From an optimization exercise on the open Yosys and OpenROAD flow, aimed at small area, a short achievable clock period and few clock cycles; shortcuts taken in it are not production practice. RTL that was checked went through simulation tests only; none was proved equivalent to the original. The series may have gaps, and a smaller design here may also do less where the tests do not look. For runs 2 to 10, only the layout was checked, not whether the RTL still works.

===== flow/config.mk =====
export PLATFORM = sky130hd
export DESIGN_NAME = matrix_mult_pipelined_10
export DESIGN_NICKNAME = matrix_mult_pipelined_10
export VERILOG_FILES = /design/flow/design.v
export SDC_FILE = /design/flow/constraint.sdc
export NUM_CORES = 4
export LEC_CHECK = 0
export CAP_MARGIN = 20
export CORE_MARGIN = 2
export CORE_UTILIZATION = 40
export PLACE_DENSITY = 0.6
export SLEW_MARGIN = 20

===== flow/constraint.sdc =====
create_clock -name core_clock -period 10.0 [get_ports {clk}]
set_input_delay 2.0000 -clock core_clock [delete_from_list [all_inputs] [get_ports {clk}]]
set_output_delay 2.0000 -clock core_clock [all_outputs]
set_load 0.01 [all_outputs]

===== flow/design.v =====
module matrix_mult_pipelined_10 #(parameter DATA_WIDTH = 8)(
    input clk,                         
    input rst,                         
    input in_valid,                    
    input [7:0] in_data,               
    output reg in_ready,               
    output reg out_valid,              
    output reg [2*DATA_WIDTH-1:0] out_data   
);
    reg [DATA_WIDTH-1:0] A_matrix [0:99];
    reg [DATA_WIDTH-1:0] B_matrix [0:99];
    reg [2*DATA_WIDTH-1:0] partial_product [0:9];  
    reg [2*DATA_WIDTH-1:0] accum_stage;           
    reg [6:0] calc_index;                         
    reg [6:0] j;                                  
    reg [1:0] cc;                                 
    reg write_done;                               
    reg [7:0] rx_count;                           
    reg load_done;                                
    integer i;
    wire [6:0] j_row = j / 10;
    wire [6:0] j_col = j % 10;
    reg [DATA_WIDTH-1:0] a_sel [0:9];
    reg [DATA_WIDTH-1:0] b_sel [0:9];
    integer r, k;
    always @(*) begin
        for (k = 0; k < 10; k = k + 1) begin
            a_sel[k] = 0;
            b_sel[k] = 0;
            for (r = 0; r < 10; r = r + 1) begin
                if (j_row == r) a_sel[k] = A_matrix[r*10+k];
                if (j_col == r) b_sel[k] = B_matrix[k*10+r];
            end
        end
    end
    always @(posedge clk) begin
        if (in_valid && in_ready) begin
            if (rx_count < 100)
                A_matrix[rx_count[6:0]] <= in_data;
            else
                B_matrix[rx_count - 100] <= in_data;
        end
    end
    always @(posedge clk or posedge rst) begin
        if (rst) begin
            accum_stage <= 0;
            for (i = 0; i < 10; i = i + 1) partial_product[i] <= 0;
            out_valid <= 0;
            out_data <= 0;
            calc_index <= 0;
            j <= 0;
            cc <= 0;
            write_done <= 0;
            rx_count <= 0;
            load_done <= 0;
            in_ready <= 1;
        end
        else if (!load_done) begin
            out_valid <= 0;
            if (in_valid && in_ready) begin
                rx_count <= rx_count + 1;
                if (rx_count == 199) begin
                    load_done <= 1;
                    in_ready <= 0;
                end
            end
        end
        else begin
            out_valid <= 0;
            if (calc_index < 100) begin
                for (i = 0; i < 10; i = i + 1)
                    partial_product[i] <= a_sel[i] * b_sel[i];
                accum_stage <= partial_product[0] + partial_product[1] + partial_product[2] +
                               partial_product[3] + partial_product[4] + partial_product[5] +
                               partial_product[6] + partial_product[7] + partial_product[8] +
                               partial_product[9];
                if (cc >= 2 || write_done) begin
                    out_data <= accum_stage;
                    out_valid <= 1;
                    calc_index <= calc_index + 1;
                    write_done <= 1;  
                end
                cc <= cc + 1;
                j <= j + 1;  
            end
            else begin
                calc_index <= 0;
                j <= 0;
                cc <= 0;
                write_done <= 0;
                rx_count <= 0;
                load_done <= 0;
                in_ready <= 1;
            end
        end
    end
endmodule

===== flow/run.sh =====
#!/bin/bash
# synth_recipe.tcl (not shown) runs the flow's synth.tcl, then flattens the netlist and writes it again
# the make line also repeats each setting of config.mk as NAME=value (left out here)
make -C /OpenROAD-flow-scripts/flow DESIGN_CONFIG=/design/flow/config.mk WORK_HOME=/design/flow/orfs CLKGATE_MAP_FILE= SYNTH_SCRIPT=/design/flow/synth_recipe.tcl finish

run_1/floorplan.png
Pins as bars on the die edge.
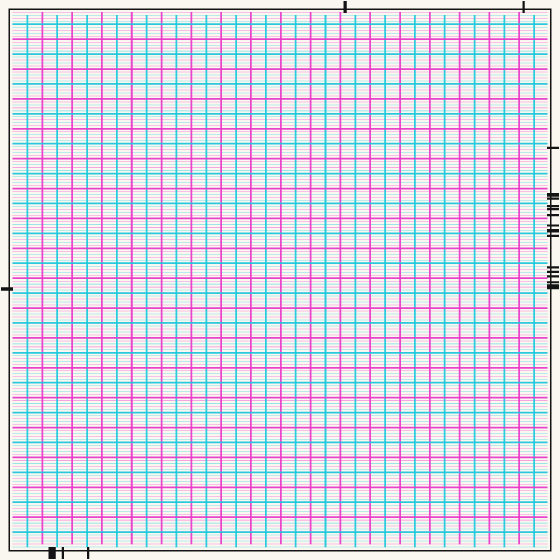
[magenta] VDD
[cyan] VSS
met5 straps: 35
met4 straps: 35
CORE AREA: 237200 µm²
width of the die: 491.7 µm
height of the die: 491.7 µm

run_1/class_map.png
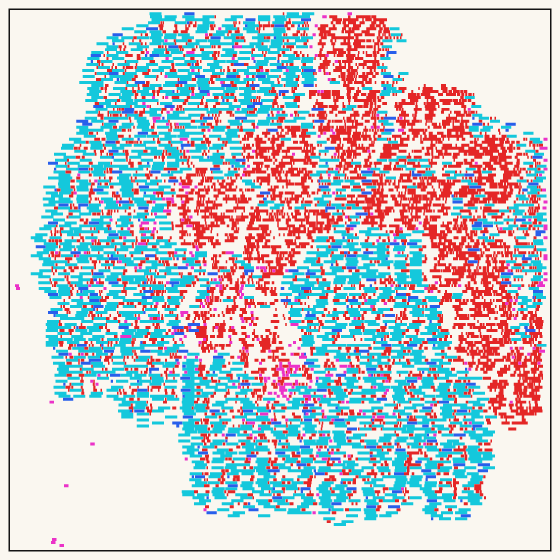
[magenta] remaining buffers and delay cells | cells: 366 | share of their area: 3.1%
[blue] clock drivers and dummy loads | cells: 342 | share of their area: 5.8%
[cyan] registers | cells: 1820 | share of their area: 52%
[red] remaining logic cells | cells: 5512 | share of their area: 39%
number of cell rows: 179
final core utilization: 45.03%
final instance area: 106800 µm²

run_1/clock_wires.png
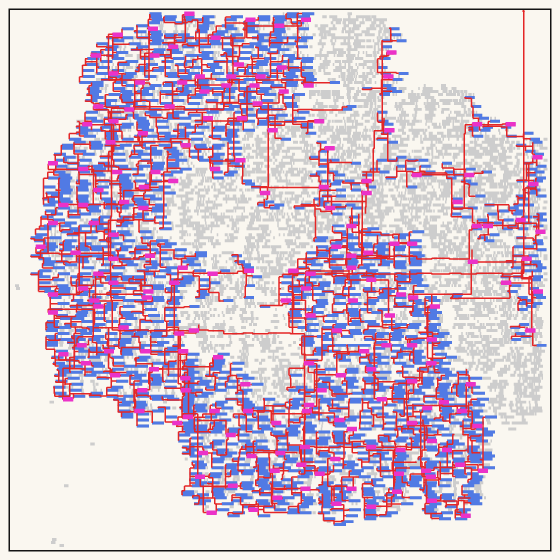
[magenta] clock-net drivers | count: 187
[red] clock wires | length: 22.0 mm
[blue] flip-flops | count: 1820
routed clock nets: 188
clock latency reported for the late side of the worst-skew pair: 870 ps
largest clock skew in the final design: 48.04 ps

## run 1: synthesized netlist by cell type, types with 48 or more instances
cell type / instances
inv_1: 631
xnor2_1: 83
nand3_1: 173
a21oi_1: 380
nor2_1: 502
clkbuf_1: 226
buf_2: 98
mux2i_1: 95
o22ai_1: 62
and2_1: 193
edfxtp_1: 1600
nor3_1: 66
a222oi_1: 60
nor2b_1: 157
o21ai_0: 288
dfrtp_1: 219
and3_1: 118
a31oi_1: 48
a21o_1: 48
nand2_1: 892
ha_1: 389
fa_1: 474
## run 1: metrics by stage
stage	worst slack, ps	TNS (ps)	area, µm²	utilization [%]
3_3_place_gp	118.5	0	100600	42.43
4_1_cts	132.1	0	106600	44.94
5_1_grt	-69.87	-78.93	106800	45.03
3_5_place_dp	183.4	0	100700	42.44
2_1_floorplan	1367	0	95140	-
6_report	414.9	0	106800	45.03
## run 1: metal layers
metal | vias to the layer above | global-route usage, % | wire (µm) | share of wire [%]
met5 | - | 0 | 0 | 0
met2 | 2938 | 38.94 | 138500 | 46
met4 | 0 | 9.011 | 11610 | 3.8
li1 | 27970 | - | - | -
met3 | 479 | 5.293 | 29350 | 9.7
met1 | 32460 | 34.11 | 123600 | 41
## run 1: worst max-delay path, delay by kind of cell, from the launching register on
family,cells,cell delay [ps]
adder cells (fa/ha/maj),6,2740
buffers and inverters,7,810
AND/OR/NAND/NOR,8,1720
AO/OA/AOI/OAI,13,3780
flip-flops,1,380
## run 1: flip-flops by register name, indices dropped and copies added (netlist names)
name             cells
A_matrix           800
B_matrix           800
partial_product    160
accum_stage         16
out_data            16
rx_count             8
calc_index           7
j                    7
cc                   2
in_ready             1
load_done            1
out_valid            1
write_done           1
## run 1: timing repair
item                       in CTS  in global routing
resized for setup               0                 31
setup buffers                   0                  8
setup endpoints to repair       0                 29
==> impl_results.md, run 1 <==
* Result of the run: finished clean
* Multi-input logic cell count at 4878
* Combinational family with the most area after synthesis: adder cells
* Worst Hold Endpoint: out_data[3]
* CTS tree: yes
* Share of the synthesized area in the top cell type at 50.50%
* Setup slack of the most critical reg-to-reg path at 410 ps
* Count of fill cells added during filler insertion at 21420
* Worst setup EP type: register
* R2r startpoint: j[4]
* Initial Util at roughly two fifths
* Portion of the layout cell area used by clock cells at around 5.5%
* Global-route wire length before repair at roughly 440000 µm
* Synth warn at 4
* Remaining routing DRC violations at 0
* Share of synthesized flip-flops with an asynchronous set or reset at 12.09%
* Length of the first detailed-routing pass in iterations at 8
* Signal inverters at 634
* Total gr overflow at 0
* Share of synthesized cell area in full adder, half adder and majority cells at about 15%
* Layout overhead on the synthesized area at 12.26%
* Register share of the cell area at 50.14%
* Weighted congestion at the end of routability-driven global placement at roughly 0.94
* Post-synthesis compound-gate area fraction at 10.96%
* Tightest hold margin at 455.7 ps
* Fraction of final layout cells with drive strength greater than 1 at 9.490%
* Hold violation count in the final report at 0
* Routed wire per std cell at around 27 µm
* Element type at the critical path start: register
* Biggest area consumer among cell classes: sequential cells
* Final setup fails at 0
* Hold path cells at 2
* Total routed wirelength at around 300000 µm
* Synth Net Count at approximately 8600
* Simple-Gate Fraction of Synth Area at 11.13%
* Number of global-route vias before repair at 63760
* Initial antenna violation count at 9
* Number of tap cells added at floorplan at 3167
* Pin count of the biggest net entering global routing at 127
* CP max-delay cell: a2111oi_1
* Cell area after technology mapping at 95130 µm²
* Multiplexer fraction of the synthesized cell area at 1.146%
* Unique cell type count in the Yosys netlist at 106
* Worst setup path endpoint: partial_product[7][15]
* Net count reported at finish at 8761
* Number of sequential cells in the layout at 1820
* Final clock period utilization by the worst path at 95.85%
* Count of port buffers added during placement at 28
* All-layer global routing usage at 24.87%
* Inserted Clock Buffers at 187
* Ratio of routed vias to standard cells at 5.697
* Worst path required time at 10760 ps
* Post-cts hold buffer count at 0
* Relative area of non-clock buffer cells in the final design at under 10%
* Area used by multi-input combinational logic at about 38000 µm²
* Crit-path max cell delay at 770 ps
* Startpoint of the most critical hold path: accum_stage[3]
* DPL Wire Length at between 200000 and 250000 µm
* Most used cells in the layout excluding fill and tap cells: edfxtp_1, nand2_1, inv_1, nor2_1, fa_1
* Final Max Slew Viols at 0
* Most used cell along the critical path: inv_1
* Worst endpoint data arrival time at between 10000 and 15000 ps
* Buffers from clock root to sink, at most at 3
* I/O pin cnt at 29
* Rel. slew slack at about a fifth
* Total placed cells including tap cells at 10860
* Post-synthesis sequential element count at 1820
* Final critical delay including setup and external delays at 9585 ps
* Detailed router's first-iteration violation count at approximately 7500
* Count of mapped cells out of synthesis at slightly below 8000
* H-tree depth at 4
* Share of the synthesized netlist area taken by xor and xnor gates at under 10%
* Post-layout instance count excluding filler cells at 11210
* Class of the tightest hold or removal check: register to register
* Number of enable-type register cells in the synthesized netlist at 1600
* Clock Buffer Count at around 230
* Most common cell after layout, fill and taps aside: edfxtp_1
* Number of maximum-capacitance violations at 0
* Die footprint at 241800 µm²
* Routed vias at 63850
* Clock Tree Root: clkbuf_16
* Crit Path Max Fanout at 43
* Start point of the critical path: j[4]
* Reg2Reg Capture Point: partial_product[7][15]
* Number of sinks on the clock net at 1820
* FF-to-FF path depth at 34
* Antenna violation net count after detailed routing at 0
* Crit Path Category: register to register
* Number of antenna diodes at 2
* Maximum achievable frequency at 0.1043 GHz
* Predominant post-synthesis flop cell: edfxtp_1
* Cell type with the highest aggregate area in the netlist: edfxtp_1
* Non-Clock Buffer Count at roughly 370
* Clock-pin slew on the worst setup and hold paths at 70 ps
* Multi-input gate share of the layout cell area at 35.42%
* Storage cell area at 53550 µm²
* Synthesized area per cell at 12.34 µm²
* Sequential-to-total area share from yosys stat at 56.29%
* Worst Max-Slew Pin Slew at 1183 ps
* Top area cells in the synthesized netlist: edfxtp_1, fa_1, dfrtp_1
Testbench counts for the RTL of run 1, summed over its fixed seeds: cycles 14,544.
run_1/placed.png
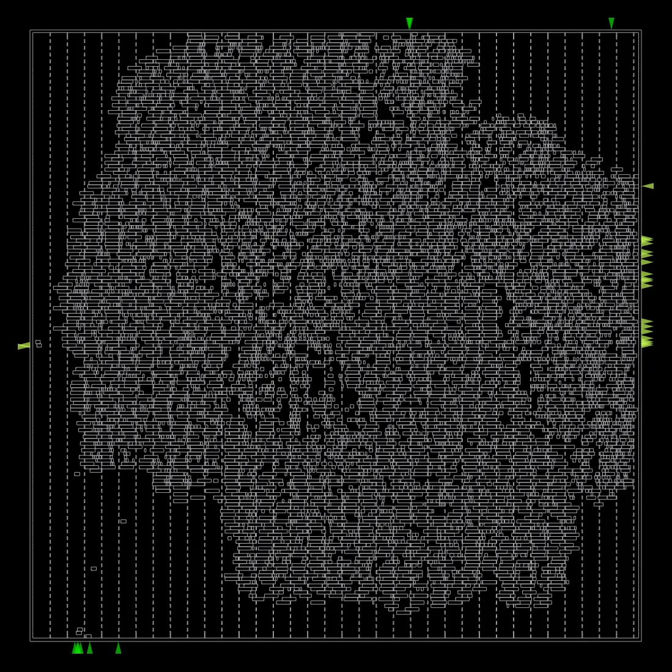

==> run 2, diff against run 1 <==
==> flow/design.v (replaced) <==
module matrix_mult_pipelined_10 #(parameter DATA_WIDTH = 8)(
    input clk,
    input rst,
    input in_valid,
    input [7:0] in_data,
    output reg in_ready,
    output reg out_valid,
    output reg [2*DATA_WIDTH-1:0] out_data
);
    integer x, k;
    reg [3:0] ph_t, ph_u;      
    reg [3:0] ix_t, ix_u;      
    reg       half;            
    reg       cact;            
    reg       wr_a;            
    reg       wr_b;            
    reg       wr_last;         
    reg [7:0] din_r;
    wire fire = in_valid & in_ready;
    wire ph_u9 = (ph_u == 4'd9);
    wire ph_t9 = (ph_t == 4'd9);
    wire ph99  = ph_u9 & ph_t9;
    wire ix_u9 = (ix_u == 4'd9);
    wire ix_t9 = (ix_t == 4'd9);
    wire ix0   = (ix_u == 4'd0) & (ix_t == 4'd0);
    wire cact_n = wr_last | (cact & ~ph99);
    wire idle_nf = ix0 & ~half & ~cact_n;
    wire [3:0] p1_u = ph_u9 ? 4'd0 : ph_u + 4'd1;
    wire [3:0] p1_t = ph_u9 ? (ph_t9 ? 4'd0 : ph_t + 4'd1) : ph_t;
    wire       p1_u9 = (p1_u == 4'd9);
    wire       p1_t9 = (p1_t == 4'd9);
    wire [3:0] p2_u = p1_u9 ? 4'd0 : p1_u + 4'd1;
    wire [3:0] p2_t = p1_u9 ? (p1_t9 ? 4'd0 : p1_t + 4'd1) : p1_t;
    wire aligned_nf = (p2_u == ix_u) & (p2_t == ix_t);
    wire rdy_nf = idle_nf | aligned_nf;
    always @(posedge clk or posedge rst) begin
        if (rst) begin
            ph_t <= 4'd9; ph_u <= 4'd9;
            ix_t <= 4'd0; ix_u <= 4'd0;
            half <= 1'b0;
            cact <= 1'b0;
            wr_a <= 1'b0; wr_b <= 1'b0; wr_last <= 1'b0;
            in_ready <= 1'b1;
        end else begin
            in_ready <= fire | rdy_nf;
            if (~fire & idle_nf) begin
                ph_t <= 4'd9; ph_u <= 4'd9;
            end else begin
                ph_t <= p1_t; ph_u <= p1_u;
            end
            wr_a <= fire & ~half;
            wr_b <= fire & half;
            wr_last <= fire & half & ix_u9 & ix_t9;
            if (fire) begin
                if (ix_u9) begin
                    ix_u <= 4'd0;
                    if (ix_t9) begin
                        ix_t <= 4'd0;
                        half <= ~half;
                    end else
                        ix_t <= ix_t + 4'd1;
                end else
                    ix_u <= ix_u + 4'd1;
            end
            cact <= cact_n;
        end
    end
    always @(posedge clk) din_r <= in_data;
    reg [7:0] ra [0:99];
    always @(posedge clk) begin
        for (x = 99; x > 0; x = x - 1) ra[x] <= ra[x-1];
        ra[0] <= wr_a ? din_r : ra[99];
    end
    reg [7:0] rb [0:99];    
    always @(posedge clk) begin
        for (k = 0; k < 10; k = k + 1) begin
            for (x = 9; x > 0; x = x - 1) rb[10*k+x] <= rb[10*k+x-1];
            rb[10*k] <= (wr_b && ph_t == k) ? din_r : rb[10*k+9];
        end
    end
    reg [7:0] ah [0:9];
    wire ld_row = cact & (ph_u == 4'd0);
    always @(posedge clk) begin
        if (ld_row)
            for (k = 0; k < 10; k = k + 1) ah[k] <= ra[99-k];
    end
    reg        pv, pv2;
    reg [15:0] pr [0:9];
    reg [15:0] sum;
    always @(*) begin
        sum = 16'd0;
        for (k = 0; k < 10; k = k + 1) sum = sum + pr[k];
    end
    always @(posedge clk) begin
        for (k = 0; k < 10; k = k + 1) pr[k] <= ah[k] * rb[10*k];
        out_data <= sum;
    end
    always @(posedge clk or posedge rst) begin
        if (rst) begin
            pv <= 1'b0; pv2 <= 1'b0; out_valid <= 1'b0;
        end else begin
            pv <= cact;
            pv2 <= pv;
            out_valid <= pv2;
        end
    end
endmodule
run_2/placed.png
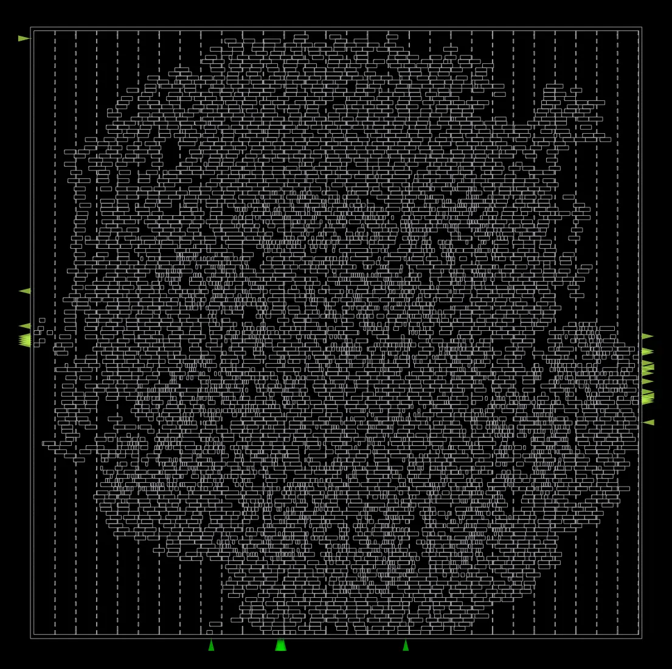
CORE AREA: 160200 µm²
number of sequential cells in the layout: 1889

run_2/top_view.png
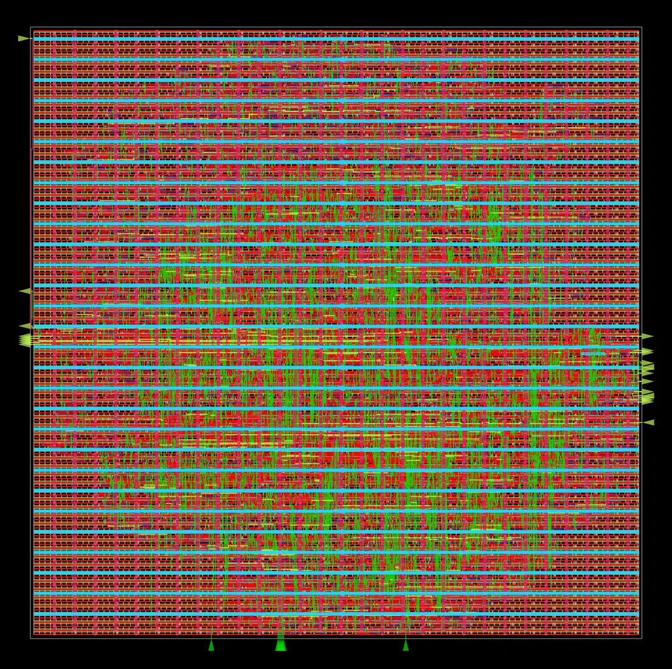
die footprint: 164100 µm²
final instance area: 73810 µm²
I/O pin cnt: 29

==> run 2 against run 1 <==
Compared with the run above:
- worst setup slack improved by 4600 ps
- sequential share of layout area increased by 2.4 points
- routed wire length decreased by 61%
- via count decreased by 50%
- sequential cell count is 69 higher
- register-to-register slack improved by 4600 ps
- clock skew is 11 ps higher
- die area down 32%
- count of clock-buffer cells in the layout rose by 5
- synthesized cell count shrank 37%
- utilization up 1.0 points
- largest cell class unchanged
==> impl_results.md, run 2 <==
* Result of the run: finished clean
* Total routed wirelength at 116800 µm (-61%)
* Length of the first detailed-routing pass in iterations at 5 (-3)
* Unique cell type count in the Yosys netlist at 64 (-40%)
* Most used cell along the critical path: fa_1
* Initial Util at 40.16% (+0.050 points)
* Post-cts hold buffer count at 0 (unchanged)
* H-tree depth at 4 (unchanged)
* Top-count cell post-synth: dfxtp_1
* Count of mapped cells out of synthesis at 4863 (-37%)
* Fraction of final layout cells with drive strength greater than 1 at 8.343% (-1.1 points)
* Crit-path max cell delay at 540 ps (-230 ps)
* Top area cells in the synthesized netlist: dfxtp_1, fa_1, ha_1
* Remaining routing DRC violations at 0 (unchanged)
* Layout overhead on the synthesized area at 14.73%
* Share of the synthesized area in the top cell type at 55.51% (+5.0 points)
* Crit path cell chain: inv_1 > fa_1 > inv_1 > fa_1 > fa_1 > fa_1 > inv_1 > fa_1 > inv_1 > ha_1 > nor2b_1 > o31a_1 > o41ai_1 > nand4b_1 > o211ai_1 > o21ai_0 > xnor2_1
* Worst path required time at 10680 ps (-80 ps)
* Number of cell rows at 147 (-18%)
* DPL Wire Length at 82680 µm (-61%)
* Predominant post-synthesis flop cell: dfxtp_1
* Buffers and inverters on the worst path at 4 (-3)
* Height of the die at 405.1 µm (-18%)
* Top Family by Delay on Critical Path: adder cells
* Worst setup EP type: register
* Maximum achievable frequency at 0.2010 GHz (+93%)
* Antenna violation net count after detailed routing at 0 (unchanged)
* CTS tree: yes
* Most common cell after layout, fill and taps aside: dfxtp_1
* CP max-delay cell: fa_1
* Clock Tree Root: clkbuf_16
* Top cells by instance count after synthesis: dfxtp_1, inv_1, fa_1, ha_1, nand2_1
* Post-synthesis sequential element count at 1889 (+3.8%)
* Tightest hold margin at 268.3 ps (-187.3 ps)
* Count of fill cells added during filler insertion at 14240 (-33%)
* Routed vias at 32080 (-50%)
* Final setup fails at 0 (unchanged)
* Buffers from clock root to sink, at most at 3 (unchanged)
* Synthesized area per cell at 13.23 µm² (+7.2%)
* Share of synthesized flip-flops with an asynchronous set or reset at 1.323% (-11 points)
* Class of the tightest hold or removal check: register to register
* Count of port buffers added during placement at 28 (unchanged)
* Crit Path Max Fanout at 4 (-91%)
* Final Max Slew Viols at 0 (unchanged)
* Synth warn at 5 (+1)
* Global-route wire length before repair at 187200 µm (-58%)
* Crit Path Category: register to register
* Sequential-to-total area share from yosys stat at 60.23% (+3.9 points)
* Hold violation count in the final report at 0 (unchanged)
* Cell area after technology mapping at 64340 µm² (-32%)
* Cell type with the highest aggregate area in the netlist: dfxtp_1
* Net count reported at finish at 5921 (-32%)
* Ratio of routed vias to standard cells at 4.355 (-24%)
* Final core utilization at 46.08% (+1.0 points)
* Width of the die at 405.1 µm (-18%)
* Worst Max-Slew Pin Slew at 1127 ps (-55.99 ps)
* Routed wire per std cell at 15.86 µm (-41%)
* Final clock period utilization by the worst path at 49.76% (-46 points)
* Synth Net Count at 5732 (-33%)
* Number of global-route vias before repair at 33170 (-48%)
* Largest clock skew in the final design at 58.54 ps (+10.50 ps)
* Number of enable-type register cells in the synthesized netlist at 80 (-95%)
* Number of maximum-capacitance violations at 0 (unchanged)
* Pin count of the biggest net entering global routing at 49 (-61%)
* Detailed router's first-iteration violation count at 1813 (-76%)
* Weighted congestion at the end of routability-driven global placement at 0.8186 (-13%)
* Sum of negative setup slack at 0 ps (unchanged)
* Initial antenna violation count at 13 (+4)
* Number of gates resized after cts at 0 (unchanged)
* Total gr overflow at 0 (unchanged)
* Rel. slew slack at 24.54% (+3.7 points)
* Element type at the critical path start: register
* Post-CTS setup buffer count at 0 (unchanged)
* Clock latency reported for the late side of the worst-skew pair at 830 ps (-40 ps)
* Worst endpoint data arrival time at 5660 ps (-4690 ps)
* Clock-pin slew on the worst setup and hold paths at 60 ps (about the same)
* Final critical delay including setup and external delays at 4976 ps (-4609 ps)
* Number of sinks on the clock net at 1889 (+3.8%)
* RSZ-0062 raised after global routing: false
* Inserted Clock Buffers at 183 (-2.1%)
* All-layer global routing usage at 14.90% (-10 points)
* Most used cells in the layout excluding fill and tap cells: dfxtp_1, inv_1, fa_1, ha_1, nand2_1
## run 2: final timing paths
check / depth (start not counted) / endpoint / slack, ps / startpoint
worst min-delay path: 0 / ra[7][5] / 270 / ra[6][5]
worst max register to register: 17 / out_data[15] / 5020 / pr[0][3]
max in group asynchronous: 2 / ph_u[1] / 7990 / rst
worst max-delay path: 17 / out_data[15] / 5020 / pr[0][3]
min in group asynchronous: 2 / ph_u[2] / 1570 / rst
worst min register to register: 0 / ra[7][5] / 270 / ra[6][5]
## run 2: cell type report
cell class                      instances  area (µm²)  share of cell area [%]
Inverter                              656        2462                   3.336
Multi-Input combinational cell       2290       23020                   31.19
Antenna cell                            5       12.51                 0.01695
Timing Repair Buffer                   32       310.3                  0.4204
Sequential cell                      1889       38760                   52.51
Clock buffer                          238        5110                   6.923
Tap cell                             2160        2703                   3.661
Clock inverter                         97        1435                   1.944
## run 2: cell families after synthesis
group | share of synthesized area, %
mux | 1.604
buf+inv | 3.998
simple gates | 7.491
compound gates | 2.516
flops | 60.23
fa+ha+maj | 22.22
xor+xnor | 1.947
## run 2: stage by stage
step | instance area (µm²) | instances | worst slack, ps
2_1_floorplan | 64340 | 4863 | 5521
3_3_place_gp | 67250 | 7027 | 5092
3_5_place_dp | 67250 | 7027 | 5035
4_1_cts | 73800 | 7362 | 4991
5_1_grt | 73800 | 7362 | 4678
6_report | 73810 | 7367 | 5024
## run 2: routing by layer
layer	vias up	share of wire (%)	wire (µm)	track usage (%)
met5	-	0.011	13	0
met4	2	2.9	3374	5.466
met3	172	5.3	6226	3.462
met2	571	43	50620	22.22
met1	15830	48	56600	21.09
li1	15510	-	-	-
## run 2: worst reg2reg max path, stage by stage (launching register included)
cell      delay (ps)
dfxtp_1          320
inv_1             60
fa_1             540
inv_1             50
fa_1             510
fa_1             430
fa_1             490
inv_1             50
fa_1             470
inv_1             40
ha_1             320
nor2b_1          160
o31a_1           300
o41ai_1          490
nand4b_1         160
o211ai_1         160
o21ai_0          150
xnor2_1          140
run_2/clock_wires.png
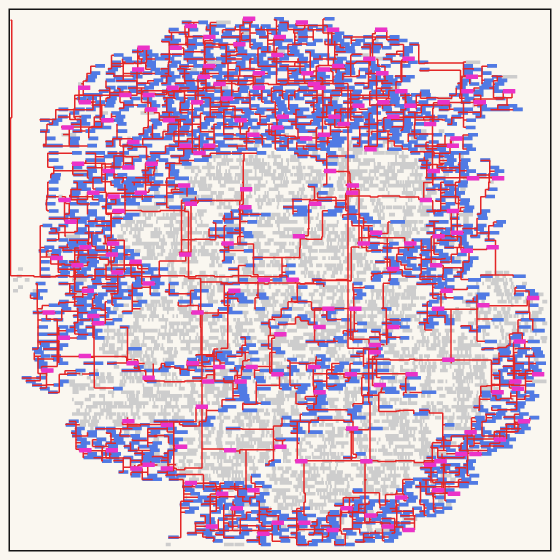

==> run 3: too many edits to list; what changed since run 2 <==
flow/design.v: 107 -> 3245 lines; modules unchanged: 0
  matrix_mult_pipelined_10: edited, 107 -> 3245 lines
run_3/clock_wires.png
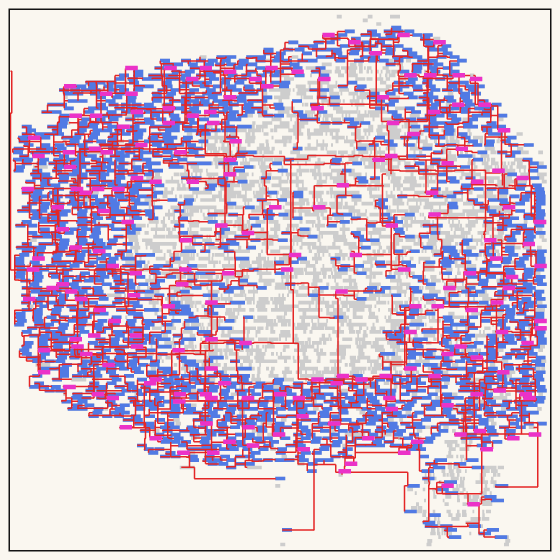
[blue] flip-flops | count: 2068
[magenta] clock-net drivers | count: 190
[red] clock wires | length: 21.4 mm
routed clock nets: 191
flops lie: widely spread
largest clock skew in the final design: 59.98 ps

run_3/top_view.png
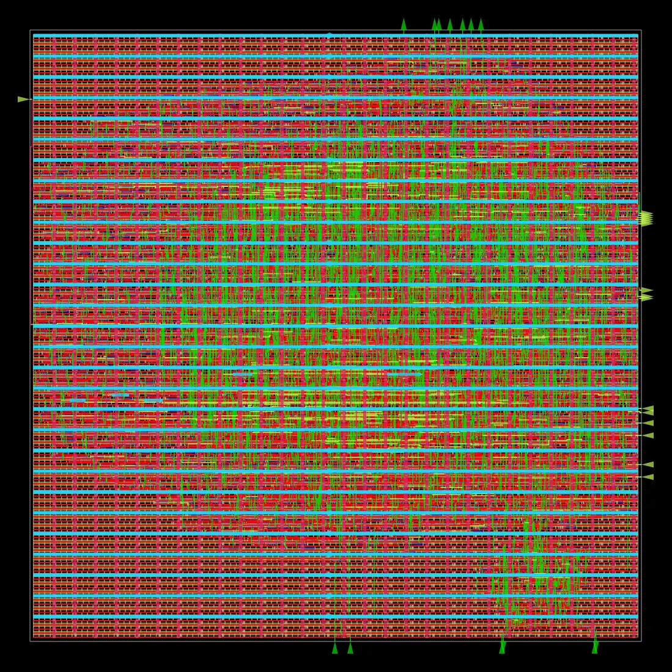
post-layout instance count excluding filler cells: 6706
final core utilization: 46.52%
final instance area: 72660 µm²

==> run 3 against run 2 <==
Compared with the run above:
- still clean
- die area is 2.1% lower
- worst hold slack better by 11 ps
- critical path depth down 16
- cell count down 9.0%
- via count down 11%
- maximum frequency rose by 28%
- register-to-register slack improved by 1700 ps
- final area is 1.6% lower
- synthesized area fell by 2.1%
- critical endpoint is now in_ready
- highest routed layer unchanged
==> impl_results.md, run 3 <==
* Result of the run: finished clean
* Top Family by Delay on Critical Path: flip-flops
* Crit-path max cell delay at 560 ps (+20 ps)
* Total routed wirelength at 124000 µm (+6.1%)
* Top area cells in the synthesized netlist: dfxtp_1, fa_1, and2_1
* Post-CTS setup buffer count at 0 (unchanged)
* Routed wire per std cell at 18.49 µm (+17%)
* Element type at the critical path start: register
* Clock-pin slew on the worst setup and hold paths at 60 ps (about the same)
* Cell type with the highest aggregate area in the netlist: dfxtp_1
* Number of sinks on the clock net at 2068 (+9.5%)
* Weighted congestion at the end of routability-driven global placement at 0.8989 (+9.8%)
* Post-synthesis sequential element count at 2068 (+9.5%)
* Top-count cell post-synth: dfxtp_1
* Buffers and inverters on the worst path at 1 (-3)
* I/O pin cnt at 29 (unchanged)
* Crit path cell chain: clkdlybuf4s50_1
* Ratio of routed vias to standard cells at 4.245 (-2.5%)
* Setup slack at placement at 6317 ps (+1282 ps)
* Cell area after technology mapping at 62960 µm² (-2.1%)
* Class of the tightest hold or removal check: register to register
* Height of the die at 400.7 µm (-1.1%)
* Crit Path Category: register to primary output
* Number of maximum-capacitance violations at 0 (unchanged)
* Final Max Slew Viols at 0 (unchanged)
* Layout overhead on the synthesized area at 15.41%
* Fin worst setup slack at 6097 ps (+1074 ps)
* Top cells by instance count after synthesis: dfxtp_1, fa_1, inv_1, and2_1, nand2_1
* CTS tree: yes
* Count of fill cells added during filler insertion at 13640 (-4.2%)
* Number of cell rows at 145 (-1.4%)
* Worst endpoint data arrival time at 1900 ps (-3760 ps)
* FF-to-FF path depth at 9 (-8)
* Initial antenna violation count at 12 (-1)
* Final critical delay including setup and external delays at 3903 ps (-1074 ps)
* DPL Wire Length at 90290 µm (+9.2%)
* Most common cell after layout, fill and taps aside: dfxtp_1
* Length of the first detailed-routing pass in iterations at 6 (+1)
* Share of the synthesized area in the top cell type at 62.39% (+6.9 points)
* Number of global-route vias before repair at 30460 (-8.2%)
* Share of synthesized flip-flops with an asynchronous set or reset at 1.257% (-0.066 points)
* Worst Max-Slew Pin Slew at 999.4 ps (-127.6 ps)
* Worst path required time at 8000 ps (-2680 ps)
* Global-route wire length before repair at 188100 µm (+0.49%)
* Startpoint of the most critical hold path: ra[83][0]
* Synth warn at 4 (-1)
* Setup slack of the most critical reg-to-reg path at 6760 ps (+1740 ps)
* Die footprint at 160600 µm² (-2.1%)
* Antenna violation net count after detailed routing at 0 (unchanged)
* Buffers from clock root to sink, at most at 3 (unchanged)
* Most used cells in the layout excluding fill and tap cells: dfxtp_1, fa_1, inv_1, and2_1, nand2_1
* Worst setup EP type: primary output
* Crit Path Max Fanout at 5 (+1)
* Rel. slew slack at 33.28% (+8.7 points)
* Post-cts hold buffer count at 0 (unchanged)
* Reg2Reg Capture Point: out_data[15]
* Net count reported at finish at 5121 (-14%)
* All-layer global routing usage at 15.96% (+1.1 points)
* Number of enable-type register cells in the synthesized netlist at 80 (unchanged)
* Detailed router's first-iteration violation count at 1587 (-12%)
* Unique cell type count in the Yosys netlist at 59 (-7.8%)
* Final clock period utilization by the worst path at 39.03% (-11 points)
* Number of gates resized after cts at 0 (unchanged)
* Width of the die at 400.7 µm (-1.1%)
* Inserted Clock Buffers at 190 (+3.8%)
* Count of mapped cells out of synthesis at 4259 (-12%)
* RSZ-0062 raised after global routing: false
* Count of port buffers added during placement at 28 (unchanged)
* Maximum achievable frequency at 0.2562 GHz (+28%)
* Synth Net Count at 4904 (-14%)
* Sum of negative setup slack at 0 ps (unchanged)
* Predominant post-synthesis flop cell: dfxtp_1
* Start point of the critical path: in_ready
* R2r startpoint: q1474
* Initial Util at 40.30% (+0.14 points)
* Hold violation count in the final report at 0 (unchanged)
* Final setup fails at 0 (unchanged)
* Sequential-to-total area share from yosys stat at 67.25% (+7.0 points)
* Synthesized area per cell at 14.78 µm² (+12%)
* Routed vias at 28460 (-11%)
* Worst setup path endpoint: in_ready
* Total gr overflow at 0 (unchanged)
* Number of logic stages on the critical path including buffering at 1 (-16)
* Pin count of the biggest net entering global routing at 56 (+14%)
* Remaining routing DRC violations at 0 (unchanged)
* CP max-delay cell: dfstp_2
* Fraction of final layout cells with drive strength greater than 1 at 9.442% (+1.1 points)
* Clock latency reported for the late side of the worst-skew pair at 820 ps (about the same)
* H-tree depth at 4 (unchanged)
* Clock Tree Root: clkbuf_16
* CORE AREA at 156200 µm² (-2.5%)
[run 3: area by class of cell]
class,count,area (µm²),share of cell area (%)
clock inverter,72,925.9,1.274
multi-input combinational,1586,18370,25.29
inverter,587,2203,3.032
timing repair buffer,43,392.9,0.5407
antenna,9,22.52,0.03100
clock buffer,283,5831,8.024
tap,2058,2575,3.544
sequential,2068,42340,58.27
[run 3: stage by stage]
| step | utilization, % | area, µm² | hold WS (ps) | std cells |
|---|---|---|---|---|
| 5_1_grt | 46.50 | 72640 | 287.7 | 6698 |
| 6_report | 46.52 | 72660 | 279.2 | 6706 |
| 2_1_floorplan | - | 62960 | 309.6 | 4259 |
| 3_5_place_dp | 42.18 | 65880 | 312.1 | 6342 |
| 4_1_cts | 46.50 | 72640 | 277.3 | 6697 |
| 3_3_place_gp | 42.17 | 65870 | 309.7 | 6342 |
[run 3: how the worst min path moves through the flow]
| stage | endpoint | slack (ps) | depth (start not counted) |
|---|---|---|---|
| final | ra[84][0] | 280 | 0 |
| after global routing | ra[81][0] | 290 | 0 |
| after CTS | ra[84][0] | 280 | 0 |
| after detailed placement | ra[35][4] | 310 | 0 |
| after global placement | rb[36][4] | 310 | 0 |
| after floorplan | q1451 | 310 | 0 |
[run 3: cells by family after synthesis]
group	synth area share (%)
AND/OR/NAND/NOR	6.523
flip-flops	67.25
buffers and inverters	3.619
adder cells (fa/ha/maj)	19.67
AO/OA/AOI/OAI	0.7175
multiplexers	1.640
XOR/XNOR	0.5843
[run 3: layer usage]
metal / GRT usage, % / vias up / part of all wire [%] / wire [µm]
li1: - / 13240 / - / -
met2: 25.70 / 626 / 46 / 57410
met3: 3.613 / 207 / 5.8 / 7194
met5: 0 / - / 0.047 / 58
met4: 6.147 / 10 / 3.7 / 4545
met1: 20.97 / 14380 / 44 / 54780
run_3/floorplan.png
Pins as bars on the die edge.
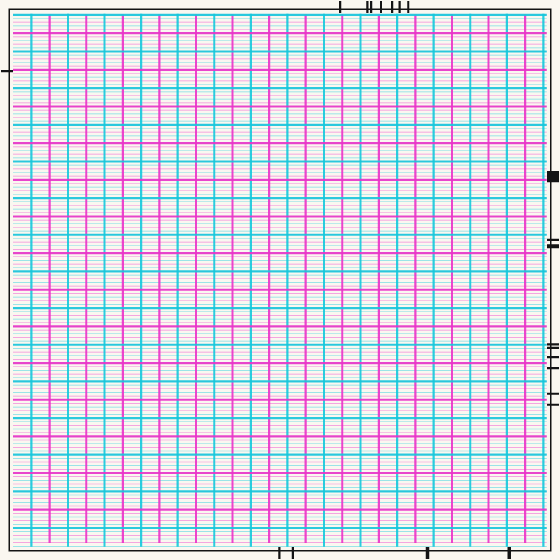

==> run 4, diff against run 3 <==
==> flow/flow/run.sh (new file) <==
#!/bin/bash
# Standard layout (standard.sh, unchanged synthesis and steps), with
# repair_timing asked to keep a larger setup slack than the default, so the
# resizer also works on paths that already meet the 10 ns clock.
bash standard.sh SETUP_SLACK_MARGIN=7.2 finish > standard.log 2>&1
==> flow/standard.sh (new file) <==
#!/bin/bash
# synth_recipe.tcl (not shown) runs the flow's synth.tcl, then flattens the netlist and writes it again
# the make line also repeats each setting of config.mk as NAME=value (left out here)
make -C /OpenROAD-flow-scripts/flow DESIGN_CONFIG=/design/flow/config.mk WORK_HOME=/design/flow/orfs CLKGATE_MAP_FILE= SYNTH_SCRIPT=/design/flow/synth_recipe.tcl "${@:-finish}"
removed: flow/run.sh
run_4/floorplan.png
Pins as bars on the die edge.
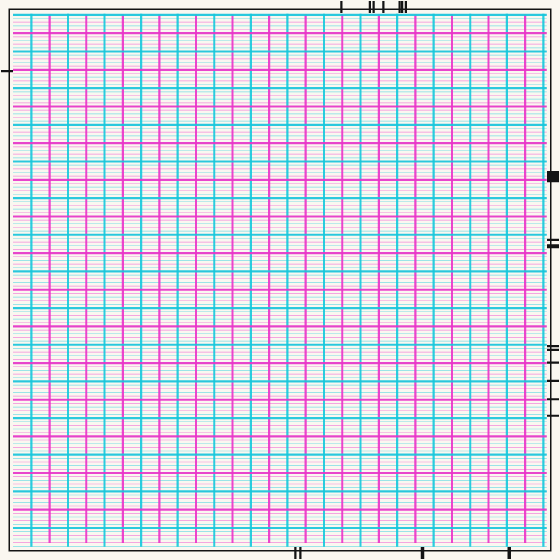
[magenta] VDD
[cyan] VSS
met4 straps: 29
met5 straps: 29
rows: 145
signal pins: 29
met1 rails: 146
height of the die: 400.7 µm
width of the die: 400.7 µm
CORE AREA: 156200 µm²

==> run 4 against run 3 <==
Compared with the run above:
- still clean on timing, DRC and antenna
- critical path type unchanged
- utilization grew 0.48 points
- worst setup slack improved by 460 ps
- first-iteration DRC count is 14% higher
- die area unchanged
- largest cell class unchanged
- global-route usage is 0.29 points higher
- clock skew fell by 4.1 ps
- critical path depth unchanged
- maximum frequency up 13%
- non-clock buffer count is 60 higher
- cell count grew 0.81%
==> impl_results.md, run 4 <==
* Result of the run: finished clean
* Top-count cell post-synth: dfxtp_1
* Cell area after technology mapping at 62960 µm² (unchanged)
* Synth Net Count at 4904 (unchanged)
* Die footprint at 160600 µm² (unchanged)
* Buffers from clock root to sink, at most at 3 (unchanged)
* Final core utilization at 46.99% (+0.48 points)
* Clock Tree Root: clkbuf_16
* Final clock period utilization by the worst path at 34.47% (-4.6 points)
* RSZ-0062 raised after global routing: true
* Synth warn at 4 (unchanged)
* Worst endpoint data arrival time at 1450 ps (-450 ps)
* Hold violation count in the final report at 0 (unchanged)
* Share of synthesized cell area in full adder, half adder and majority cells at 19.67% (unchanged)
* Crit path cell chain: buf_6
* Routed vias at 29020 (+1.9%)
* Total placed cells including tap cells at 6339 (-0.047%)
* Post-synthesis compound-gate area fraction at 0.7174% (unchanged)
* Class of the tightest hold or removal check: register to register
* Weighted congestion at the end of routability-driven global placement at 0.8817 (-1.9%)
* Crit-path max cell delay at 540 ps (-20 ps)
* Final critical delay including setup and external delays at 3447 ps (-455.4 ps)
* Startpoint of the most critical hold path: ra[81][0]
* Setup slack at placement at 6538 ps (+221.3 ps)
* Global-route wire length before repair at 192400 µm (+2.3%)
* Predominant post-synthesis flop cell: dfxtp_1
* Number of sinks on the clock net at 2068 (unchanged)
* Element type at the critical path start: register
* Final Max Slew Viols at 0 (unchanged)
* Combinational family with the most area after synthesis: adder cells
* Number of global-route vias before repair at 31290 (+2.7%)
* Routed wire per std cell at 18.73 µm (+1.3%)
* Most common cell after layout, fill and taps aside: dfxtp_1
* Top Family by Delay on Critical Path: flip-flops
* Share of synthesized flip-flops with an asynchronous set or reset at 1.257% (unchanged)
* Net count reported at finish at 5181 (+1.2%)
* Maximum achievable frequency at 0.2901 GHz (+13%)
* Clock latency reported for the late side of the worst-skew pair at 840 ps (+20 ps)
* Cell type with the highest aggregate area in the netlist: dfxtp_1
* Share of the synthesized netlist area taken by xor and xnor gates at 0.5843% (unchanged)
* Fin worst setup slack at 6553 ps (+455.4 ps)
* I/O pin cnt at 29 (unchanged)
* Worst Hold Endpoint: ra[82][0]
* Share of the synthesized area in the top cell type at 62.39% (unchanged)
* Inserted Clock Buffers at 190 (unchanged)
* Final setup fails at 0 (unchanged)
* Sum of negative setup slack at 0 ps (unchanged)
* Layout overhead on the synthesized area at 16.59%
* CP max-delay cell: dfstp_2
* Detailed router's first-iteration violation count at 1817 (+14%)
* Clock-pin slew on the worst setup and hold paths at 60 ps (about the same)
* Top cells by instance count after synthesis: dfxtp_1, fa_1, inv_1, and2_1, nand2_1
* Simple-Gate Fraction of Synth Area at 6.523% (unchanged)
* Worst setup EP type: primary output
* Tightest hold margin at 284.5 ps (+5.326 ps)
* CTS tree: yes
* Number of maximum-capacitance violations at 0 (unchanged)
* Initial Util at 40.30% (unchanged)
* Multiplexer fraction of the synthesized cell area at 1.640% (unchanged)
* Post-synthesis sequential element count at 2068 (unchanged)
* Total routed wirelength at 126600 µm (+2.1%)
* R2r startpoint: q1454
* Total gr overflow at 0 (unchanged)
* Count of mapped cells out of synthesis at 4259 (unchanged)
* Sequential-to-total area share from yosys stat at 67.25% (unchanged)
* Worst Max-Slew Pin Slew at 1114 ps (+114.1 ps)
* Rel. slew slack at 25.66% (-7.6 points)
* Unique cell type count in the Yosys netlist at 59 (unchanged)
* Setup slack of the most critical reg-to-reg path at 6860 ps (+100 ps)
* Crit Path Category: register to primary output
* Hold path cells at 0 (unchanged)
* Ratio of routed vias to standard cells at 4.293 (+1.1%)
* Number of enable-type register cells in the synthesized netlist at 80 (unchanged)
* Crit Path Max Fanout at 2 (-3)
* Reg2Reg Capture Point: out_data[13]
* Length of the first detailed-routing pass in iterations at 5 (-1)
* Synthesized area per cell at 14.78 µm² (unchanged)
* H-tree depth at 4 (unchanged)
* Count of port buffers added during placement at 28 (unchanged)
* All-layer global routing usage at 16.25% (+0.29 points)
* FF-to-FF path depth at 11 (+2)
* Antenna violation net count after detailed routing at 0 (unchanged)
* Most used cells in the layout excluding fill and tap cells: dfxtp_1, inv_1, fa_1, and2_1, nand2_1
* DPL Wire Length at 90870 µm (+0.65%)
* Buffers and inverters on the worst path at 1 (unchanged)
* Top area cells in the synthesized netlist: dfxtp_1, fa_1, and2_1
* Pin count of the biggest net entering global routing at 53 (-5.4%)
* Initial antenna violation count at 7 (-5)
* Largest clock skew in the final design at 55.87 ps (-4.115 ps)
* Fraction of final layout cells with drive strength greater than 1 at 14.57% (+5.1 points)
* Worst path required time at 8000 ps (about the same)
* Remaining routing DRC violations at 0 (unchanged)
run_4/top_view.png
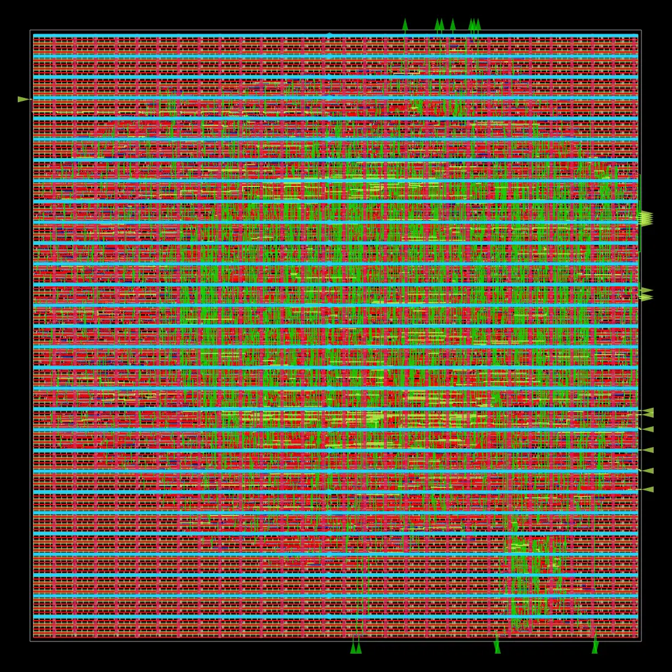
post-layout instance count excluding filler cells: 6760
number of cell rows: 145

## run 4: kinds of logic (layout without fill, tap and decap cells)
logic type	count (synthesis)	after routing
other cells	0	1
xor+xnor	42	42
fa+ha+maj	634	634
buf+inv	605	1047
flops	2068	2068
mux	92	92
compound gates	65	65
simple gates	753	753
## run 4: worst register-to-register path: stages (launching register included)
cell and delay (ps):
dfxtp_2 320, fa_1 520, inv_1 40, fa_1 520, inv_2 60, ha_4 270, a21oi_4 60, o211ai_1 260
nand4b_1 310, a211o_1 430, o21bai_1 180, xor2_1 140
## run 4: timing repair
item	4_1_cts	5_1_grt
setup endpoints to repair	59	55
buffers inserted	50	12
hold buffers	0	0
gates resized for setup	202	65
pin swaps	58	50
## run 4: layout make-up
type / instances / area [µm²]
flip-flops and latches: 2068 / 42390
fillers: 13660 / 82800
clock buffers: 276 / 5605
clock inverters: 81 / 962.2
inverters: 587 / 2203
repair buffers: 103 / 874.6
diodes: 1 / 2.502
multi-input cells: 1586 / 18790
well taps: 2058 / 2575
## run 4: metrics by stage
stage	area (µm²)
final	73410
after global routing	73400
after global placement	65920
after detailed placement	65930
after floorplan	63040
after CTS	73100
## run 4: worst max path at each step
stage               startpoint        to  slack (ps)  cells after the start
detailed placement    in_valid   ix_t[1]        6540                      5
finish                in_ready  in_ready        6550                      1
global route          in_ready  in_ready        6490                      1
global placement      in_valid   ix_t[1]        6580                      5
CTS                   in_ready  in_ready        6490                      1
floorplan              ph_u[1]  ah[0][0]        6340                      3
## run 4: metal layers
| layer | track usage (%) | part of all wire, % | vias up | wire length (µm) |
|---|---|---|---|---|
| met4 | 5.170 | 2.9 | 0 | 3672 |
| met5 | 0 | 0 | - | 0 |
| li1 | - | - | 13370 | - |
| met3 | 3.314 | 5.0 | 213 | 6343 |
| met2 | 26.66 | 47 | 614 | 59680 |
| met1 | 21.62 | 45 | 14820 | 56920 |
run_4/placed.png
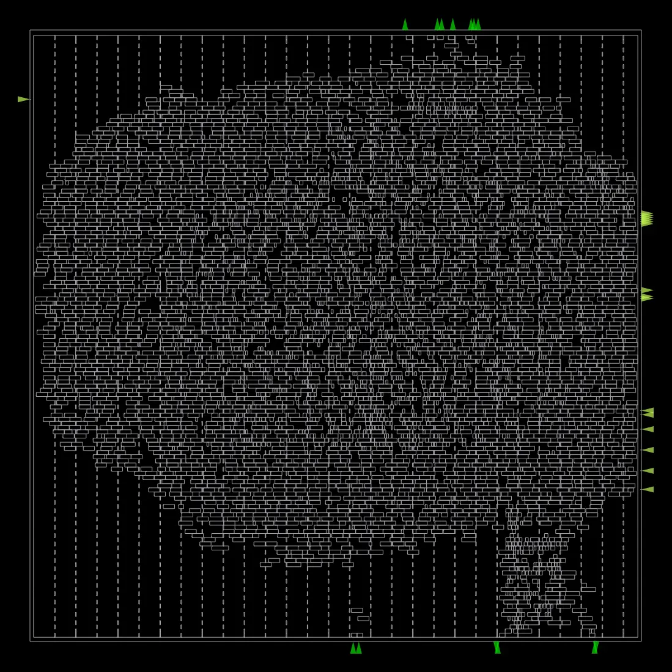

==> run 5, diff against run 4 <==
==> flow/flow/run.sh (replaced) <==
#!/bin/bash
# Standard layout (standard.sh, unchanged synthesis and steps), with
# repair_timing asked to keep a larger setup slack than the default, so the
# resizer also works on paths that already meet the 10 ns clock.
bash standard.sh SETUP_SLACK_MARGIN=6.5 finish > standard.log 2>&1
run_5/placed.png
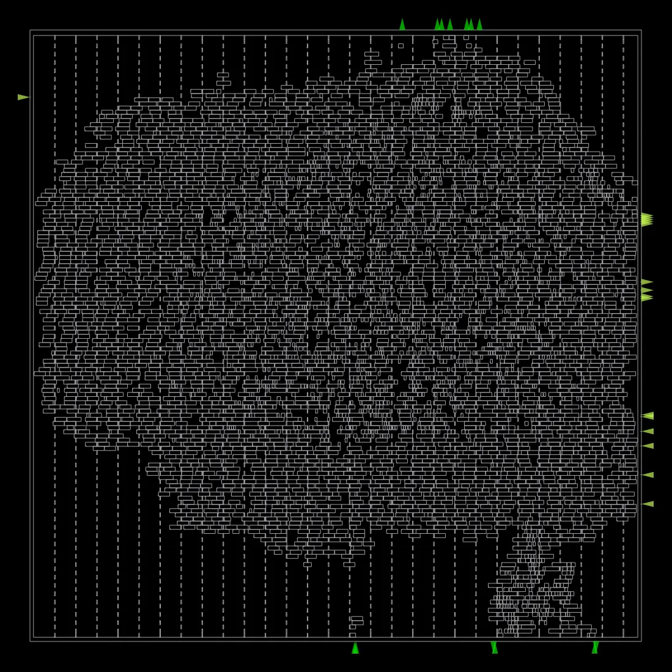
register share of the cell area: 58.38%
post-layout instance count excluding filler cells: 6707
final core utilization: 46.43%
number of sequential cells in the layout: 2068

run_5/layers.png
Scale bar: 100 µm.
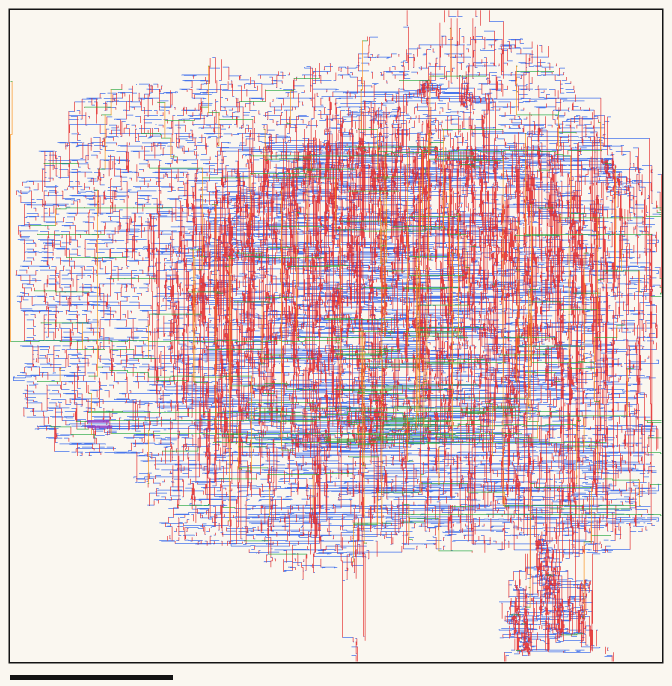
[red] M2 | wire length: 57.8 mm
[orange] M4 | wire length: 5250 µm
[green] M3 | wire length: 6930 µm
[blue] M1 | wire length: 54.5 mm
[purple] M5 | wire length: 25.8 µm
all-layer global routing usage: 16.12%
total routed wirelength: 124400 µm
Routed wire per std cell: 18.55 µm

==> run 5 against run 4 <==
Compared with the run above:
- maximum frequency fell by 0.83%
- non-clock buffer count down 54
- largest cell class unchanged
- still clean
- synthesized cell count stayed put
==> impl_results.md, run 5 <==
* Worst endpoint data arrival time at 1480 ps (+30 ps)
* RSZ-0062 raised after global routing: true
* Share of the synthesized area in the top cell type at 62.39% (unchanged)
* Detailed router's first-iteration violation count at 1532 (-16%)
* Post-cts hold buffer count at 0 (unchanged)
* Result of the run: finished clean
* Net count reported at finish at 5126 (-1.1%)
* Length of the first detailed-routing pass in iterations at 5 (unchanged)
* Number of sinks on the clock net at 2068 (unchanged)
* Routed vias at 28680 (-1.2%)
* Rel. slew slack at 32.31% (+6.6 points)
* Global-route wire length before repair at 190500 µm (-1.0%)
* Remaining routing DRC violations at 0 (unchanged)
* H-tree depth at 4 (unchanged)
* Worst Max-Slew Pin Slew at 1014 ps (-99.53 ps)
* Worst setup EP type: primary output
* Reg2Reg Capture Point: out_data[15]
* Element type at the critical path start: register
* Crit-path max cell delay at 530 ps (about the same)
* CORE AREA at 156200 µm² (unchanged)
* Most used cells in the layout excluding fill and tap cells: dfxtp_1, fa_1, inv_1, and2_1, nand2_1
* Startpoint of the most critical hold path: rb[35][2]
* Antenna violation net count after detailed routing at 0 (unchanged)
* Count of fill cells added during filler insertion at 13620 (-0.33%)
* Inserted Clock Buffers at 189 (-0.53%)
* R2r startpoint: q1474
* Final critical delay including setup and external delays at 3476 ps (+28.90 ps)
* FF-to-FF path depth at 10 (-1)
* Clock Tree Root: clkbuf_16
* Height of the die at 400.7 µm (unchanged)
* Busiest grt layer: met2
* Worst path required time at 8000 ps (about the same)
* Pin count of the biggest net entering global routing at 52 (-1.9%)
* Global routing met2 resource utilization at 25.90% (-0.76 points)
* Synth warn at 4 (unchanged)
* Share of synthesized flip-flops with an asynchronous set or reset at 1.257% (unchanged)
* Maximum achievable frequency at 0.2877 GHz (-0.83%)
* Weighted congestion at the end of routability-driven global placement at 0.8785 (-0.36%)
* Fraction of final layout cells with drive strength greater than 1 at 9.432% (-5.1 points)
* Count of mapped cells out of synthesis at 4259 (unchanged)
* DPL Wire Length at 91200 µm (+0.36%)
* Initial Util at 40.30% (unchanged)
* Crit Path Category: register to primary output
* Met1 GRT Util at 20.88% (-0.74 points)
* Layout overhead on the synthesized area at 15.20%
* Top area cells in the synthesized netlist: dfxtp_1, fa_1, and2_1
* Total gr overflow at 0 (unchanged)
* Setup slack of the most critical reg-to-reg path at 6760 ps (-100 ps)
* Count of port buffers added during placement at 28 (unchanged)
* Crit path cell chain: clkbuf_2
* Post-synthesis sequential element count at 2068 (unchanged)
* Number of logic stages on the critical path including buffering at 1 (unchanged)
* Ratio of routed vias to standard cells at 4.276 (-0.40%)
* Cell area after technology mapping at 62960 µm² (unchanged)
* Unique cell type count in the Yosys netlist at 59 (unchanged)
* Final Max Slew Viols at 0 (unchanged)
* Die footprint at 160600 µm² (unchanged)
* CTS tree: yes
* Top-count cell post-synth: dfxtp_1
* Final clock period utilization by the worst path at 34.76% (+0.29 points)
* Synth Net Count at 4904 (unchanged)
* Buffers from clock root to sink, at most at 3 (unchanged)
* Number of enable-type register cells in the synthesized netlist at 80 (unchanged)
* Largest clock skew in the final design at 51.55 ps (-4.321 ps)
* Crit Path Max Fanout at 2 (unchanged)
* Cell type with the highest aggregate area in the netlist: dfxtp_1
* Number of global-route vias before repair at 30930 (-1.2%)
* Top Family by Delay on Critical Path: flip-flops
* Sequential-to-total area share from yosys stat at 67.25% (unchanged)
* CP max-delay cell: dfstp_2
* I/O pin cnt at 29 (unchanged)
* Initial antenna violation count at 7 (unchanged)
* Clock-pin slew on the worst setup and hold paths at 70 ps (about the same)
* Synthesized area per cell at 14.78 µm² (unchanged)
* Met3 GRT Util at 3.685% (+0.37 points)
* Class of the tightest hold or removal check: register to register
* Clock latency reported for the late side of the worst-skew pair at 830 ps (about the same)
* Buffers and inverters on the worst path at 1 (unchanged)
* Number of cell rows at 145 (unchanged)
* Width of the die at 400.7 µm (unchanged)
* Most common cell after layout, fill and taps aside: dfxtp_1
* Sum of negative setup slack at 0 ps (unchanged)
* Predominant post-synthesis flop cell: dfxtp_1
* Hold violation count in the final report at 0 (unchanged)
* Worst Hold Endpoint: rb[36][2]
* Hold path cells at 0 (unchanged)
* Top cells by instance count after synthesis: dfxtp_1, fa_1, inv_1, and2_1, nand2_1
* Final setup fails at 0 (unchanged)
* Number of maximum-capacitance violations at 0 (unchanged)
[run 5: kinds of logic after synthesis]
family,count (synthesis),synth area share [%]
AOI/OAI and AO/OA,65,0.7175
and+or+nand+nor,753,6.523
DFF,2068,67.25
buffers and inverters,605,3.619
muxes,92,1.640
adders and majority gates,634,19.67
xor gates and xnor gates,42,0.5843
[run 5: how the worst max path moves through the flow]
| stage | from | to | slack, ps |
|---|---|---|---|
| 3_3_place_gp | in_valid | ix_t[1] | 6400 |
| 2_1_floorplan | ph_u[1] | ah[0][0] | 6340 |
| 5_1_grt | in_ready | in_ready | 6470 |
| 3_5_place_dp | in_valid | ix_t[1] | 6350 |
| 4_1_cts | in_ready | in_ready | 6280 |
| 6_report | in_ready | in_ready | 6520 |
[run 5: routing by layer]
layer	up-vias	share of wire [%]	wire length, µm
li1	13250	-	-
met1	14560	44	54460
met2	623	46	57790
met3	244	5.6	6925
met4	4	4.2	5246
met5	-	0.020	25
[run 5: cell type report]
class,instances,area (µm²),area share (%)
repair buffers,49,437.9,0.6038
clock inverters,79,1008,1.391
multi-input cells,1586,18380,25.35
well taps,2058,2575,3.550
clock buffers,275,5569,7.679
inverters,587,2203,3.038
diodes,5,12.51,0.01725
flip-flops and latches,2068,42340,58.38
[run 5: stage by stage]
stage	setup WS (ps)	area [µm²]	cells	hold WS (ps)
2_1_floorplan	6338	62990	4259	309.6
3_3_place_gp	6401	65900	6345	309.7
3_5_place_dp	6355	65910	6345	312.1
4_1_cts	6275	72470	6699	289.5
5_1_grt	6471	72510	6702	291.7
6_report	6524	72520	6707	296.3
[run 5: timing repair]
| item | in CTS | in global routing |
|---|---|---|
| gates cloned | 0 | 0 |
| gates resized for setup | 23 | 2 |
| endpoints found under the setup margin | 18 | 2 |
| setup buffers | 0 | 2 |
| pin swaps | 0 | 1 |
run_5/clock_wires.png
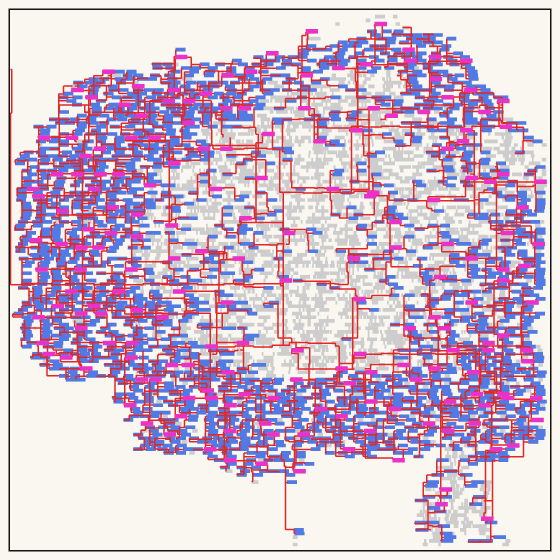

## Run 6: large edit since run 5, in outline
flow/design.v: 3245 -> 2835 lines; modules unchanged: 0
  matrix_mult_pipelined_10: edited, 3245 -> 2835 lines
==> flow/run.sh (new file) <==
#!/bin/bash
# synth_recipe.tcl (not shown) runs the flow's synth.tcl, then flattens the netlist and writes it again
# the make line also repeats each setting of config.mk as NAME=value (left out here)
make -C /OpenROAD-flow-scripts/flow DESIGN_CONFIG=/design/flow/config.mk WORK_HOME=/design/flow/orfs CLKGATE_MAP_FILE= SYNTH_SCRIPT=/design/flow/synth_recipe.tcl finish
removed: flow/flow/run.sh
removed: flow/standard.sh
run_6/clock_wires.png
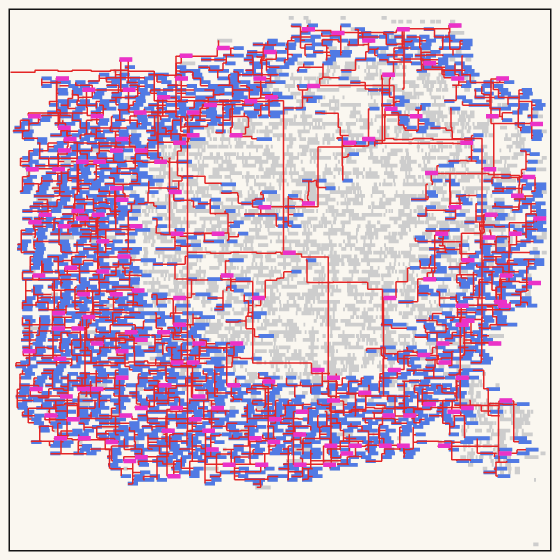
[red] clock wires | length: 19300 µm
[blue] flip-flops | count: 1865
[magenta] clock-net drivers | count: 167
flops lie: widely spread
largest clock skew in the final design: 42.10 ps

run_6/class_map.png
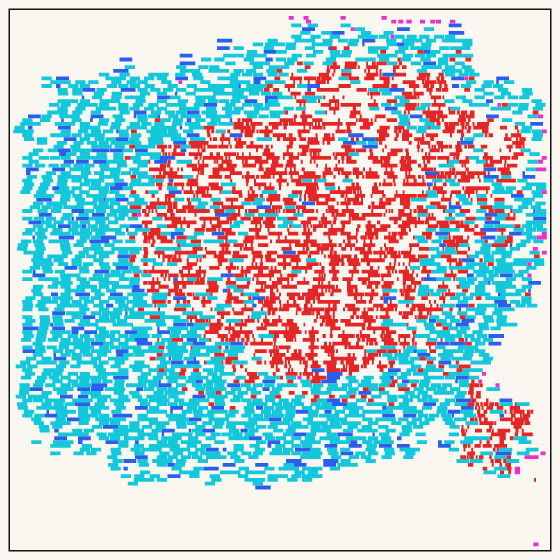
[cyan] registers | cells: 1865 | share of their area: 59%
[blue] clock drivers and dummy loads | cells: 313 | share of their area: 9.4%
[magenta] remaining buffers and delay cells | cells: 41 | share of their area: 0.61%
[red] remaining logic cells | cells: 2191 | share of their area: 31%
register share of the cell area: 56.44%
number of cell rows: 140

==> run 6 against run 5 <==
Compared with the run above:
- critical path type is now register to register
- largest cell class unchanged
- clock skew is 9.5 ps lower
- global-route usage is 0.52 points higher
- routed wire length is 4.1% lower
- die area is 6.4% lower
- still clean
==> impl_results.md, run 6 <==
* Number of sinks on the clock net at 1865 (-9.8%)
* Most used cells in the layout excluding fill and tap cells: dfxtp_1, inv_1, fa_1, and2_1, nand2_1
* Top cells by instance count after synthesis: dfxtp_1, inv_1, fa_1, and2_1, nand2_1
* Met1 GRT Util at 22.89% (+2.0 points)
* Initial antenna violation count at 8 (+1)
* Predominant post-synthesis flop cell: dfxtp_1
* Crit Path Category: register to register
* Total gr overflow at 0 (unchanged)
* Crit path cell chain: inv_1 > fa_1 > inv_1 > fa_1 > fa_1 > inv_1 > fa_1 > inv_1 > ha_1 > nor2b_1 > o21ai_0 > a21boi_1 > o21ai_0 > a31oi_1 > nor4_1 > a311o_1
* H-tree depth at 4 (unchanged)
* Busiest grt layer: met2
* Routed vias at 27160 (-5.3%)
* Share of synthesized flip-flops with an asynchronous set or reset at 1.340% (+0.083 points)
* All-layer global routing usage at 16.64% (+0.52 points)
* Final critical delay including setup and external delays at 4481 ps (+1005 ps)
* Element type at the critical path start: register
* CTS tree: yes
* CP max-delay cell: fa_1
* Length of the first detailed-routing pass in iterations at 5 (unchanged)
* Weighted congestion at the end of routability-driven global placement at 0.9292 (+5.8%)
* Sum of negative setup slack at 0 ps (unchanged)
* Post-cts hold buffer count at 0 (unchanged)
* Crit-path max cell delay at 540 ps (about the same)
* Number of enable-type register cells in the synthesized netlist at 80 (unchanged)
* Detailed router's first-iteration violation count at 1409 (-8.0%)
* Count of mapped cells out of synthesis at 4076 (-4.3%)
* Final core utilization at 46.46% (about the same)
* Fraction of final layout cells with drive strength greater than 1 at 9.206% (-0.23 points)
* Setup slack at placement at 5491 ps (-864.0 ps)
* Sequential-to-total area share from yosys stat at 64.96% (-2.3 points)
* Class of the tightest hold or removal check: register to register
* Inserted Clock Buffers at 167 (-12%)
* Rel. slew slack at 26.99% (-5.3 points)
* Post-CTS setup buffer count at 0 (unchanged)
* Width of the die at 387.8 µm (-3.2%)
* DPL Wire Length at 88140 µm (-3.4%)
* Die footprint at 150400 µm² (-6.4%)
* Clock Tree Root: clkbuf_16
* Layout overhead on the synthesized area at 15.08% (about the same)
* Number of global-route vias before repair at 29660 (-4.1%)
* Pin count of the biggest net entering global routing at 60 (+15%)
* Final Max Slew Viols at 0 (unchanged)
* Top-count cell post-synth: dfxtp_1
* Post-synthesis sequential element count at 1865 (-9.8%)
* Cell type with the highest aggregate area in the netlist: dfxtp_1
* Synth warn at 4 (unchanged)
* Worst endpoint data arrival time at 5180 ps (+3700 ps)
* Share of the synthesized area in the top cell type at 59.81% (-2.6 points)
* Most common cell after layout, fill and taps aside: dfxtp_1
* Top area cells in the synthesized netlist: dfxtp_1, fa_1, and2_1
* Final setup fails at 0 (unchanged)
* Worst path required time at 10700 ps (+2700 ps)
* Result of the run: finished clean
* Height of the die at 387.8 µm (-3.2%)
* Clock latency reported for the late side of the worst-skew pair at 820 ps (about the same)
* Global routing met2 resource utilization at 26.70% (+0.80 points)
* CORE AREA at 145900 µm² (-6.6%)
* Fin worst setup slack at 5519 ps (-1005 ps)
* Count of port buffers added during placement at 28 (unchanged)
* Crit Path Max Fanout at 4 (+2)
* Net count reported at finish at 4911 (-4.2%)
* Unique cell type count in the Yosys netlist at 53 (-10%)
* Synthesized area per cell at 14.45 µm² (-2.2%)
* Worst Max-Slew Pin Slew at 1092 ps (+78.11 ps)
* Hold violation count in the final report at 0 (unchanged)
* Synth Net Count at 4721 (-3.7%)
* Final clock period utilization by the worst path at 44.81% (+10 points)
* Worst setup EP type: register
## run 6: changes by cell type after synthesis, sizes merged, moves of 3 or more
| cell | previous run | this run |
|---|---|---|
| a21oi | 17 | 11 |
| nor2 | 24 | 27 |
| a211o | 5 | 0 |
| nand2b | 8 | 4 |
| dfxtp | 1962 | 1760 |
| o21a | 1 | 4 |
| and3 | 3 | 7 |
| and2 | 446 | 430 |
| nand2 | 221 | 235 |
| inv | 587 | 619 |
| o21ai | 13 | 10 |
| xor2 | 5 | 10 |
## run 6: worst paths after layout
| check | startpoint | slack, ps | endpoint | cells after the start |
|---|---|---|---|---|
| max | q1043 | 5520 | out_data[14] | 16 |
| min | rb[46][1] | 310 | rb[47][1] | 0 |
| max reg2reg | q1043 | 5520 | out_data[14] | 16 |
| min reg2reg | rb[46][1] | 310 | rb[47][1] | 0 |
| max in group asynchronous | rst | 8070 | ph_u[3] | 3 |
| min in group asynchronous | rst | 1480 | ph_u[1] | 2 |
## run 6: cells by family (layout without fill, tap and decap cells)
group                      count (synthesis)  count (layout)  share of synthesized area, %
AOI/OAI and AO/OA                         48              48                        0.5628
xor gates and xnor gates                  45              45                        0.7136
other                                      0               5                             0
and+or+nand+nor                          751             751                         6.860
DFF                                     1865            1865                         64.96
adders and majority gates                634             634                         21.02
muxes                                     94              94                         1.788
buffers and inverters                    639             973                         4.099
## run 6: per-layer routing
layer  part of all wire, %  vias up
li1                      -    12560
met1                    46    13870
met2                    47      573
met3                   4.7      159
met4                   2.6        0
met5                     0        -
## run 6: worst max-delay path: cells and delay by family, from the launching register on
family	cells	cell delay [ps]
adder cells (fa/ha/maj)	5	2300
AO/OA/AOI/OAI	5	1320
flip-flops	1	320
AND/OR/NAND/NOR	2	220
buffers and inverters	4	210
## run 6: layout make-up
type	count	area [µm²]
Sequential cell	1865	38270
Clock buffer	220	4722
Fill cell	12770	78120
Antenna cell	5	12.51
Tap cell	1917	2399
Multi-Input combinational cell	1572	18250
Timing Repair Buffer	41	397.9
Clock inverter	93	1430
Inverter	619	2323
## run 6: through the flow
stage | std cells | instance area [µm²] | hold slack (ps)
3_5_place_dp | 6013 | 61610 | 312.1
6_report | 6332 | 67800 | 305.0
2_1_floorplan | 4076 | 58910 | 309.6
4_1_cts | 6326 | 67760 | 298.9
3_3_place_gp | 6013 | 61610 | 309.5
5_1_grt | 6328 | 67790 | 308.5
run_6/floorplan.png
Pins as bars on the die edge.
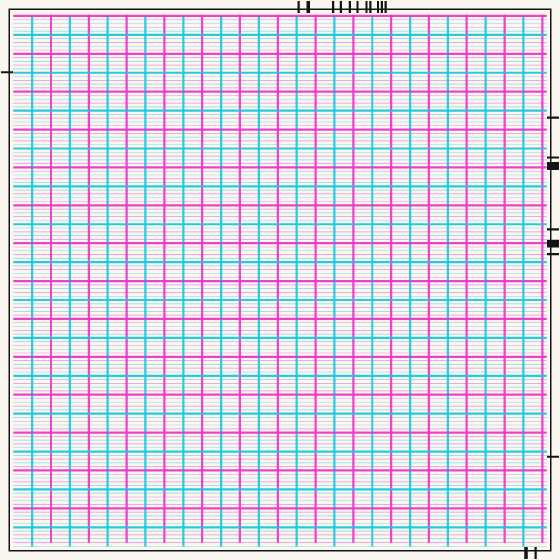

## Run 7: large edit since run 6, in outline
flow/design.v: 2835 -> 2687 lines; modules unchanged: 0
  matrix_mult_pipelined_10: edited, 2835 -> 2683 lines
  mm10_fa: new, 4 lines
==> module mm10_fa as of run 7 <==
module mm10_fa(input a, input b, input c, output s, output co);
    assign s = a ^ b ^ c;
    assign co = (a & b) | (a & c) | (b & c);
endmodule
==> flow/flow/run.sh (new file) <==
#!/bin/bash
# Standard layout (standard.sh: unchanged synthesis and steps), with
# repair_timing asked to keep a larger setup slack than the default, so the
# resizer also speeds up paths that already meet the 10 ns clock.
bash standard.sh SETUP_SLACK_MARGIN=6.5 finish > standard.log 2>&1
==> flow/standard.sh (new file) <==
#!/bin/bash
# synth_recipe.tcl (not shown) runs the flow's synth.tcl, then flattens the netlist and writes it again
# the make line also repeats each setting of config.mk as NAME=value (left out here)
make -C /OpenROAD-flow-scripts/flow DESIGN_CONFIG=/design/flow/config.mk WORK_HOME=/design/flow/orfs CLKGATE_MAP_FILE= SYNTH_SCRIPT=/design/flow/synth_recipe.tcl "${@:-finish}"
--- a/flow/config.mk
+++ b/flow/config.mk
@@ -11,2 +11,4 @@
 export PLACE_DENSITY = 0.6
 export SLEW_MARGIN = 20
+export SYNTH_HIERARCHICAL = 1
+export SYNTH_MINIMUM_KEEP_SIZE = 0
removed: flow/run.sh
run_7/floorplan.png
Pins as bars on the die edge.
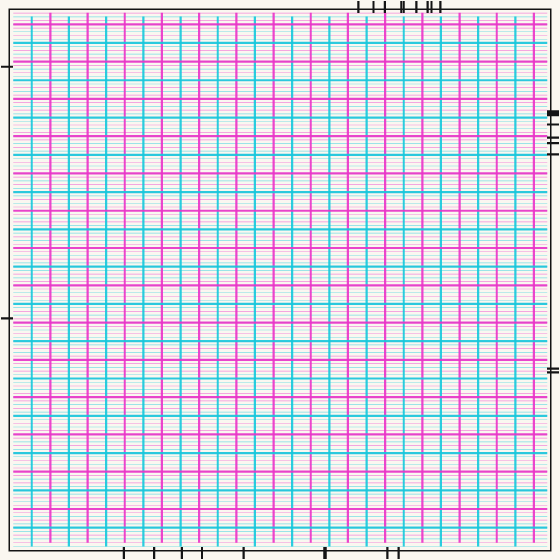
[cyan] VSS
[magenta] VDD
signal pins: 29
rows: 143
met5 straps: 28
width of the die: 394.0 µm
CORE AREA: 151500 µm²

run_7/class_map.png
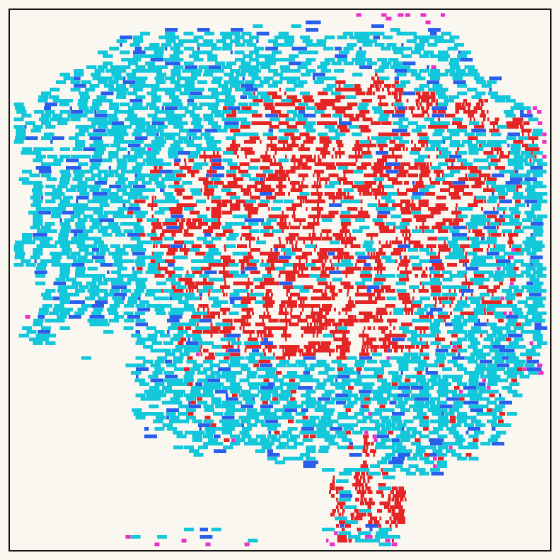
[blue] clock drivers and dummy loads | cells: 351 | share of their area: 9.8%
[magenta] remaining buffers and delay cells | cells: 54 | share of their area: 0.70%
[cyan] registers | cells: 2068 | share of their area: 63%
[red] remaining logic cells | cells: 1709 | share of their area: 26%
number of cell rows: 143
final instance area: 69740 µm²
register share of the cell area: 60.71%

==> run 7 against run 6 <==
Compared with the run above:
- still clean on timing, DRC and antenna
- clock skew rose by 13 ps
- routed wire length fell by 0.86%
- final area rose by 2.9%
- critical path type unchanged
- critical endpoint is now out_data[12]
==> impl_results.md, run 7 <==
* All-layer global routing usage at 15.75% (-0.89 points)
* Layout overhead on the synthesized area at 14.64%
* Rel. slew slack at 24.28% (-2.7 points)
* Hold violation count in the final report at 0 (unchanged)
* Share of the synthesized area in the top cell type at 64.57% (+4.8 points)
* Initial Util at 40.14%
* Clock-pin slew on the worst setup and hold paths at 60 ps
* Synth Net Count at 4604 (-2.5%)
* Buffers from clock root to sink, at most at 3
* Unique cell type count in the Yosys netlist at 64 (+21%)
* Most used cells in the layout excluding fill and tap cells: dfxtp_1, nand2_1, fa_1, clkbuf_16, inv_1
* Count of port buffers added during placement at 28 (unchanged)
* Predominant post-synthesis flop cell: dfxtp_1
* Number of gates resized after cts at 34
* Final setup fails at 0 (unchanged)
* Cell type with the highest aggregate area in the netlist: dfxtp_1
* Detailed router's first-iteration violation count at 1732 (+23%)
* Top area cells in the synthesized netlist: dfxtp_1, fa_1, nand2_1
* Crit Path Category: register to register
* Number of global-route vias before repair at 29140 (-1.7%)
* CTS tree: yes
* H-tree depth at 4 (unchanged)
* Sum of negative setup slack at 0 ps (unchanged)
* Post-synthesis sequential element count at 2068 (+11%)
* Routed vias at 27170 (+0.022%)
* Largest clock skew in the final design at 54.98 ps (+12.88 ps)
* Clock latency reported for the late side of the worst-skew pair at 830 ps (about the same)
* Worst setup EP type: register
* Net count reported at finish at 4667 (-5.0%)
* Fraction of final layout cells with drive strength greater than 1 at 10.81% (+1.6 points)
* Cell area after technology mapping at 60830 µm²
* Inserted Clock Buffers at 189 (+13%)
* Synthesized area per cell at 15.37 µm² (+6.3%)
* Sequential-to-total area share from yosys stat at 69.60% (+4.6 points)
* Antenna violation net count after detailed routing at 0
* Maximum achievable frequency at between 0.2 and 0.3 GHz
* Top cells by instance count after synthesis: dfxtp_1, nand2_1, fa_1, clkbuf_1, inv_1
* Post-cts hold buffer count at 0 (unchanged)
* Routed wire per std cell at ~19 µm
* Element type at the critical path start: register
* Number of antenna diodes at 0 (-5)
* Global-route wire length before repair at 180900 µm
* Worst path required time at 10740 ps (+40 ps)
* Number of sinks on the clock net at 2068 (+11%)
* Most common cell after layout, fill and taps aside: dfxtp_1
* Total routed wirelength at between 100000 and 150000 µm
* Tightest hold margin at 296.9 ps (-8.120 ps)
* DPL Wire Length at 85660 µm (-2.8%)
* Top-count cell post-synth: dfxtp_1
* Number of enable-type register cells in the synthesized netlist at 80 (unchanged)
* I/O pin cnt at 29
* Die footprint at 155200 µm² (+3.2%)
* Final clock period utilization by the worst path at 34.01% (-11 points)
* Count of mapped cells out of synthesis at 3959 (-2.9%)
* Fin worst setup slack at 6599 ps (+1080 ps)
* Setup slack at placement at 6306 ps (+815.0 ps)
* Final Max Slew Viols at 0 (unchanged)
* Total gr overflow at 0 (unchanged)
* Remaining routing DRC violations at 0
* Share of synthesized flip-flops with an asynchronous set or reset at 1.257% (-0.083 points)
* Result of the run: finished clean
* Pin count of the biggest net entering global routing at 54 (-10%)
* RSZ-0062 raised after global routing: true
* Length of the first detailed-routing pass in iterations at 8 (+3)
* Weighted congestion at the end of routability-driven global placement at 0.9008 (-3.1%)
* Worst endpoint data arrival time at 4140 ps (-1040 ps)
* Worst Max-Slew Pin Slew at 1136 ps (+43.68 ps)
* Final critical delay including setup and external delays at 3401 ps (-1080 ps)
* Ratio of routed vias to standard cells at roughly 4.4
* Number of maximum-capacitance violations at 0
* Class of the tightest hold or removal check: register to register
* Standard cell area after detailed placement at 63110 µm² (+2.4%)
* Post-CTS setup buffer count at 1 (+1)
* Synth warn at 10 (+6)
* Crit Path Max Fanout at 2 (-2)
* Initial antenna violation count at 4 (-4)
* Clock Tree Root: clkbuf_16
-- run 7: cell count changes after synthesis, sizes merged, moves of 6 or more --
cell	change
a21o	+6
a21oi	+10
and2	-413
clkbuf	+160
dfxtp	+202
inv	-513
nand2	+412
nand3	+8
o21ai	+9
-- run 7: area by class of cell --
cell class                      count  area (µm²)
Fill cell                       13230       81810
Sequential cell                  2068       42340
Multi-Input combinational cell   1603       17400
Clock buffer                      262        5419
Tap cell                         2030        2540
Clock inverter                     89        1176
Timing Repair Buffer               54       471.7
Inverter                          106       397.9
-- run 7: kinds of logic (layout without fill, tap and decap cells) --
family,Yosys count,after routing,synth area share [%]
xor+xnor,40,40,0.5759
flops,2068,2068,69.60
compound gates,81,81,0.8886
fa+ha+maj,634,634,20.36
buf+inv,288,511,1.849
simple gates,757,757,5.054
mux,91,91,1.678
-- run 7: per-module statistics from Yosys (local to each module, per instance) --
module                    cells inside  cell area (µm²)
matrix_mult_pipelined_10          3367            48980
mm10_fa                              1            20.02
-- run 7: worst max-delay path: stages (launching register included) --
cell,delay (ps)
dfxtp_1,310
fa_1,500
fa_1,550
inv_1,70
fa_1,460
a21o_1,230
a21o_1,200
a2111oi_2,450
o311ai_0,240
a21oi_1,220
xnor2_1,130
-- run 7: worst paths after layout --
kind | from | to | slack, ps | cells past startpoint
worst min register to register | rb[73][4] | rb[74][4] | 300 | 0
min in group asynchronous | rst | ph_u[1] | 1450 | 2
max in group asynchronous | rst | ph_u[3] | 8030 | 3
worst max-delay path | q2094 | out_data[12] | 6600 | 10
worst min-delay path | rb[73][4] | rb[74][4] | 300 | 0
worst max register to register | q2094 | out_data[12] | 6600 | 10
-- run 7: stage by stage --
stage	cells	utilization [%]
after CTS	6211	46.00
after global placement	5859	41.64
final	6212	46.02
after floorplan	3959	-
after global routing	6212	46.02
after detailed placement	5859	41.64
-- run 7: routing by layer --
layer,wire length [µm],global-route usage [%]
met1,52300,20.89
met2,55470,25.28
met3,6872,3.782
met4,3695,5.480
met5,0,0
run_7/clock_wires.png
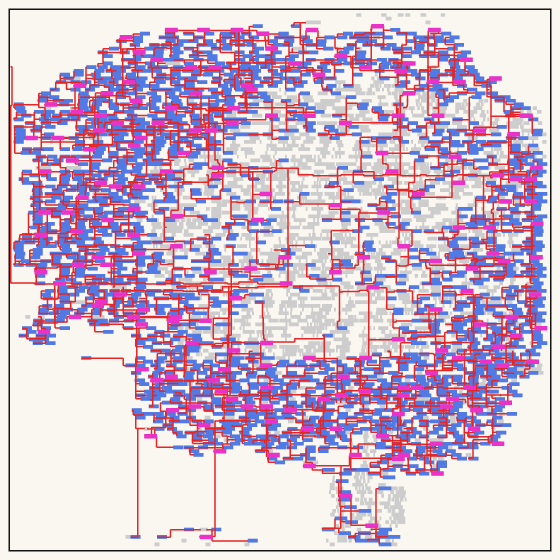

==> run 8, diff against run 7 <==
--- a/flow/config.mk
+++ b/flow/config.mk
@@ -8,6 +8,6 @@
 export CAP_MARGIN = 20
 export CORE_MARGIN = 2
-export CORE_UTILIZATION = 40
-export PLACE_DENSITY = 0.6
+export CORE_UTILIZATION = 65
+export PLACE_DENSITY = 0.75
 export SLEW_MARGIN = 20
 export SYNTH_HIERARCHICAL = 1
run_8/clock_wires.png
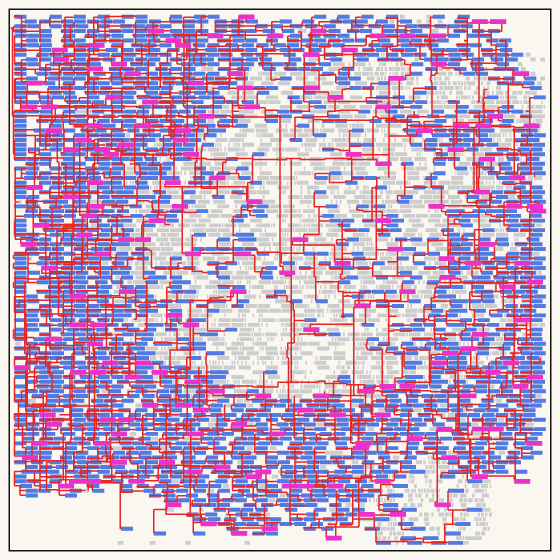
[blue] flip-flops | count: 2068
[red] clock wires | length: 20.7 mm
[magenta] clock-net drivers | count: 178
flops lie: widely spread
clock latency reported for the late side of the worst-skew pair: 800 ps
largest clock skew in the final design: 42.01 ps

run_8/class_map.png
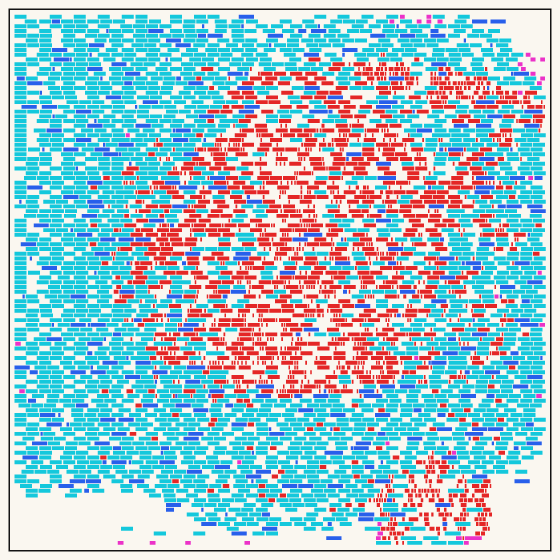
[red] remaining logic cells | cells: 1709 | share of their area: 27%
[blue] clock drivers and dummy loads | cells: 327 | share of their area: 9.2%
[cyan] registers | cells: 2068 | share of their area: 64%
[magenta] remaining buffers and delay cells | cells: 37 | share of their area: 0.52%
final instance area: 68160 µm²
CORE AREA: 93050 µm²
register share of the cell area: 62.12%
final core utilization: 73.25%

==> run 8 against run 7 <==
Compared with the run above:
- cell count shrank 13%
- critical path depth down 9
- routed wire length increased by 3.7%
- highest routed layer unchanged
- non-clock buffer count is 17 lower
- die area fell by 38%
- worst hold slack improved by 7.1 ps
- maximum frequency shrank 1.1%
- clock skew decreased by 13 ps
- synthesized area is the same
- critical path type is now register to primary output
- sequential share of layout area is 1.4 points higher
==> impl_results.md, run 8 <==
* Reg2Reg Capture Point: out_data[12]
* Rel. slew slack at 21.07% (-3.2 points)
* Routed wire per std cell at 22.75 µm (+19%)
* Startpoint of the most critical hold path: rb[15][0]
* Length of the first detailed-routing pass in iterations at 7 (-1)
* Final setup fails at 0 (unchanged)
* Cell type with the highest aggregate area in the netlist: dfxtp_1
* Sum of negative setup slack at 0 ps (unchanged)
* Initial Util at 65.37% (+25 points)
* Crit path cell chain: dlygate4sd2_1
* Share of the synthesized area in the top cell type at 64.57% (unchanged)
* Net count reported at finish at 4639 (-0.60%)
* Post-cts hold buffer count at 0 (unchanged)
* Post-synthesis sequential element count at 2068 (unchanged)
* Height of the die at 309.9 µm
* CP max-delay cell: dfrtp_1
* Initial antenna violation count at 4 (unchanged)
* Fraction of final layout cells with drive strength greater than 1 at 9.780% (-1.0 points)
* I/O pin cnt at 29 (unchanged)
* Pin count of the biggest net entering global routing at 54 (unchanged)
* Total placed cells including tap cells at 5066 (-14%)
* Top cells by instance count after synthesis: dfxtp_1, nand2_1, fa_1, clkbuf_1, inv_1
* Buffers from clock root to sink, at most at 3 (unchanged)
* Element type at the critical path start: register
* Top-count cell post-synth: dfxtp_1
* Standard cell area after detailed placement at 62020 µm² (-1.7%)
* Maximum achievable frequency at 0.2910 GHz (-1.1%)
* Count of fill cells added during filler insertion at 5563 (-58%)
* Worst setup EP type: primary output
* Global-route wire length before repair at 184900 µm (+2.2%)
* RSZ-0062 raised after global routing: true
* Worst Hold Endpoint: rb[16][0]
* Setup slack of the most critical reg-to-reg path at 6610 ps (about the same)
* Final Max Slew Viols at 0 (unchanged)
* Hold violation count in the final report at 0 (unchanged)
* Inserted Clock Buffers at 178 (-5.8%)
* Number of global-route vias before repair at 30090 (+3.3%)
* Final clock period utilization by the worst path at 34.37% (+0.36 points)
* Number of maximum-capacitance violations at 0 (unchanged)
* Worst Max-Slew Pin Slew at 1184 ps (+48.19 ps)
* Number of sinks on the clock net at 2068 (unchanged)
* Total gr overflow at 0 (unchanged)
* Total routed wirelength at 122700 µm (+3.7%)
* All-layer global routing usage at 26.78% (+11 points)
* FF-to-FF path depth at 10 (unchanged)
* Crit Path Category: register to primary output
* DPL Wire Length at 82540 µm (-3.6%)
* Cell area after technology mapping at 60830 µm² (unchanged)
* Hold path cells at 0 (unchanged)
* Synthesized area per cell at 15.37 µm² (unchanged)
* Routed vias at 27810 (+2.4%)
* Number of cell rows at 112 (-22%)
* Synth warn at 10 (unchanged)
* Result of the run: finished clean
* Remaining routing DRC violations at 0 (unchanged)
* Count of mapped cells out of synthesis at 3959 (unchanged)
* Worst endpoint data arrival time at 1440 ps (-2700 ps)
* Post-layout instance count excluding filler cells at 5395 (-13%)
* Class of the tightest hold or removal check: register to register
* Synth Net Count at 4604 (unchanged)
* Buffers and inverters on the worst path at 1 (unchanged)
* Share of synthesized flip-flops with an asynchronous set or reset at 1.257% (unchanged)
* Number of antenna diodes at 0 (unchanged)
* Die footprint at 96050 µm² (-38%)
* Top area cells in the synthesized netlist: dfxtp_1, fa_1, nand2_1
* Final critical delay including setup and external delays at 3437 ps (+36.25 ps)
* Most used cells in the layout excluding fill and tap cells: dfxtp_1, nand2_1, fa_1, clkbuf_16, inv_1
* Ratio of routed vias to standard cells at 5.156 (+18%)
* Crit Path Max Fanout at 2 (unchanged)
* Unique cell type count in the Yosys netlist at 64 (unchanged)
* Sequential-to-total area share from yosys stat at 69.60% (unchanged)
* Clock Tree Root: clkbuf_16
* Antenna violation net count after detailed routing at 0 (unchanged)
* Clock-pin slew on the worst setup and hold paths at 60 ps (about the same)
* Count of port buffers added during placement at 28 (unchanged)
* Number of enable-type register cells in the synthesized netlist at 80 (unchanged)
* Weighted congestion at the end of routability-driven global placement at 0.9429 (+4.7%)
* Top Family by Delay on Critical Path: flip-flops
* Layout overhead on the synthesized area at 12.04%
* Crit-path max cell delay at 370 ps (-180 ps)
* Worst path required time at 8000 ps (-2740 ps)
* Detailed router's first-iteration violation count at 2242 (+29%)
* Width of the die at 309.9 µm (-21%)
* R2r startpoint: q2094
* CTS tree: yes
* Predominant post-synthesis flop cell: dfxtp_1
* Most common cell after layout, fill and taps aside: dfxtp_1
* H-tree depth at 4 (unchanged)
[run 8: logic make-up after synthesis]
family,share of synthesized area [%]
AO/OA/AOI/OAI,0.8886
XOR/XNOR,0.5759
adder cells (fa/ha/maj),20.36
buffers and inverters,1.849
flip-flops,69.60
multiplexers,1.678
AND/OR/NAND/NOR,5.054
[run 8: Yosys stat by module, one instance, submodules excluded]
module / cell area (µm²) / copies in the design
mm10_fa: 20.02 / 592
matrix_mult_pipelined_10: 48980 / 1
[run 8: stage by stage]
stage / setup slack (ps) / hold slack (ps)
detailed placement: 6416 / 312.1
global route: 6440 / 293.6
finish: 6563 / 304.0
CTS: 6447 / 297.3
floorplan: 6871 / 309.6
global placement: 6424 / 309.5
[run 8: worst max path at each step]
stage / startpoint / endpoint / slack, ps / cells past startpoint
CTS: in_ready / in_ready / 6450 / 1
global placement: in_valid / ix_t[3] / 6420 / 7
finish: in_ready / in_ready / 6560 / 1
global route: q2094 / out_data[12] / 6440 / 10
floorplan: q2094 / out_data[14] / 6870 / 10
detailed placement: in_valid / half / 6420 / 6
[run 8: area by class of cell]
| class | instances | area [µm²] | area share [%] |
|---|---|---|---|
| well taps | 1254 | 1569 | 2.302 |
| clock buffers | 259 | 5271 | 7.734 |
| multi-input cells | 1603 | 17410 | 25.54 |
| flip-flops and latches | 2068 | 42340 | 62.12 |
| repair buffers | 37 | 345.3 | 0.5067 |
| inverters | 106 | 397.9 | 0.5838 |
| clock inverters | 68 | 827.0 | 1.213 |
[run 8: timing repair]
item | 4_1_cts | 5_1_grt
setup endpoints to repair | 19 | 5
gates cloned | 0 | 0
gates resized for setup | 19 | 5
endpoints found under the hold margin | 0 | 0
buffers inserted | 0 | 1
[run 8: metal layers]
| layer | routed length (µm) | vias up | track usage (%) |
|---|---|---|---|
| li1 | - | 12260 | - |
| met1 | 48770 | 14250 | 34.20 |
| met2 | 60350 | 1051 | 44.47 |
| met3 | 8072 | 245 | 5.517 |
| met4 | 5549 | 0 | 12.13 |
| met5 | 0 | - | 0 |
run_8/layers.png
Scale bar: 100 µm.
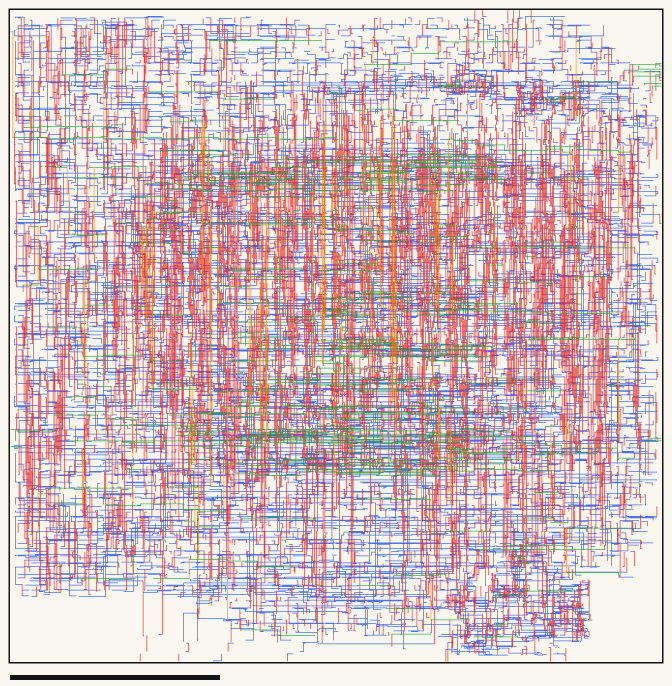

==> run 9, diff against run 8 <==
--- a/flow/config.mk
+++ b/flow/config.mk
@@ -9,4 +9,6 @@
 export CORE_MARGIN = 2
 export CORE_UTILIZATION = 65
+export CTS_CLUSTER_DIAMETER = 100
+export CTS_CLUSTER_SIZE = 30
 export PLACE_DENSITY = 0.75
 export SLEW_MARGIN = 20
run_9/layers.png
Scale bar: 100 µm.
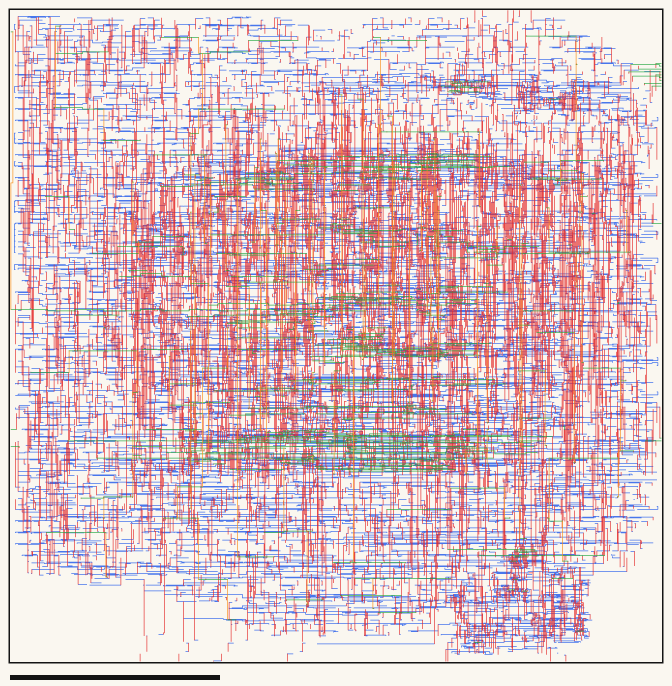
[orange] M4 | wire length: 4510 µm
[red] M2 | wire length: 55.4 mm
[green] M3 | wire length: 6850 µm
[blue] M1 | wire length: 47.4 mm
routed vias: 26530
total routed wirelength: 114300 µm
all-layer global routing usage: 24.71%
Routed wire per std cell: 22.03 µm

==> run 9 against run 8 <==
Compared with the run above:
- worst hold slack gained 4.1 ps
- utilization down 4.0 points
- final area is 5.5% lower
- register-to-register slack improved by 30 ps
- global-route usage shrank 2.1 points
- non-clock buffer count did not move
- critical path type unchanged
- count of clock-buffer cells in the layout down 154
==> impl_results.md, run 9 <==
* Number of cell rows at 112 (unchanged)
* Die footprint at 96050 µm² (unchanged)
* Count of mapped cells out of synthesis at 3959 (unchanged)
* Initial antenna violation count at 2 (-2)
* Post-synthesis sequential element count at 2068 (unchanged)
* Combinational family with the most area after synthesis: adder cells
* Share of the synthesized netlist area taken by xor and xnor gates at 0.5759% (unchanged)
* CP max-delay cell: dfrtp_1
* Cell area after technology mapping at 60830 µm² (unchanged)
* Final Max Slew Viols at 0 (unchanged)
* Tightest hold margin at 308.1 ps (+4.122 ps)
* Worst Max-Slew Pin Slew at 1179 ps (-5.396 ps)
* Inserted Clock Buffers at 80 (-55%)
* Weighted congestion at the end of routability-driven global placement at 0.9429 (unchanged)
* Ratio of routed vias to standard cells at 5.116 (-0.76%)
* Width of the die at 309.9 µm (unchanged)
* Final clock period utilization by the worst path at 33.67% (-0.69 points)
* Element type at the critical path start: register
* Crit path cell chain: dlygate4sd2_1
* Unique cell type count in the Yosys netlist at 64 (unchanged)
* Sequential-to-total area share from yosys stat at 69.60% (unchanged)
* Maximum achievable frequency at 0.2970 GHz (+2.1%)
* Crit Path Max Fanout at 2 (unchanged)
* Post-layout instance count excluding filler cells at 5186 (-3.9%)
* Result of the run: finished clean
* Largest clock skew in the final design at 46.69 ps (+4.679 ps)
* Top cells by instance count after synthesis: dfxtp_1, nand2_1, fa_1, clkbuf_1, inv_1
* Crit Path Category: register to primary output
* Multiplexer fraction of the synthesized cell area at 1.678% (unchanged)
* Total gr overflow at 0 (unchanged)
* Antenna violation net count after detailed routing at 0 (unchanged)
* Worst path required time at 8000 ps (about the same)
* Share of the synthesized area in the top cell type at 64.57% (unchanged)
* Hold violation count in the final report at 0 (unchanged)
* Top Family by Delay on Critical Path: flip-flops
* Crit-path max cell delay at 390 ps (+20 ps)
* Share of synthesized flip-flops with an asynchronous set or reset at 1.257% (unchanged)
* Global-route wire length before repair at 171700 µm (-7.1%)
* Most used cells in the layout excluding fill and tap cells: dfxtp_1, nand2_1, fa_1, inv_1, mux2_2
* Buffers from clock root to sink, at most at 3 (unchanged)
* Net count reported at finish at 4541 (-2.1%)
* DPL Wire Length at 82540 µm (unchanged)
* Fraction of final layout cells with drive strength greater than 1 at 5.443% (-4.3 points)
* Clock-pin slew on the worst setup and hold paths at 110 ps (+50 ps)
* Final instance area at 64390 µm² (-5.5%)
* Cell type with the highest aggregate area in the netlist: dfxtp_1
* Total placed cells including tap cells at 5066 (unchanged)
* Top area cells in the synthesized netlist: dfxtp_1, fa_1, nand2_1
* Simple-Gate Fraction of Synth Area at 5.054% (unchanged)
* Number of antenna diodes at 0 (unchanged)
* Rel. slew slack at 21.43% (+0.36 points)
* Synth warn at 10 (unchanged)
* Synth Net Count at 4604 (unchanged)
* Count of port buffers added during placement at 28 (unchanged)
* Worst setup EP type: primary output
* Post-cts hold buffer count at 0 (unchanged)
* Standard cell area after detailed placement at 62020 µm² (unchanged)
* H-tree depth at 3 (-1)
* Length of the first detailed-routing pass in iterations at 8 (+1)
* CORE AREA at 93050 µm² (unchanged)
* Sum of negative setup slack at 0 ps (unchanged)
* Clock Tree Root: clkbuf_16
* Predominant post-synthesis flop cell: dfxtp_1
* Number of global-route vias before repair at 27930 (-7.2%)
* Pin count of the biggest net entering global routing at 54 (unchanged)
* Top-count cell post-synth: dfxtp_1
run_9/clock_wires.png
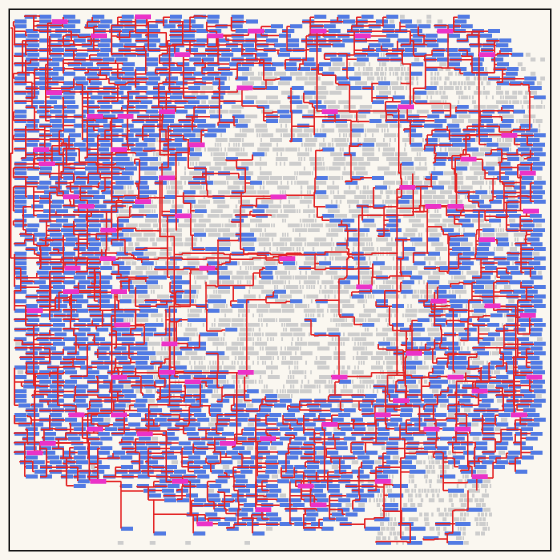
[red] clock wires | length: 17700 µm
[magenta] clock-net drivers | count: 80
[blue] flip-flops | count: 2068
routed clock nets: 81
clock latency reported for the late side of the worst-skew pair: 710 ps

run 9: cell types whose count changed in the layout (fill, tap and decap cells not counted), sizes merged:
cell,delta
inv,-6
bufinv,-8
clkinv,-31
clkinvlp,-10
clkbuf,-154
run 9: cells by family after synthesis:
family	Yosys count
adders and majority gates	634
AOI/OAI and AO/OA	81
muxes	91
xor gates and xnor gates	40
DFF	2068
and+or+nand+nor	757
buffers and inverters	288
run 9: layout make-up:
type | count | area, µm²
Multi-Input combinational cell | 1603 | 17410
Tap cell | 1254 | 1569
Clock buffer | 105 | 2096
Timing Repair Buffer | 37 | 345.3
Inverter | 106 | 397.9
Sequential cell | 2068 | 42340
Fill cell | 6082 | 28660
Clock inverter | 13 | 239.0
run 9: per-stage QoR:
stage | utilization (%) | setup slack (ps)
floorplan | - | 6871
global placement | 66.65 | 6424
detailed placement | 66.65 | 6416
CTS | 69.14 | 6546
global route | 69.20 | 6461
finish | 69.20 | 6633
run 9: repair_timing:
action | CTS | global route
buffers inserted | 1 | 0
setup endpoints to repair | 19 | 3
gates resized for setup | 19 | 4
run 9: per-layer routing:
metal	GRT usage, %	up-vias	part of all wire, %	wire length [µm]
li1	-	11940	-	-
met4	9.055	0	3.9	4510
met5	0	-	0	0
met1	33.00	13530	42	47450
met3	4.277	192	6.0	6852
met2	41.09	871	49	55450
run 9: final timing paths:
path / start / endpoint / slack, ps / cells after the start
max: in_ready / in_ready / 6630 / 1
max reg2reg: q2094 / out_data[12] / 6640 / 10
min in group asynchronous: rst / ph_t[1] / 1540 / 2
min reg2reg: rb[58][5] / rb[59][5] / 310 / 0
max in group asynchronous: rst / ph_u[3] / 7970 / 3
min: rb[58][5] / rb[59][5] / 310 / 0
run 9: Yosys stat by module, one instance, submodules excluded:
module                    flip-flops and latches  cells inside  area [µm²]
matrix_mult_pipelined_10                    2068          3367       48980
mm10_fa                                        0             1       20.02
run_9/placed.png
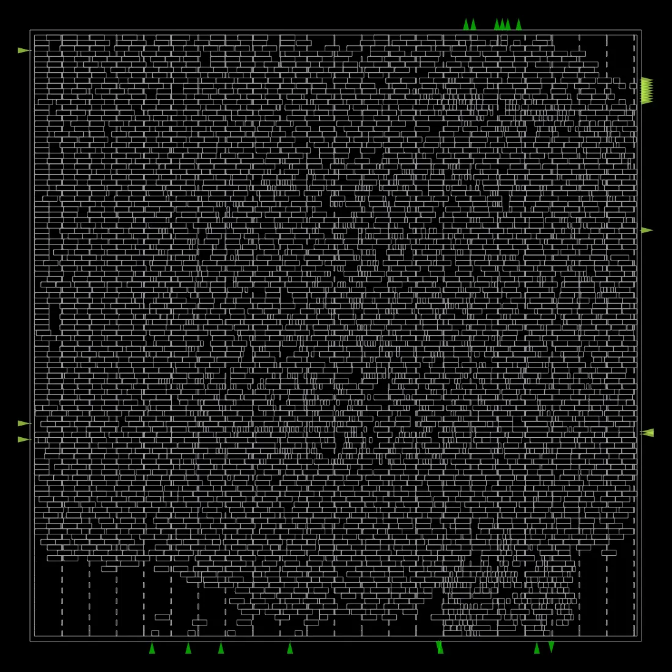

==> run 10, diff against run 9 <==
--- a/flow/config.mk
+++ b/flow/config.mk
@@ -9,6 +9,5 @@
 export CORE_MARGIN = 2
 export CORE_UTILIZATION = 65
-export CTS_CLUSTER_DIAMETER = 100
-export CTS_CLUSTER_SIZE = 30
+export CTS_BUF_LIST = sky130_fd_sc_hd__clkbuf_4 sky130_fd_sc_hd__clkbuf_8
 export PLACE_DENSITY = 0.75
 export SLEW_MARGIN = 20
run_10/placed.png
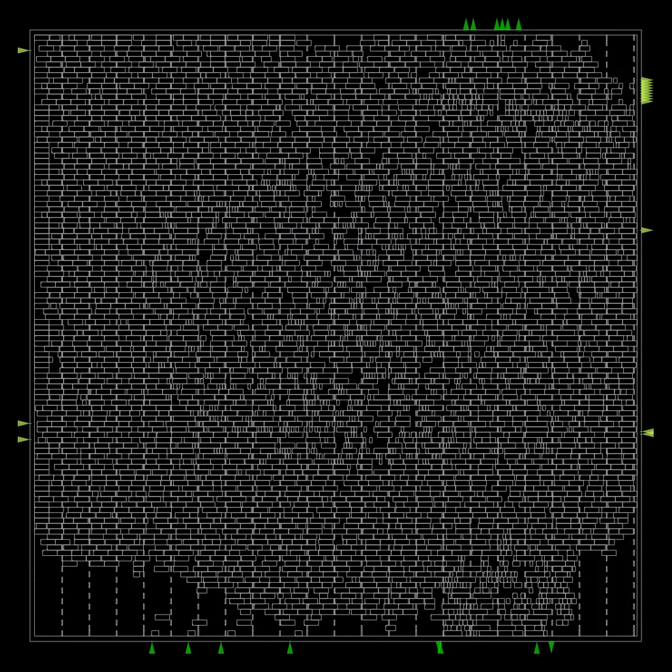
final core utilization: 73.32%
count of fill cells added during filler insertion: 5613
post-layout instance count excluding filler cells: 5591
register share of the cell area: 62.06%

run_10/floorplan.png
Pins as bars on the die edge.
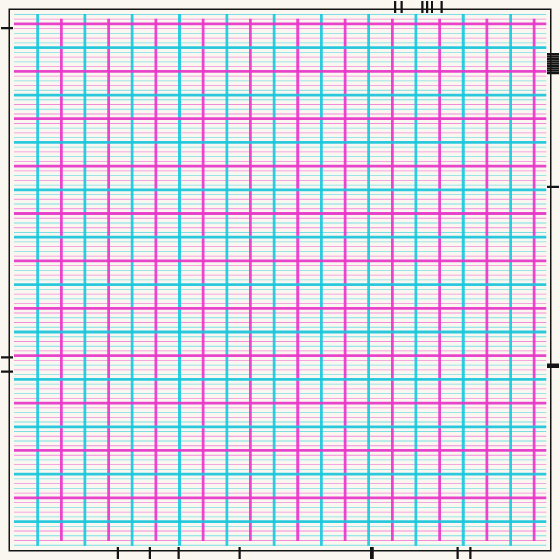
[cyan] VSS
[magenta] VDD
rows: 112
met4 straps: 22
signal pins: 29
met5 straps: 22
met1 rails: 113
width of the die: 309.9 µm
height of the die: 309.9 µm

==> run 10 against run 9 <==
Compared with the run above:
- synthesized cell count did not move
- global-route usage rose by 1.3 points
- clock skew rose by 39 ps
- die area did not move
- non-clock buffer count did not move
- first-iteration DRC count fell by 9.9%
- utilization rose by 4.1 points
- still clean
- routed wire length rose by 4.6%
- count of clock-buffer cells in the layout rose by 356
- largest cell class unchanged
==> impl_results.md, run 10 <==
* Net count reported at finish at 4773 (+5.1%)
* Count of port buffers added during placement at 28 (unchanged)
* Most used cells in the layout excluding fill and tap cells: dfxtp_1, nand2_1, fa_1, clkbuf_8, inv_1
* Share of synthesized flip-flops with an asynchronous set or reset at 1.257% (unchanged)
* Remaining routing DRC violations at 0
* Buffers from clock root to sink, at most at 4 (+1)
* Largest clock skew in the final design at 85.38 ps (+38.70 ps)
* Layout overhead on the synthesized area at 12.16%
* All-layer global routing usage at 26.04% (+1.3 points)
* Predominant post-synthesis flop cell: dfxtp_1
* Crit Path Category: register to primary output
* Top Family by Delay on Critical Path: flip-flops
* Crit-path max cell delay at 370 ps (-20 ps)
* Antenna violation net count after detailed routing at 0 (unchanged)
* Result of the run: finished clean
* Initial antenna violation count at 4 (+2)
* Element type at the critical path start: register
* Ratio of routed vias to standard cells at 5.040 (-1.5%)
* Sequential-to-total area share from yosys stat at 69.60% (unchanged)
* Most common cell after layout, fill and taps aside: dfxtp_1
* Setup slack at placement at 6416 ps (unchanged)
* Worst Max-Slew Pin Slew at 1192 ps (+13.55 ps)
* Inserted Clock Buffers at 312 (+290%)
* CP max-delay cell: dfrtp_1
* Global-route wire length before repair at 180500 µm (+5.1%)
* Pin count of the biggest net entering global routing at 54 (unchanged)
* Routed wire per std cell at 21.37 µm (-3.0%)
* Initial Util at 65.37%
* Final Max Slew Viols at 0 (unchanged)
* Top area cells in the synthesized netlist: dfxtp_1, fa_1, nand2_1
* Top-count cell post-synth: dfxtp_1
* Final setup fails at 0
* CTS tree: yes
* Length of the first detailed-routing pass in iterations at 8 (unchanged)
* Routed vias at 28180 (+6.2%)
* Crit Path Max Fanout at 2 (unchanged)
* Number of enable-type register cells in the synthesized netlist at 80
* Fin worst setup slack at 6566 ps (-66.41 ps)
* Maximum achievable frequency at 0.2912 GHz (-1.9%)
* Clock-pin slew on the worst setup and hold paths at 60 ps (-50 ps)
* Clock Tree Root: clkbuf_8
* Count of mapped cells out of synthesis at 3959 (unchanged)
* Worst endpoint data arrival time at roughly 1400 ps
* Top cells by instance count after synthesis: dfxtp_1, nand2_1, fa_1, clkbuf_1, inv_1
* Die footprint at 96050 µm² (unchanged)
* Number of sinks on the clock net at 2068
* H-tree depth at 5 (+2)
* Cell area after technology mapping at 60830 µm² (unchanged)
* Post-synthesis sequential element count at 2068 (unchanged)
* Class of the tightest hold or removal check: register to register
* Final clock period utilization by the worst path at 34.34% (+0.66 points)
* Hold violation count in the final report at 0 (unchanged)
* Total routed wirelength at 119500 µm (+4.6%)
* Sum of negative setup slack at 0 ps (unchanged)
* Worst setup EP type: primary output
* Rel. slew slack at 20.53% (-0.90 points)
* Number of global-route vias before repair at 30470 (+9.1%)
* Detailed router's first-iteration violation count at 1931
* Synthesized area per cell at around 15 µm²
* Final critical delay including setup and external delays at 3434 ps
* RSZ-0062 raised after global routing: true
* Buffers and inverters on the worst path at 1
* Total gr overflow at 0 (unchanged)
* Worst path required time at 8000 ps (about the same)
* CORE AREA at 93050 µm² (unchanged)
* Share of the synthesized area in the top cell type at 64.57% (unchanged)
* Crit path cell chain: buf_2
* Number of maximum-capacitance violations at 0
* Cell type with the highest aggregate area in the netlist: dfxtp_1
* Unique cell type count in the Yosys netlist at 64 (unchanged)
* I/O pin cnt at 29
* Clock latency reported for the late side of the worst-skew pair at 970 ps (+260 ps)
* Synth warn at 10 (unchanged)
* Number of cell rows at 112 (unchanged)
* Fraction of final layout cells with drive strength greater than 1 at 15.09% (+9.7 points)
* DPL Wire Length at 82540 µm (unchanged)
* Synth Net Count at 4604 (unchanged)
* Weighted congestion at the end of routability-driven global placement at 0.9429 (unchanged)
## run 10: Yosys stat by module (local to each module, per instance)
| module | cells inside | flip-flops and latches | area [µm²] |
|---|---|---|---|
| mm10_fa | 1 | 0 | 20.02 |
| matrix_mult_pipelined_10 | 3367 | 2068 | 48980 |
## run 10: final timing paths
path	startpoint	to	slack, ps	cells past startpoint
min reg2reg	rb[38][7]	rb[39][7]	270	0
max in group asynchronous	rst	ph_u[3]	8190	3
max reg2reg	q2094	out_data[12]	6600	10
min	rb[38][7]	rb[39][7]	270	0
max	in_ready	in_ready	6570	1
min in group asynchronous	rst	ph_t[2]	1340	2
## run 10: kinds of logic (layout without fill, tap and decap cells)
| group | count (synthesis) | count (layout) | synth area share [%] |
|---|---|---|---|
| buffers and inverters | 288 | 662 | 1.849 |
| AOI/OAI and AO/OA | 81 | 81 | 0.8886 |
| and+or+nand+nor | 757 | 757 | 5.054 |
| other | 0 | 4 | 0 |
| DFF | 2068 | 2068 | 69.60 |
| xor gates and xnor gates | 40 | 40 | 0.5759 |
| adders and majority gates | 634 | 634 | 20.36 |
| muxes | 91 | 91 | 1.678 |
## run 10: timing repair
item,CTS,global route
hold buffers,0,0
setup buffers,1,0
endpoints found under the setup margin,19,3
resized for setup,76,3
## run 10: metal layers
metal | up-vias | part of all wire (%) | global-route usage (%)
met5 | - | 0 | 0
met3 | 298 | 6.6 | 5.871
met2 | 1068 | 49 | 42.52
met4 | 0 | 4.8 | 13.32
li1 | 12570 | - | -
met1 | 14240 | 40 | 32.92
## run 10: layout make-up
type	count	area, µm²	area share, %
Inverter	106	397.9	0.5832
Antenna cell	4	10.01	0.01467
Timing Repair Buffer	37	277.8	0.4071
Clock buffer	461	5757	8.438
Sequential cell	2068	42340	62.06
Tap cell	1254	1569	2.300
Clock inverter	58	475.5	0.6969
Multi-Input combinational cell	1603	17400	25.50
## run 10: through the flow
step	hold WS, ps	cell area, µm²	instances	util [%]
finish	274.1	68230	5591	73.32
global route	261.5	68230	5591	73.32
CTS	261.8	68170	5586	73.26
detailed placement	312.1	62020	5066	66.65
global placement	309.5	62020	5066	66.65
floorplan	309.6	60830	3959	-
run_10/layers.png
Scale bar: 100 µm.
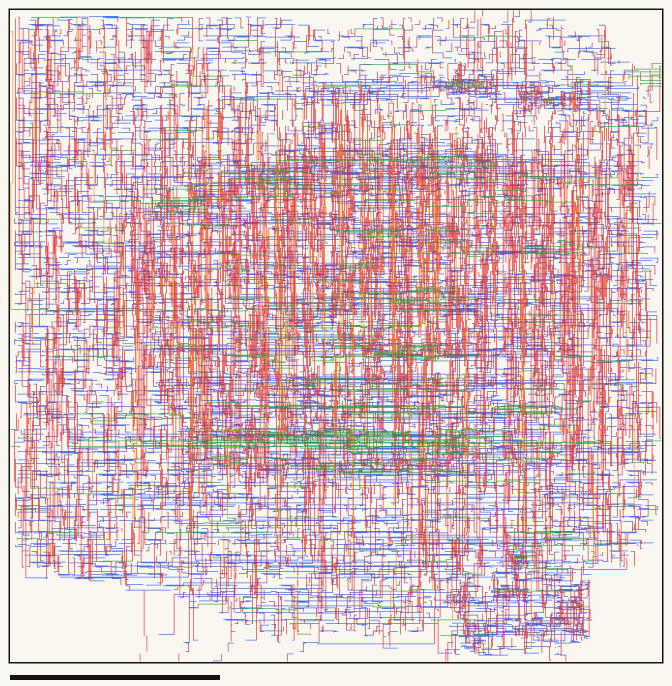

--- run 11: outline of the changes from run 10 ---
flow/design.v: 2687 -> 2420 lines; modules unchanged: 1
  matrix_mult_pipelined_10: edited, 2683 -> 2416 lines
==> flow/flow/run.sh (replaced) <==
#!/bin/bash
# Standard layout (standard.sh: unchanged synthesis and steps), with
# repair_timing asked to keep a larger setup slack than the default, so the
# resizer also speeds up paths that already meet the 10 ns clock.
bash standard.sh SETUP_SLACK_MARGIN=7.0 finish > standard.log 2>&1
--- a/flow/config.mk
+++ b/flow/config.mk
@@ -9,5 +9,6 @@
 export CORE_MARGIN = 2
 export CORE_UTILIZATION = 65
-export CTS_BUF_LIST = sky130_fd_sc_hd__clkbuf_4 sky130_fd_sc_hd__clkbuf_8
+export CTS_CLUSTER_DIAMETER = 100
+export CTS_CLUSTER_SIZE = 30
 export PLACE_DENSITY = 0.75
 export SLEW_MARGIN = 20
run_11/layers.png
Scale bar: 100 µm.
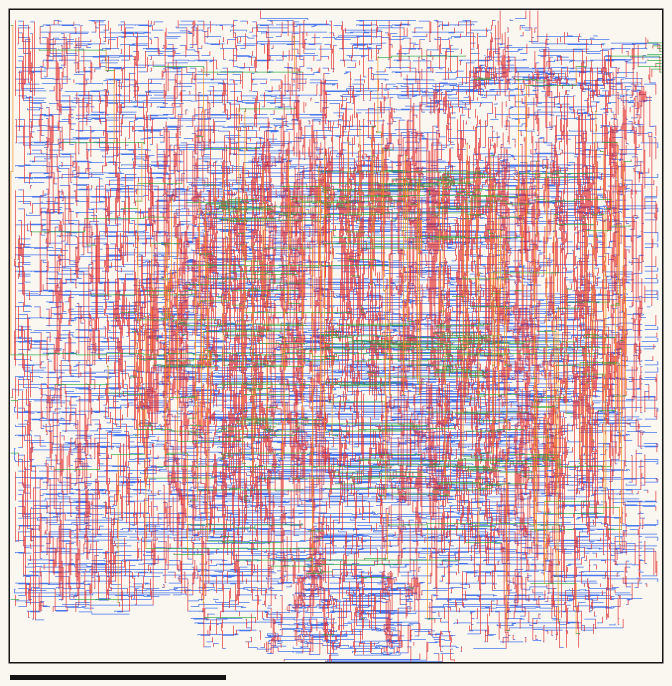
[red] M2 | wire length: 57.6 mm
[blue] M1 | wire length: 49.9 mm
[orange] M4 | wire length: 7260 µm
[green] M3 | wire length: 7060 µm
routed vias: 26460
total routed wirelength: 121800 µm

==> run 11 against run 10 <==
Compared with the run above:
- still clean
- count of clock-buffer cells in the layout down 363
- synthesized area fell by 4.8%
- register-to-register slack improved by 30 ps
- critical path depth rose by 6
- global-route usage increased by 1.5 points
- critical endpoint is now q1695
==> impl_results.md, run 11 <==
* Number of cell rows at 109 (-2.7%)
* Clock-pin slew on the worst setup and hold paths at 110 ps (+50 ps)
* Crit Path Category: register to register
* Count of mapped cells out of synthesis at 3780 (-4.5%)
* Clock Tree Root: clkbuf_16
* Weighted congestion at the end of routability-driven global placement at 0.9537 (+1.1%)
* Share of the synthesized area in the top cell type at 63.41% (-1.2 points)
* Ratio of routed vias to standard cells at 5.228 (+3.7%)
* Total gr overflow at 0 (unchanged)
* Tightest hold margin at 303.4 ps (+29.31 ps)
* H-tree depth at 3 (-2)
* Number of enable-type register cells in the synthesized netlist at 80 (unchanged)
* Worst endpoint data arrival time at 3910 ps (+2480 ps)
* Count of port buffers added during placement at 28 (unchanged)
* Crit Path Max Fanout at 8 (+6)
* Hold violation count in the final report at 0 (unchanged)
* I/O pin cnt at 29 (unchanged)
* Fraction of final layout cells with drive strength greater than 1 at 18.56% (+3.5 points)
* Largest clock skew in the final design at 60.21 ps (-25.17 ps)
* Number of global-route vias before repair at 28690 (-5.8%)
* Unique cell type count in the Yosys netlist at 50 (-22%)
* Cell type with the highest aggregate area in the netlist: dfxtp_1
* CTS tree: yes
* Clock latency reported for the late side of the worst-skew pair at 710 ps (-260 ps)
* Final instance area at 63800 µm² (-6.5%)
* Layout overhead on the synthesized area at 10.13%
* Highest metal layer with signal wires: met4
* DPL Wire Length at 84940 µm (+2.9%)
* Final critical delay including setup and external delays at 3369 ps (-64.65 ps)
* CP max-delay cell: fa_2
* Predominant post-synthesis flop cell: dfxtp_1
* Top Family by Delay on Critical Path: adder cells
* Buffers and inverters on the worst path at 1 (unchanged)
* Pin count of the biggest net entering global routing at 51 (-5.6%)
* Rel. slew slack at 19.63% (-0.90 points)
* Net count reported at finish at 4502 (-5.7%)
* Detailed router's first-iteration violation count at 1967 (+1.9%)
* Global-route wire length before repair at 180300 µm (about the same)
* Length of the first detailed-routing pass in iterations at 6 (-2)
* Synth warn at 10 (unchanged)
* Final clock period utilization by the worst path at 33.69% (-0.65 points)
* Standard cell area after detailed placement at 59290 µm² (-4.4%)
* Crit path cell chain: buf_12 > nand2_2 > fa_2 > fa_2 > fa_2 > fa_2 > fa_1
* Inserted Clock Buffers at 76 (-76%)
* Final Max Slew Viols at 0 (unchanged)
* Cell area after technology mapping at 57930 µm² (-4.8%)
* Class of the tightest hold or removal check: register to register
* Sum of negative setup slack at 0 ps (unchanged)
* Routed wire per std cell at 24.06 µm (+13%)
* Post-synthesis sequential element count at 1941 (-6.1%)
* Share of synthesized flip-flops with an asynchronous set or reset at 1.340% (+0.082 points)
* Initial Util at 65.55% (+0.18 points)
* Setup slack of the most critical reg-to-reg path at 6630 ps (+30 ps)
* Met1 Wirelength at 49920 µm (+4.7%)
* Number of maximum-capacitance violations at 0 (unchanged)
* Synthesized area per cell at 15.33 µm² (-0.25%)
* Worst Max-Slew Pin Slew at 1204 ps (+12.18 ps)
* Final setup fails at 0 (unchanged)
* Result of the run: finished clean
* Antenna violation net count after detailed routing at 0 (unchanged)
* Element type at the critical path start: register
* RSZ-0062 raised after global routing: true
* Number of sinks on the clock net at 1941 (-6.1%)
* Setup slack at placement at 6433 ps (+17.23 ps)
* Top area cells in the synthesized netlist: dfxtp_1, fa_1, nand2_1
* Worst setup EP type: register
* Buffers from clock root to sink, at most at 3 (-1)
* Most common cell after layout, fill and taps aside: dfxtp_1
* Most used cells in the layout excluding fill and tap cells: dfxtp_1, nand2_1, fa_1, fa_2, buf_4
* Fin worst setup slack at 6631 ps (+64.65 ps)
* Crit-path max cell delay at 600 ps (+230 ps)
* Die footprint at 91530 µm² (-4.7%)
* Sequential-to-total area share from yosys stat at 68.69% (-0.91 points)
Testbench counts for the RTL of run 11, summed over its fixed seeds: cycles 10,440.
run_11/floorplan.png
Pins as bars on the die edge.
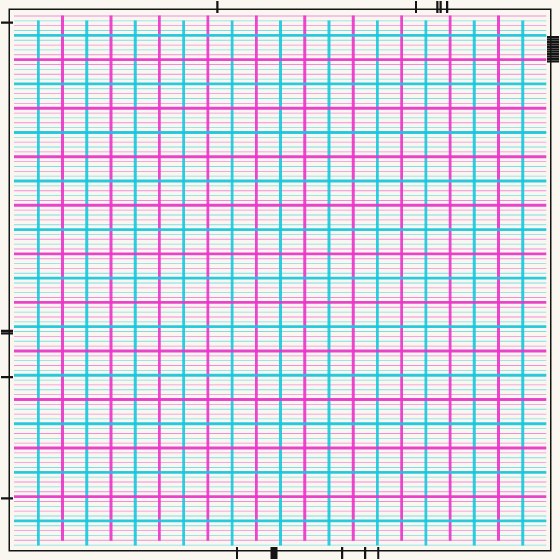
[magenta] VDD
[cyan] VSS
met5 straps: 21
met4 straps: 21
height of the die: 302.5 µm
width of the die: 302.5 µm
CORE AREA: 88370 µm²

## run 11: Yosys stat by module, one instance, submodules excluded
module / cells / area (µm²) / flip-flops and latches / times used
mm10_fa: 1 / 20.02 / 0 / 592
matrix_mult_pipelined_10: 3188 / 46080 / 1941 / 1
## run 11: cell families (layout without fill, tap and decap cells)
kind of cell	after synthesis	count (layout)	synth area share, %
multiplexers	89	89	1.728
AO/OA/AOI/OAI	67	67	0.7710
flip-flops	1941	1941	68.69
adder cells (fa/ha/maj)	628	628	21.25
XOR/XNOR	46	46	0.6954
buffers and inverters	264	379	1.715
AND/OR/NAND/NOR	745	745	5.155
other	0	2	0
## run 11: final cells by class
type                    count  area, µm²
diodes                      2      5.005
flip-flops and latches   1941      39990
repair buffers            182       1743
clock buffers              98       2004
multi-input cells        1575      18010
clock inverters            12      261.5
inverters                  87      326.6
fillers                  5415      24570
well taps                1165       1458
## run 11: per-layer routing
layer  vias to the layer above  global-route usage (%)
met3                       263                   4.483
met2                       927                   44.59
met4                         0                   14.18
met5                         -                       0
met1                     13580                   36.52
li1                      11690                       -
## run 11: timing repair
item                                    4_1_cts  5_1_grt
buffers inserted                            120       25
pin swaps                                   116      102
hold buffers                                  0        0
resized for setup                           344      107
endpoints found under the setup margin       94       97
## run 11: worst reg2reg max path, stage by stage (launching register included)
cell      delay (ps)
edfxtp_1         410
buf_12           160
nand2_2           90
fa_2             590
fa_2             470
fa_2             600
fa_2             470
fa_1             440
## run 11: path summary, 6_finish.rpt
kind / startpoint / depth (start not counted) / to
min in group asynchronous: rst / 2 / cact
setup reg to reg: ah[0][5] / 7 / q1695
setup / recovery: ah[0][5] / 7 / q1695
max in group asynchronous: rst / 2 / ph_u[0]
hold reg to reg: rb[35][0] / 0 / rb[36][0]
hold / removal: rb[35][0] / 0 / rb[36][0]

==> afterwards: timing with drivers on the ports <==
The results above use ideal ports. As a check the final layouts listed here were re-extracted and re-timed, cells and wires unchanged. Step 1, drivers: a clkbuf_16 drives clk and a buf_2 each remaining input, both assumed. Step 2 adds t to the input delays and takes it off the output delays; t is the mean of the earliest and latest rising clock arrival at the registers after step 1. Input paths then give back, and output paths get back, about the clock's delay inside the block. a / b / c = ideal ports / drivers / drivers and shift; a / b = the first two.
run	shift t [ns]	setup WS [ns]	worst hold slack (ns)	latest minus earliest clock arrival (ns)	cell pins on the clock port's net
run 1	0.950	0.415 / 0.415 / 0.415	0.456 / 0.456 / 0.456	0.050 / 0.050	1
run 2	0.883	5.024 / 5.024 / 5.024	0.268 / 0.268 / 0.268	0.059 / 0.059	1
run 3	0.860	6.097 / 6.026 / 6.332	0.279 / 0.279 / 0.279	0.065 / 0.064	1
run 4	0.881	6.553 / 6.477 / 6.544	0.284 / 0.284 / 0.284	0.059 / 0.059	1
run 5	0.877	6.524 / 6.453 / 6.355	0.296 / 0.296 / 0.296	0.054 / 0.053	1
run 6	0.867	5.519 / 5.519 / 5.519	0.305 / 0.305 / 0.305	0.046 / 0.046	1
run 7	0.871	6.599 / 6.540 / 6.358	0.297 / 0.297 / 0.297	0.060 / 0.060	1
run 8	0.851	6.563 / 6.491 / 6.395	0.304 / 0.304 / 0.304	0.057 / 0.057	1
run 9	0.754	6.633 / 6.567 / 6.410	0.308 / 0.308 / 0.308	0.050 / 0.050	1
run 10	1.006	6.566 / 6.495 / 6.387	0.274 / 0.274 / 0.274	0.095 / 0.095	1
run 11	0.748	6.631 / 6.631 / 6.533	0.303 / 0.303 / 0.303	0.063 / 0.063	1
After both steps every run listed still meets setup and hold. For run 7, which loses most, drivers alone change the setup slack by -0.059 ns; drivers and shift together by -0.241 ns.
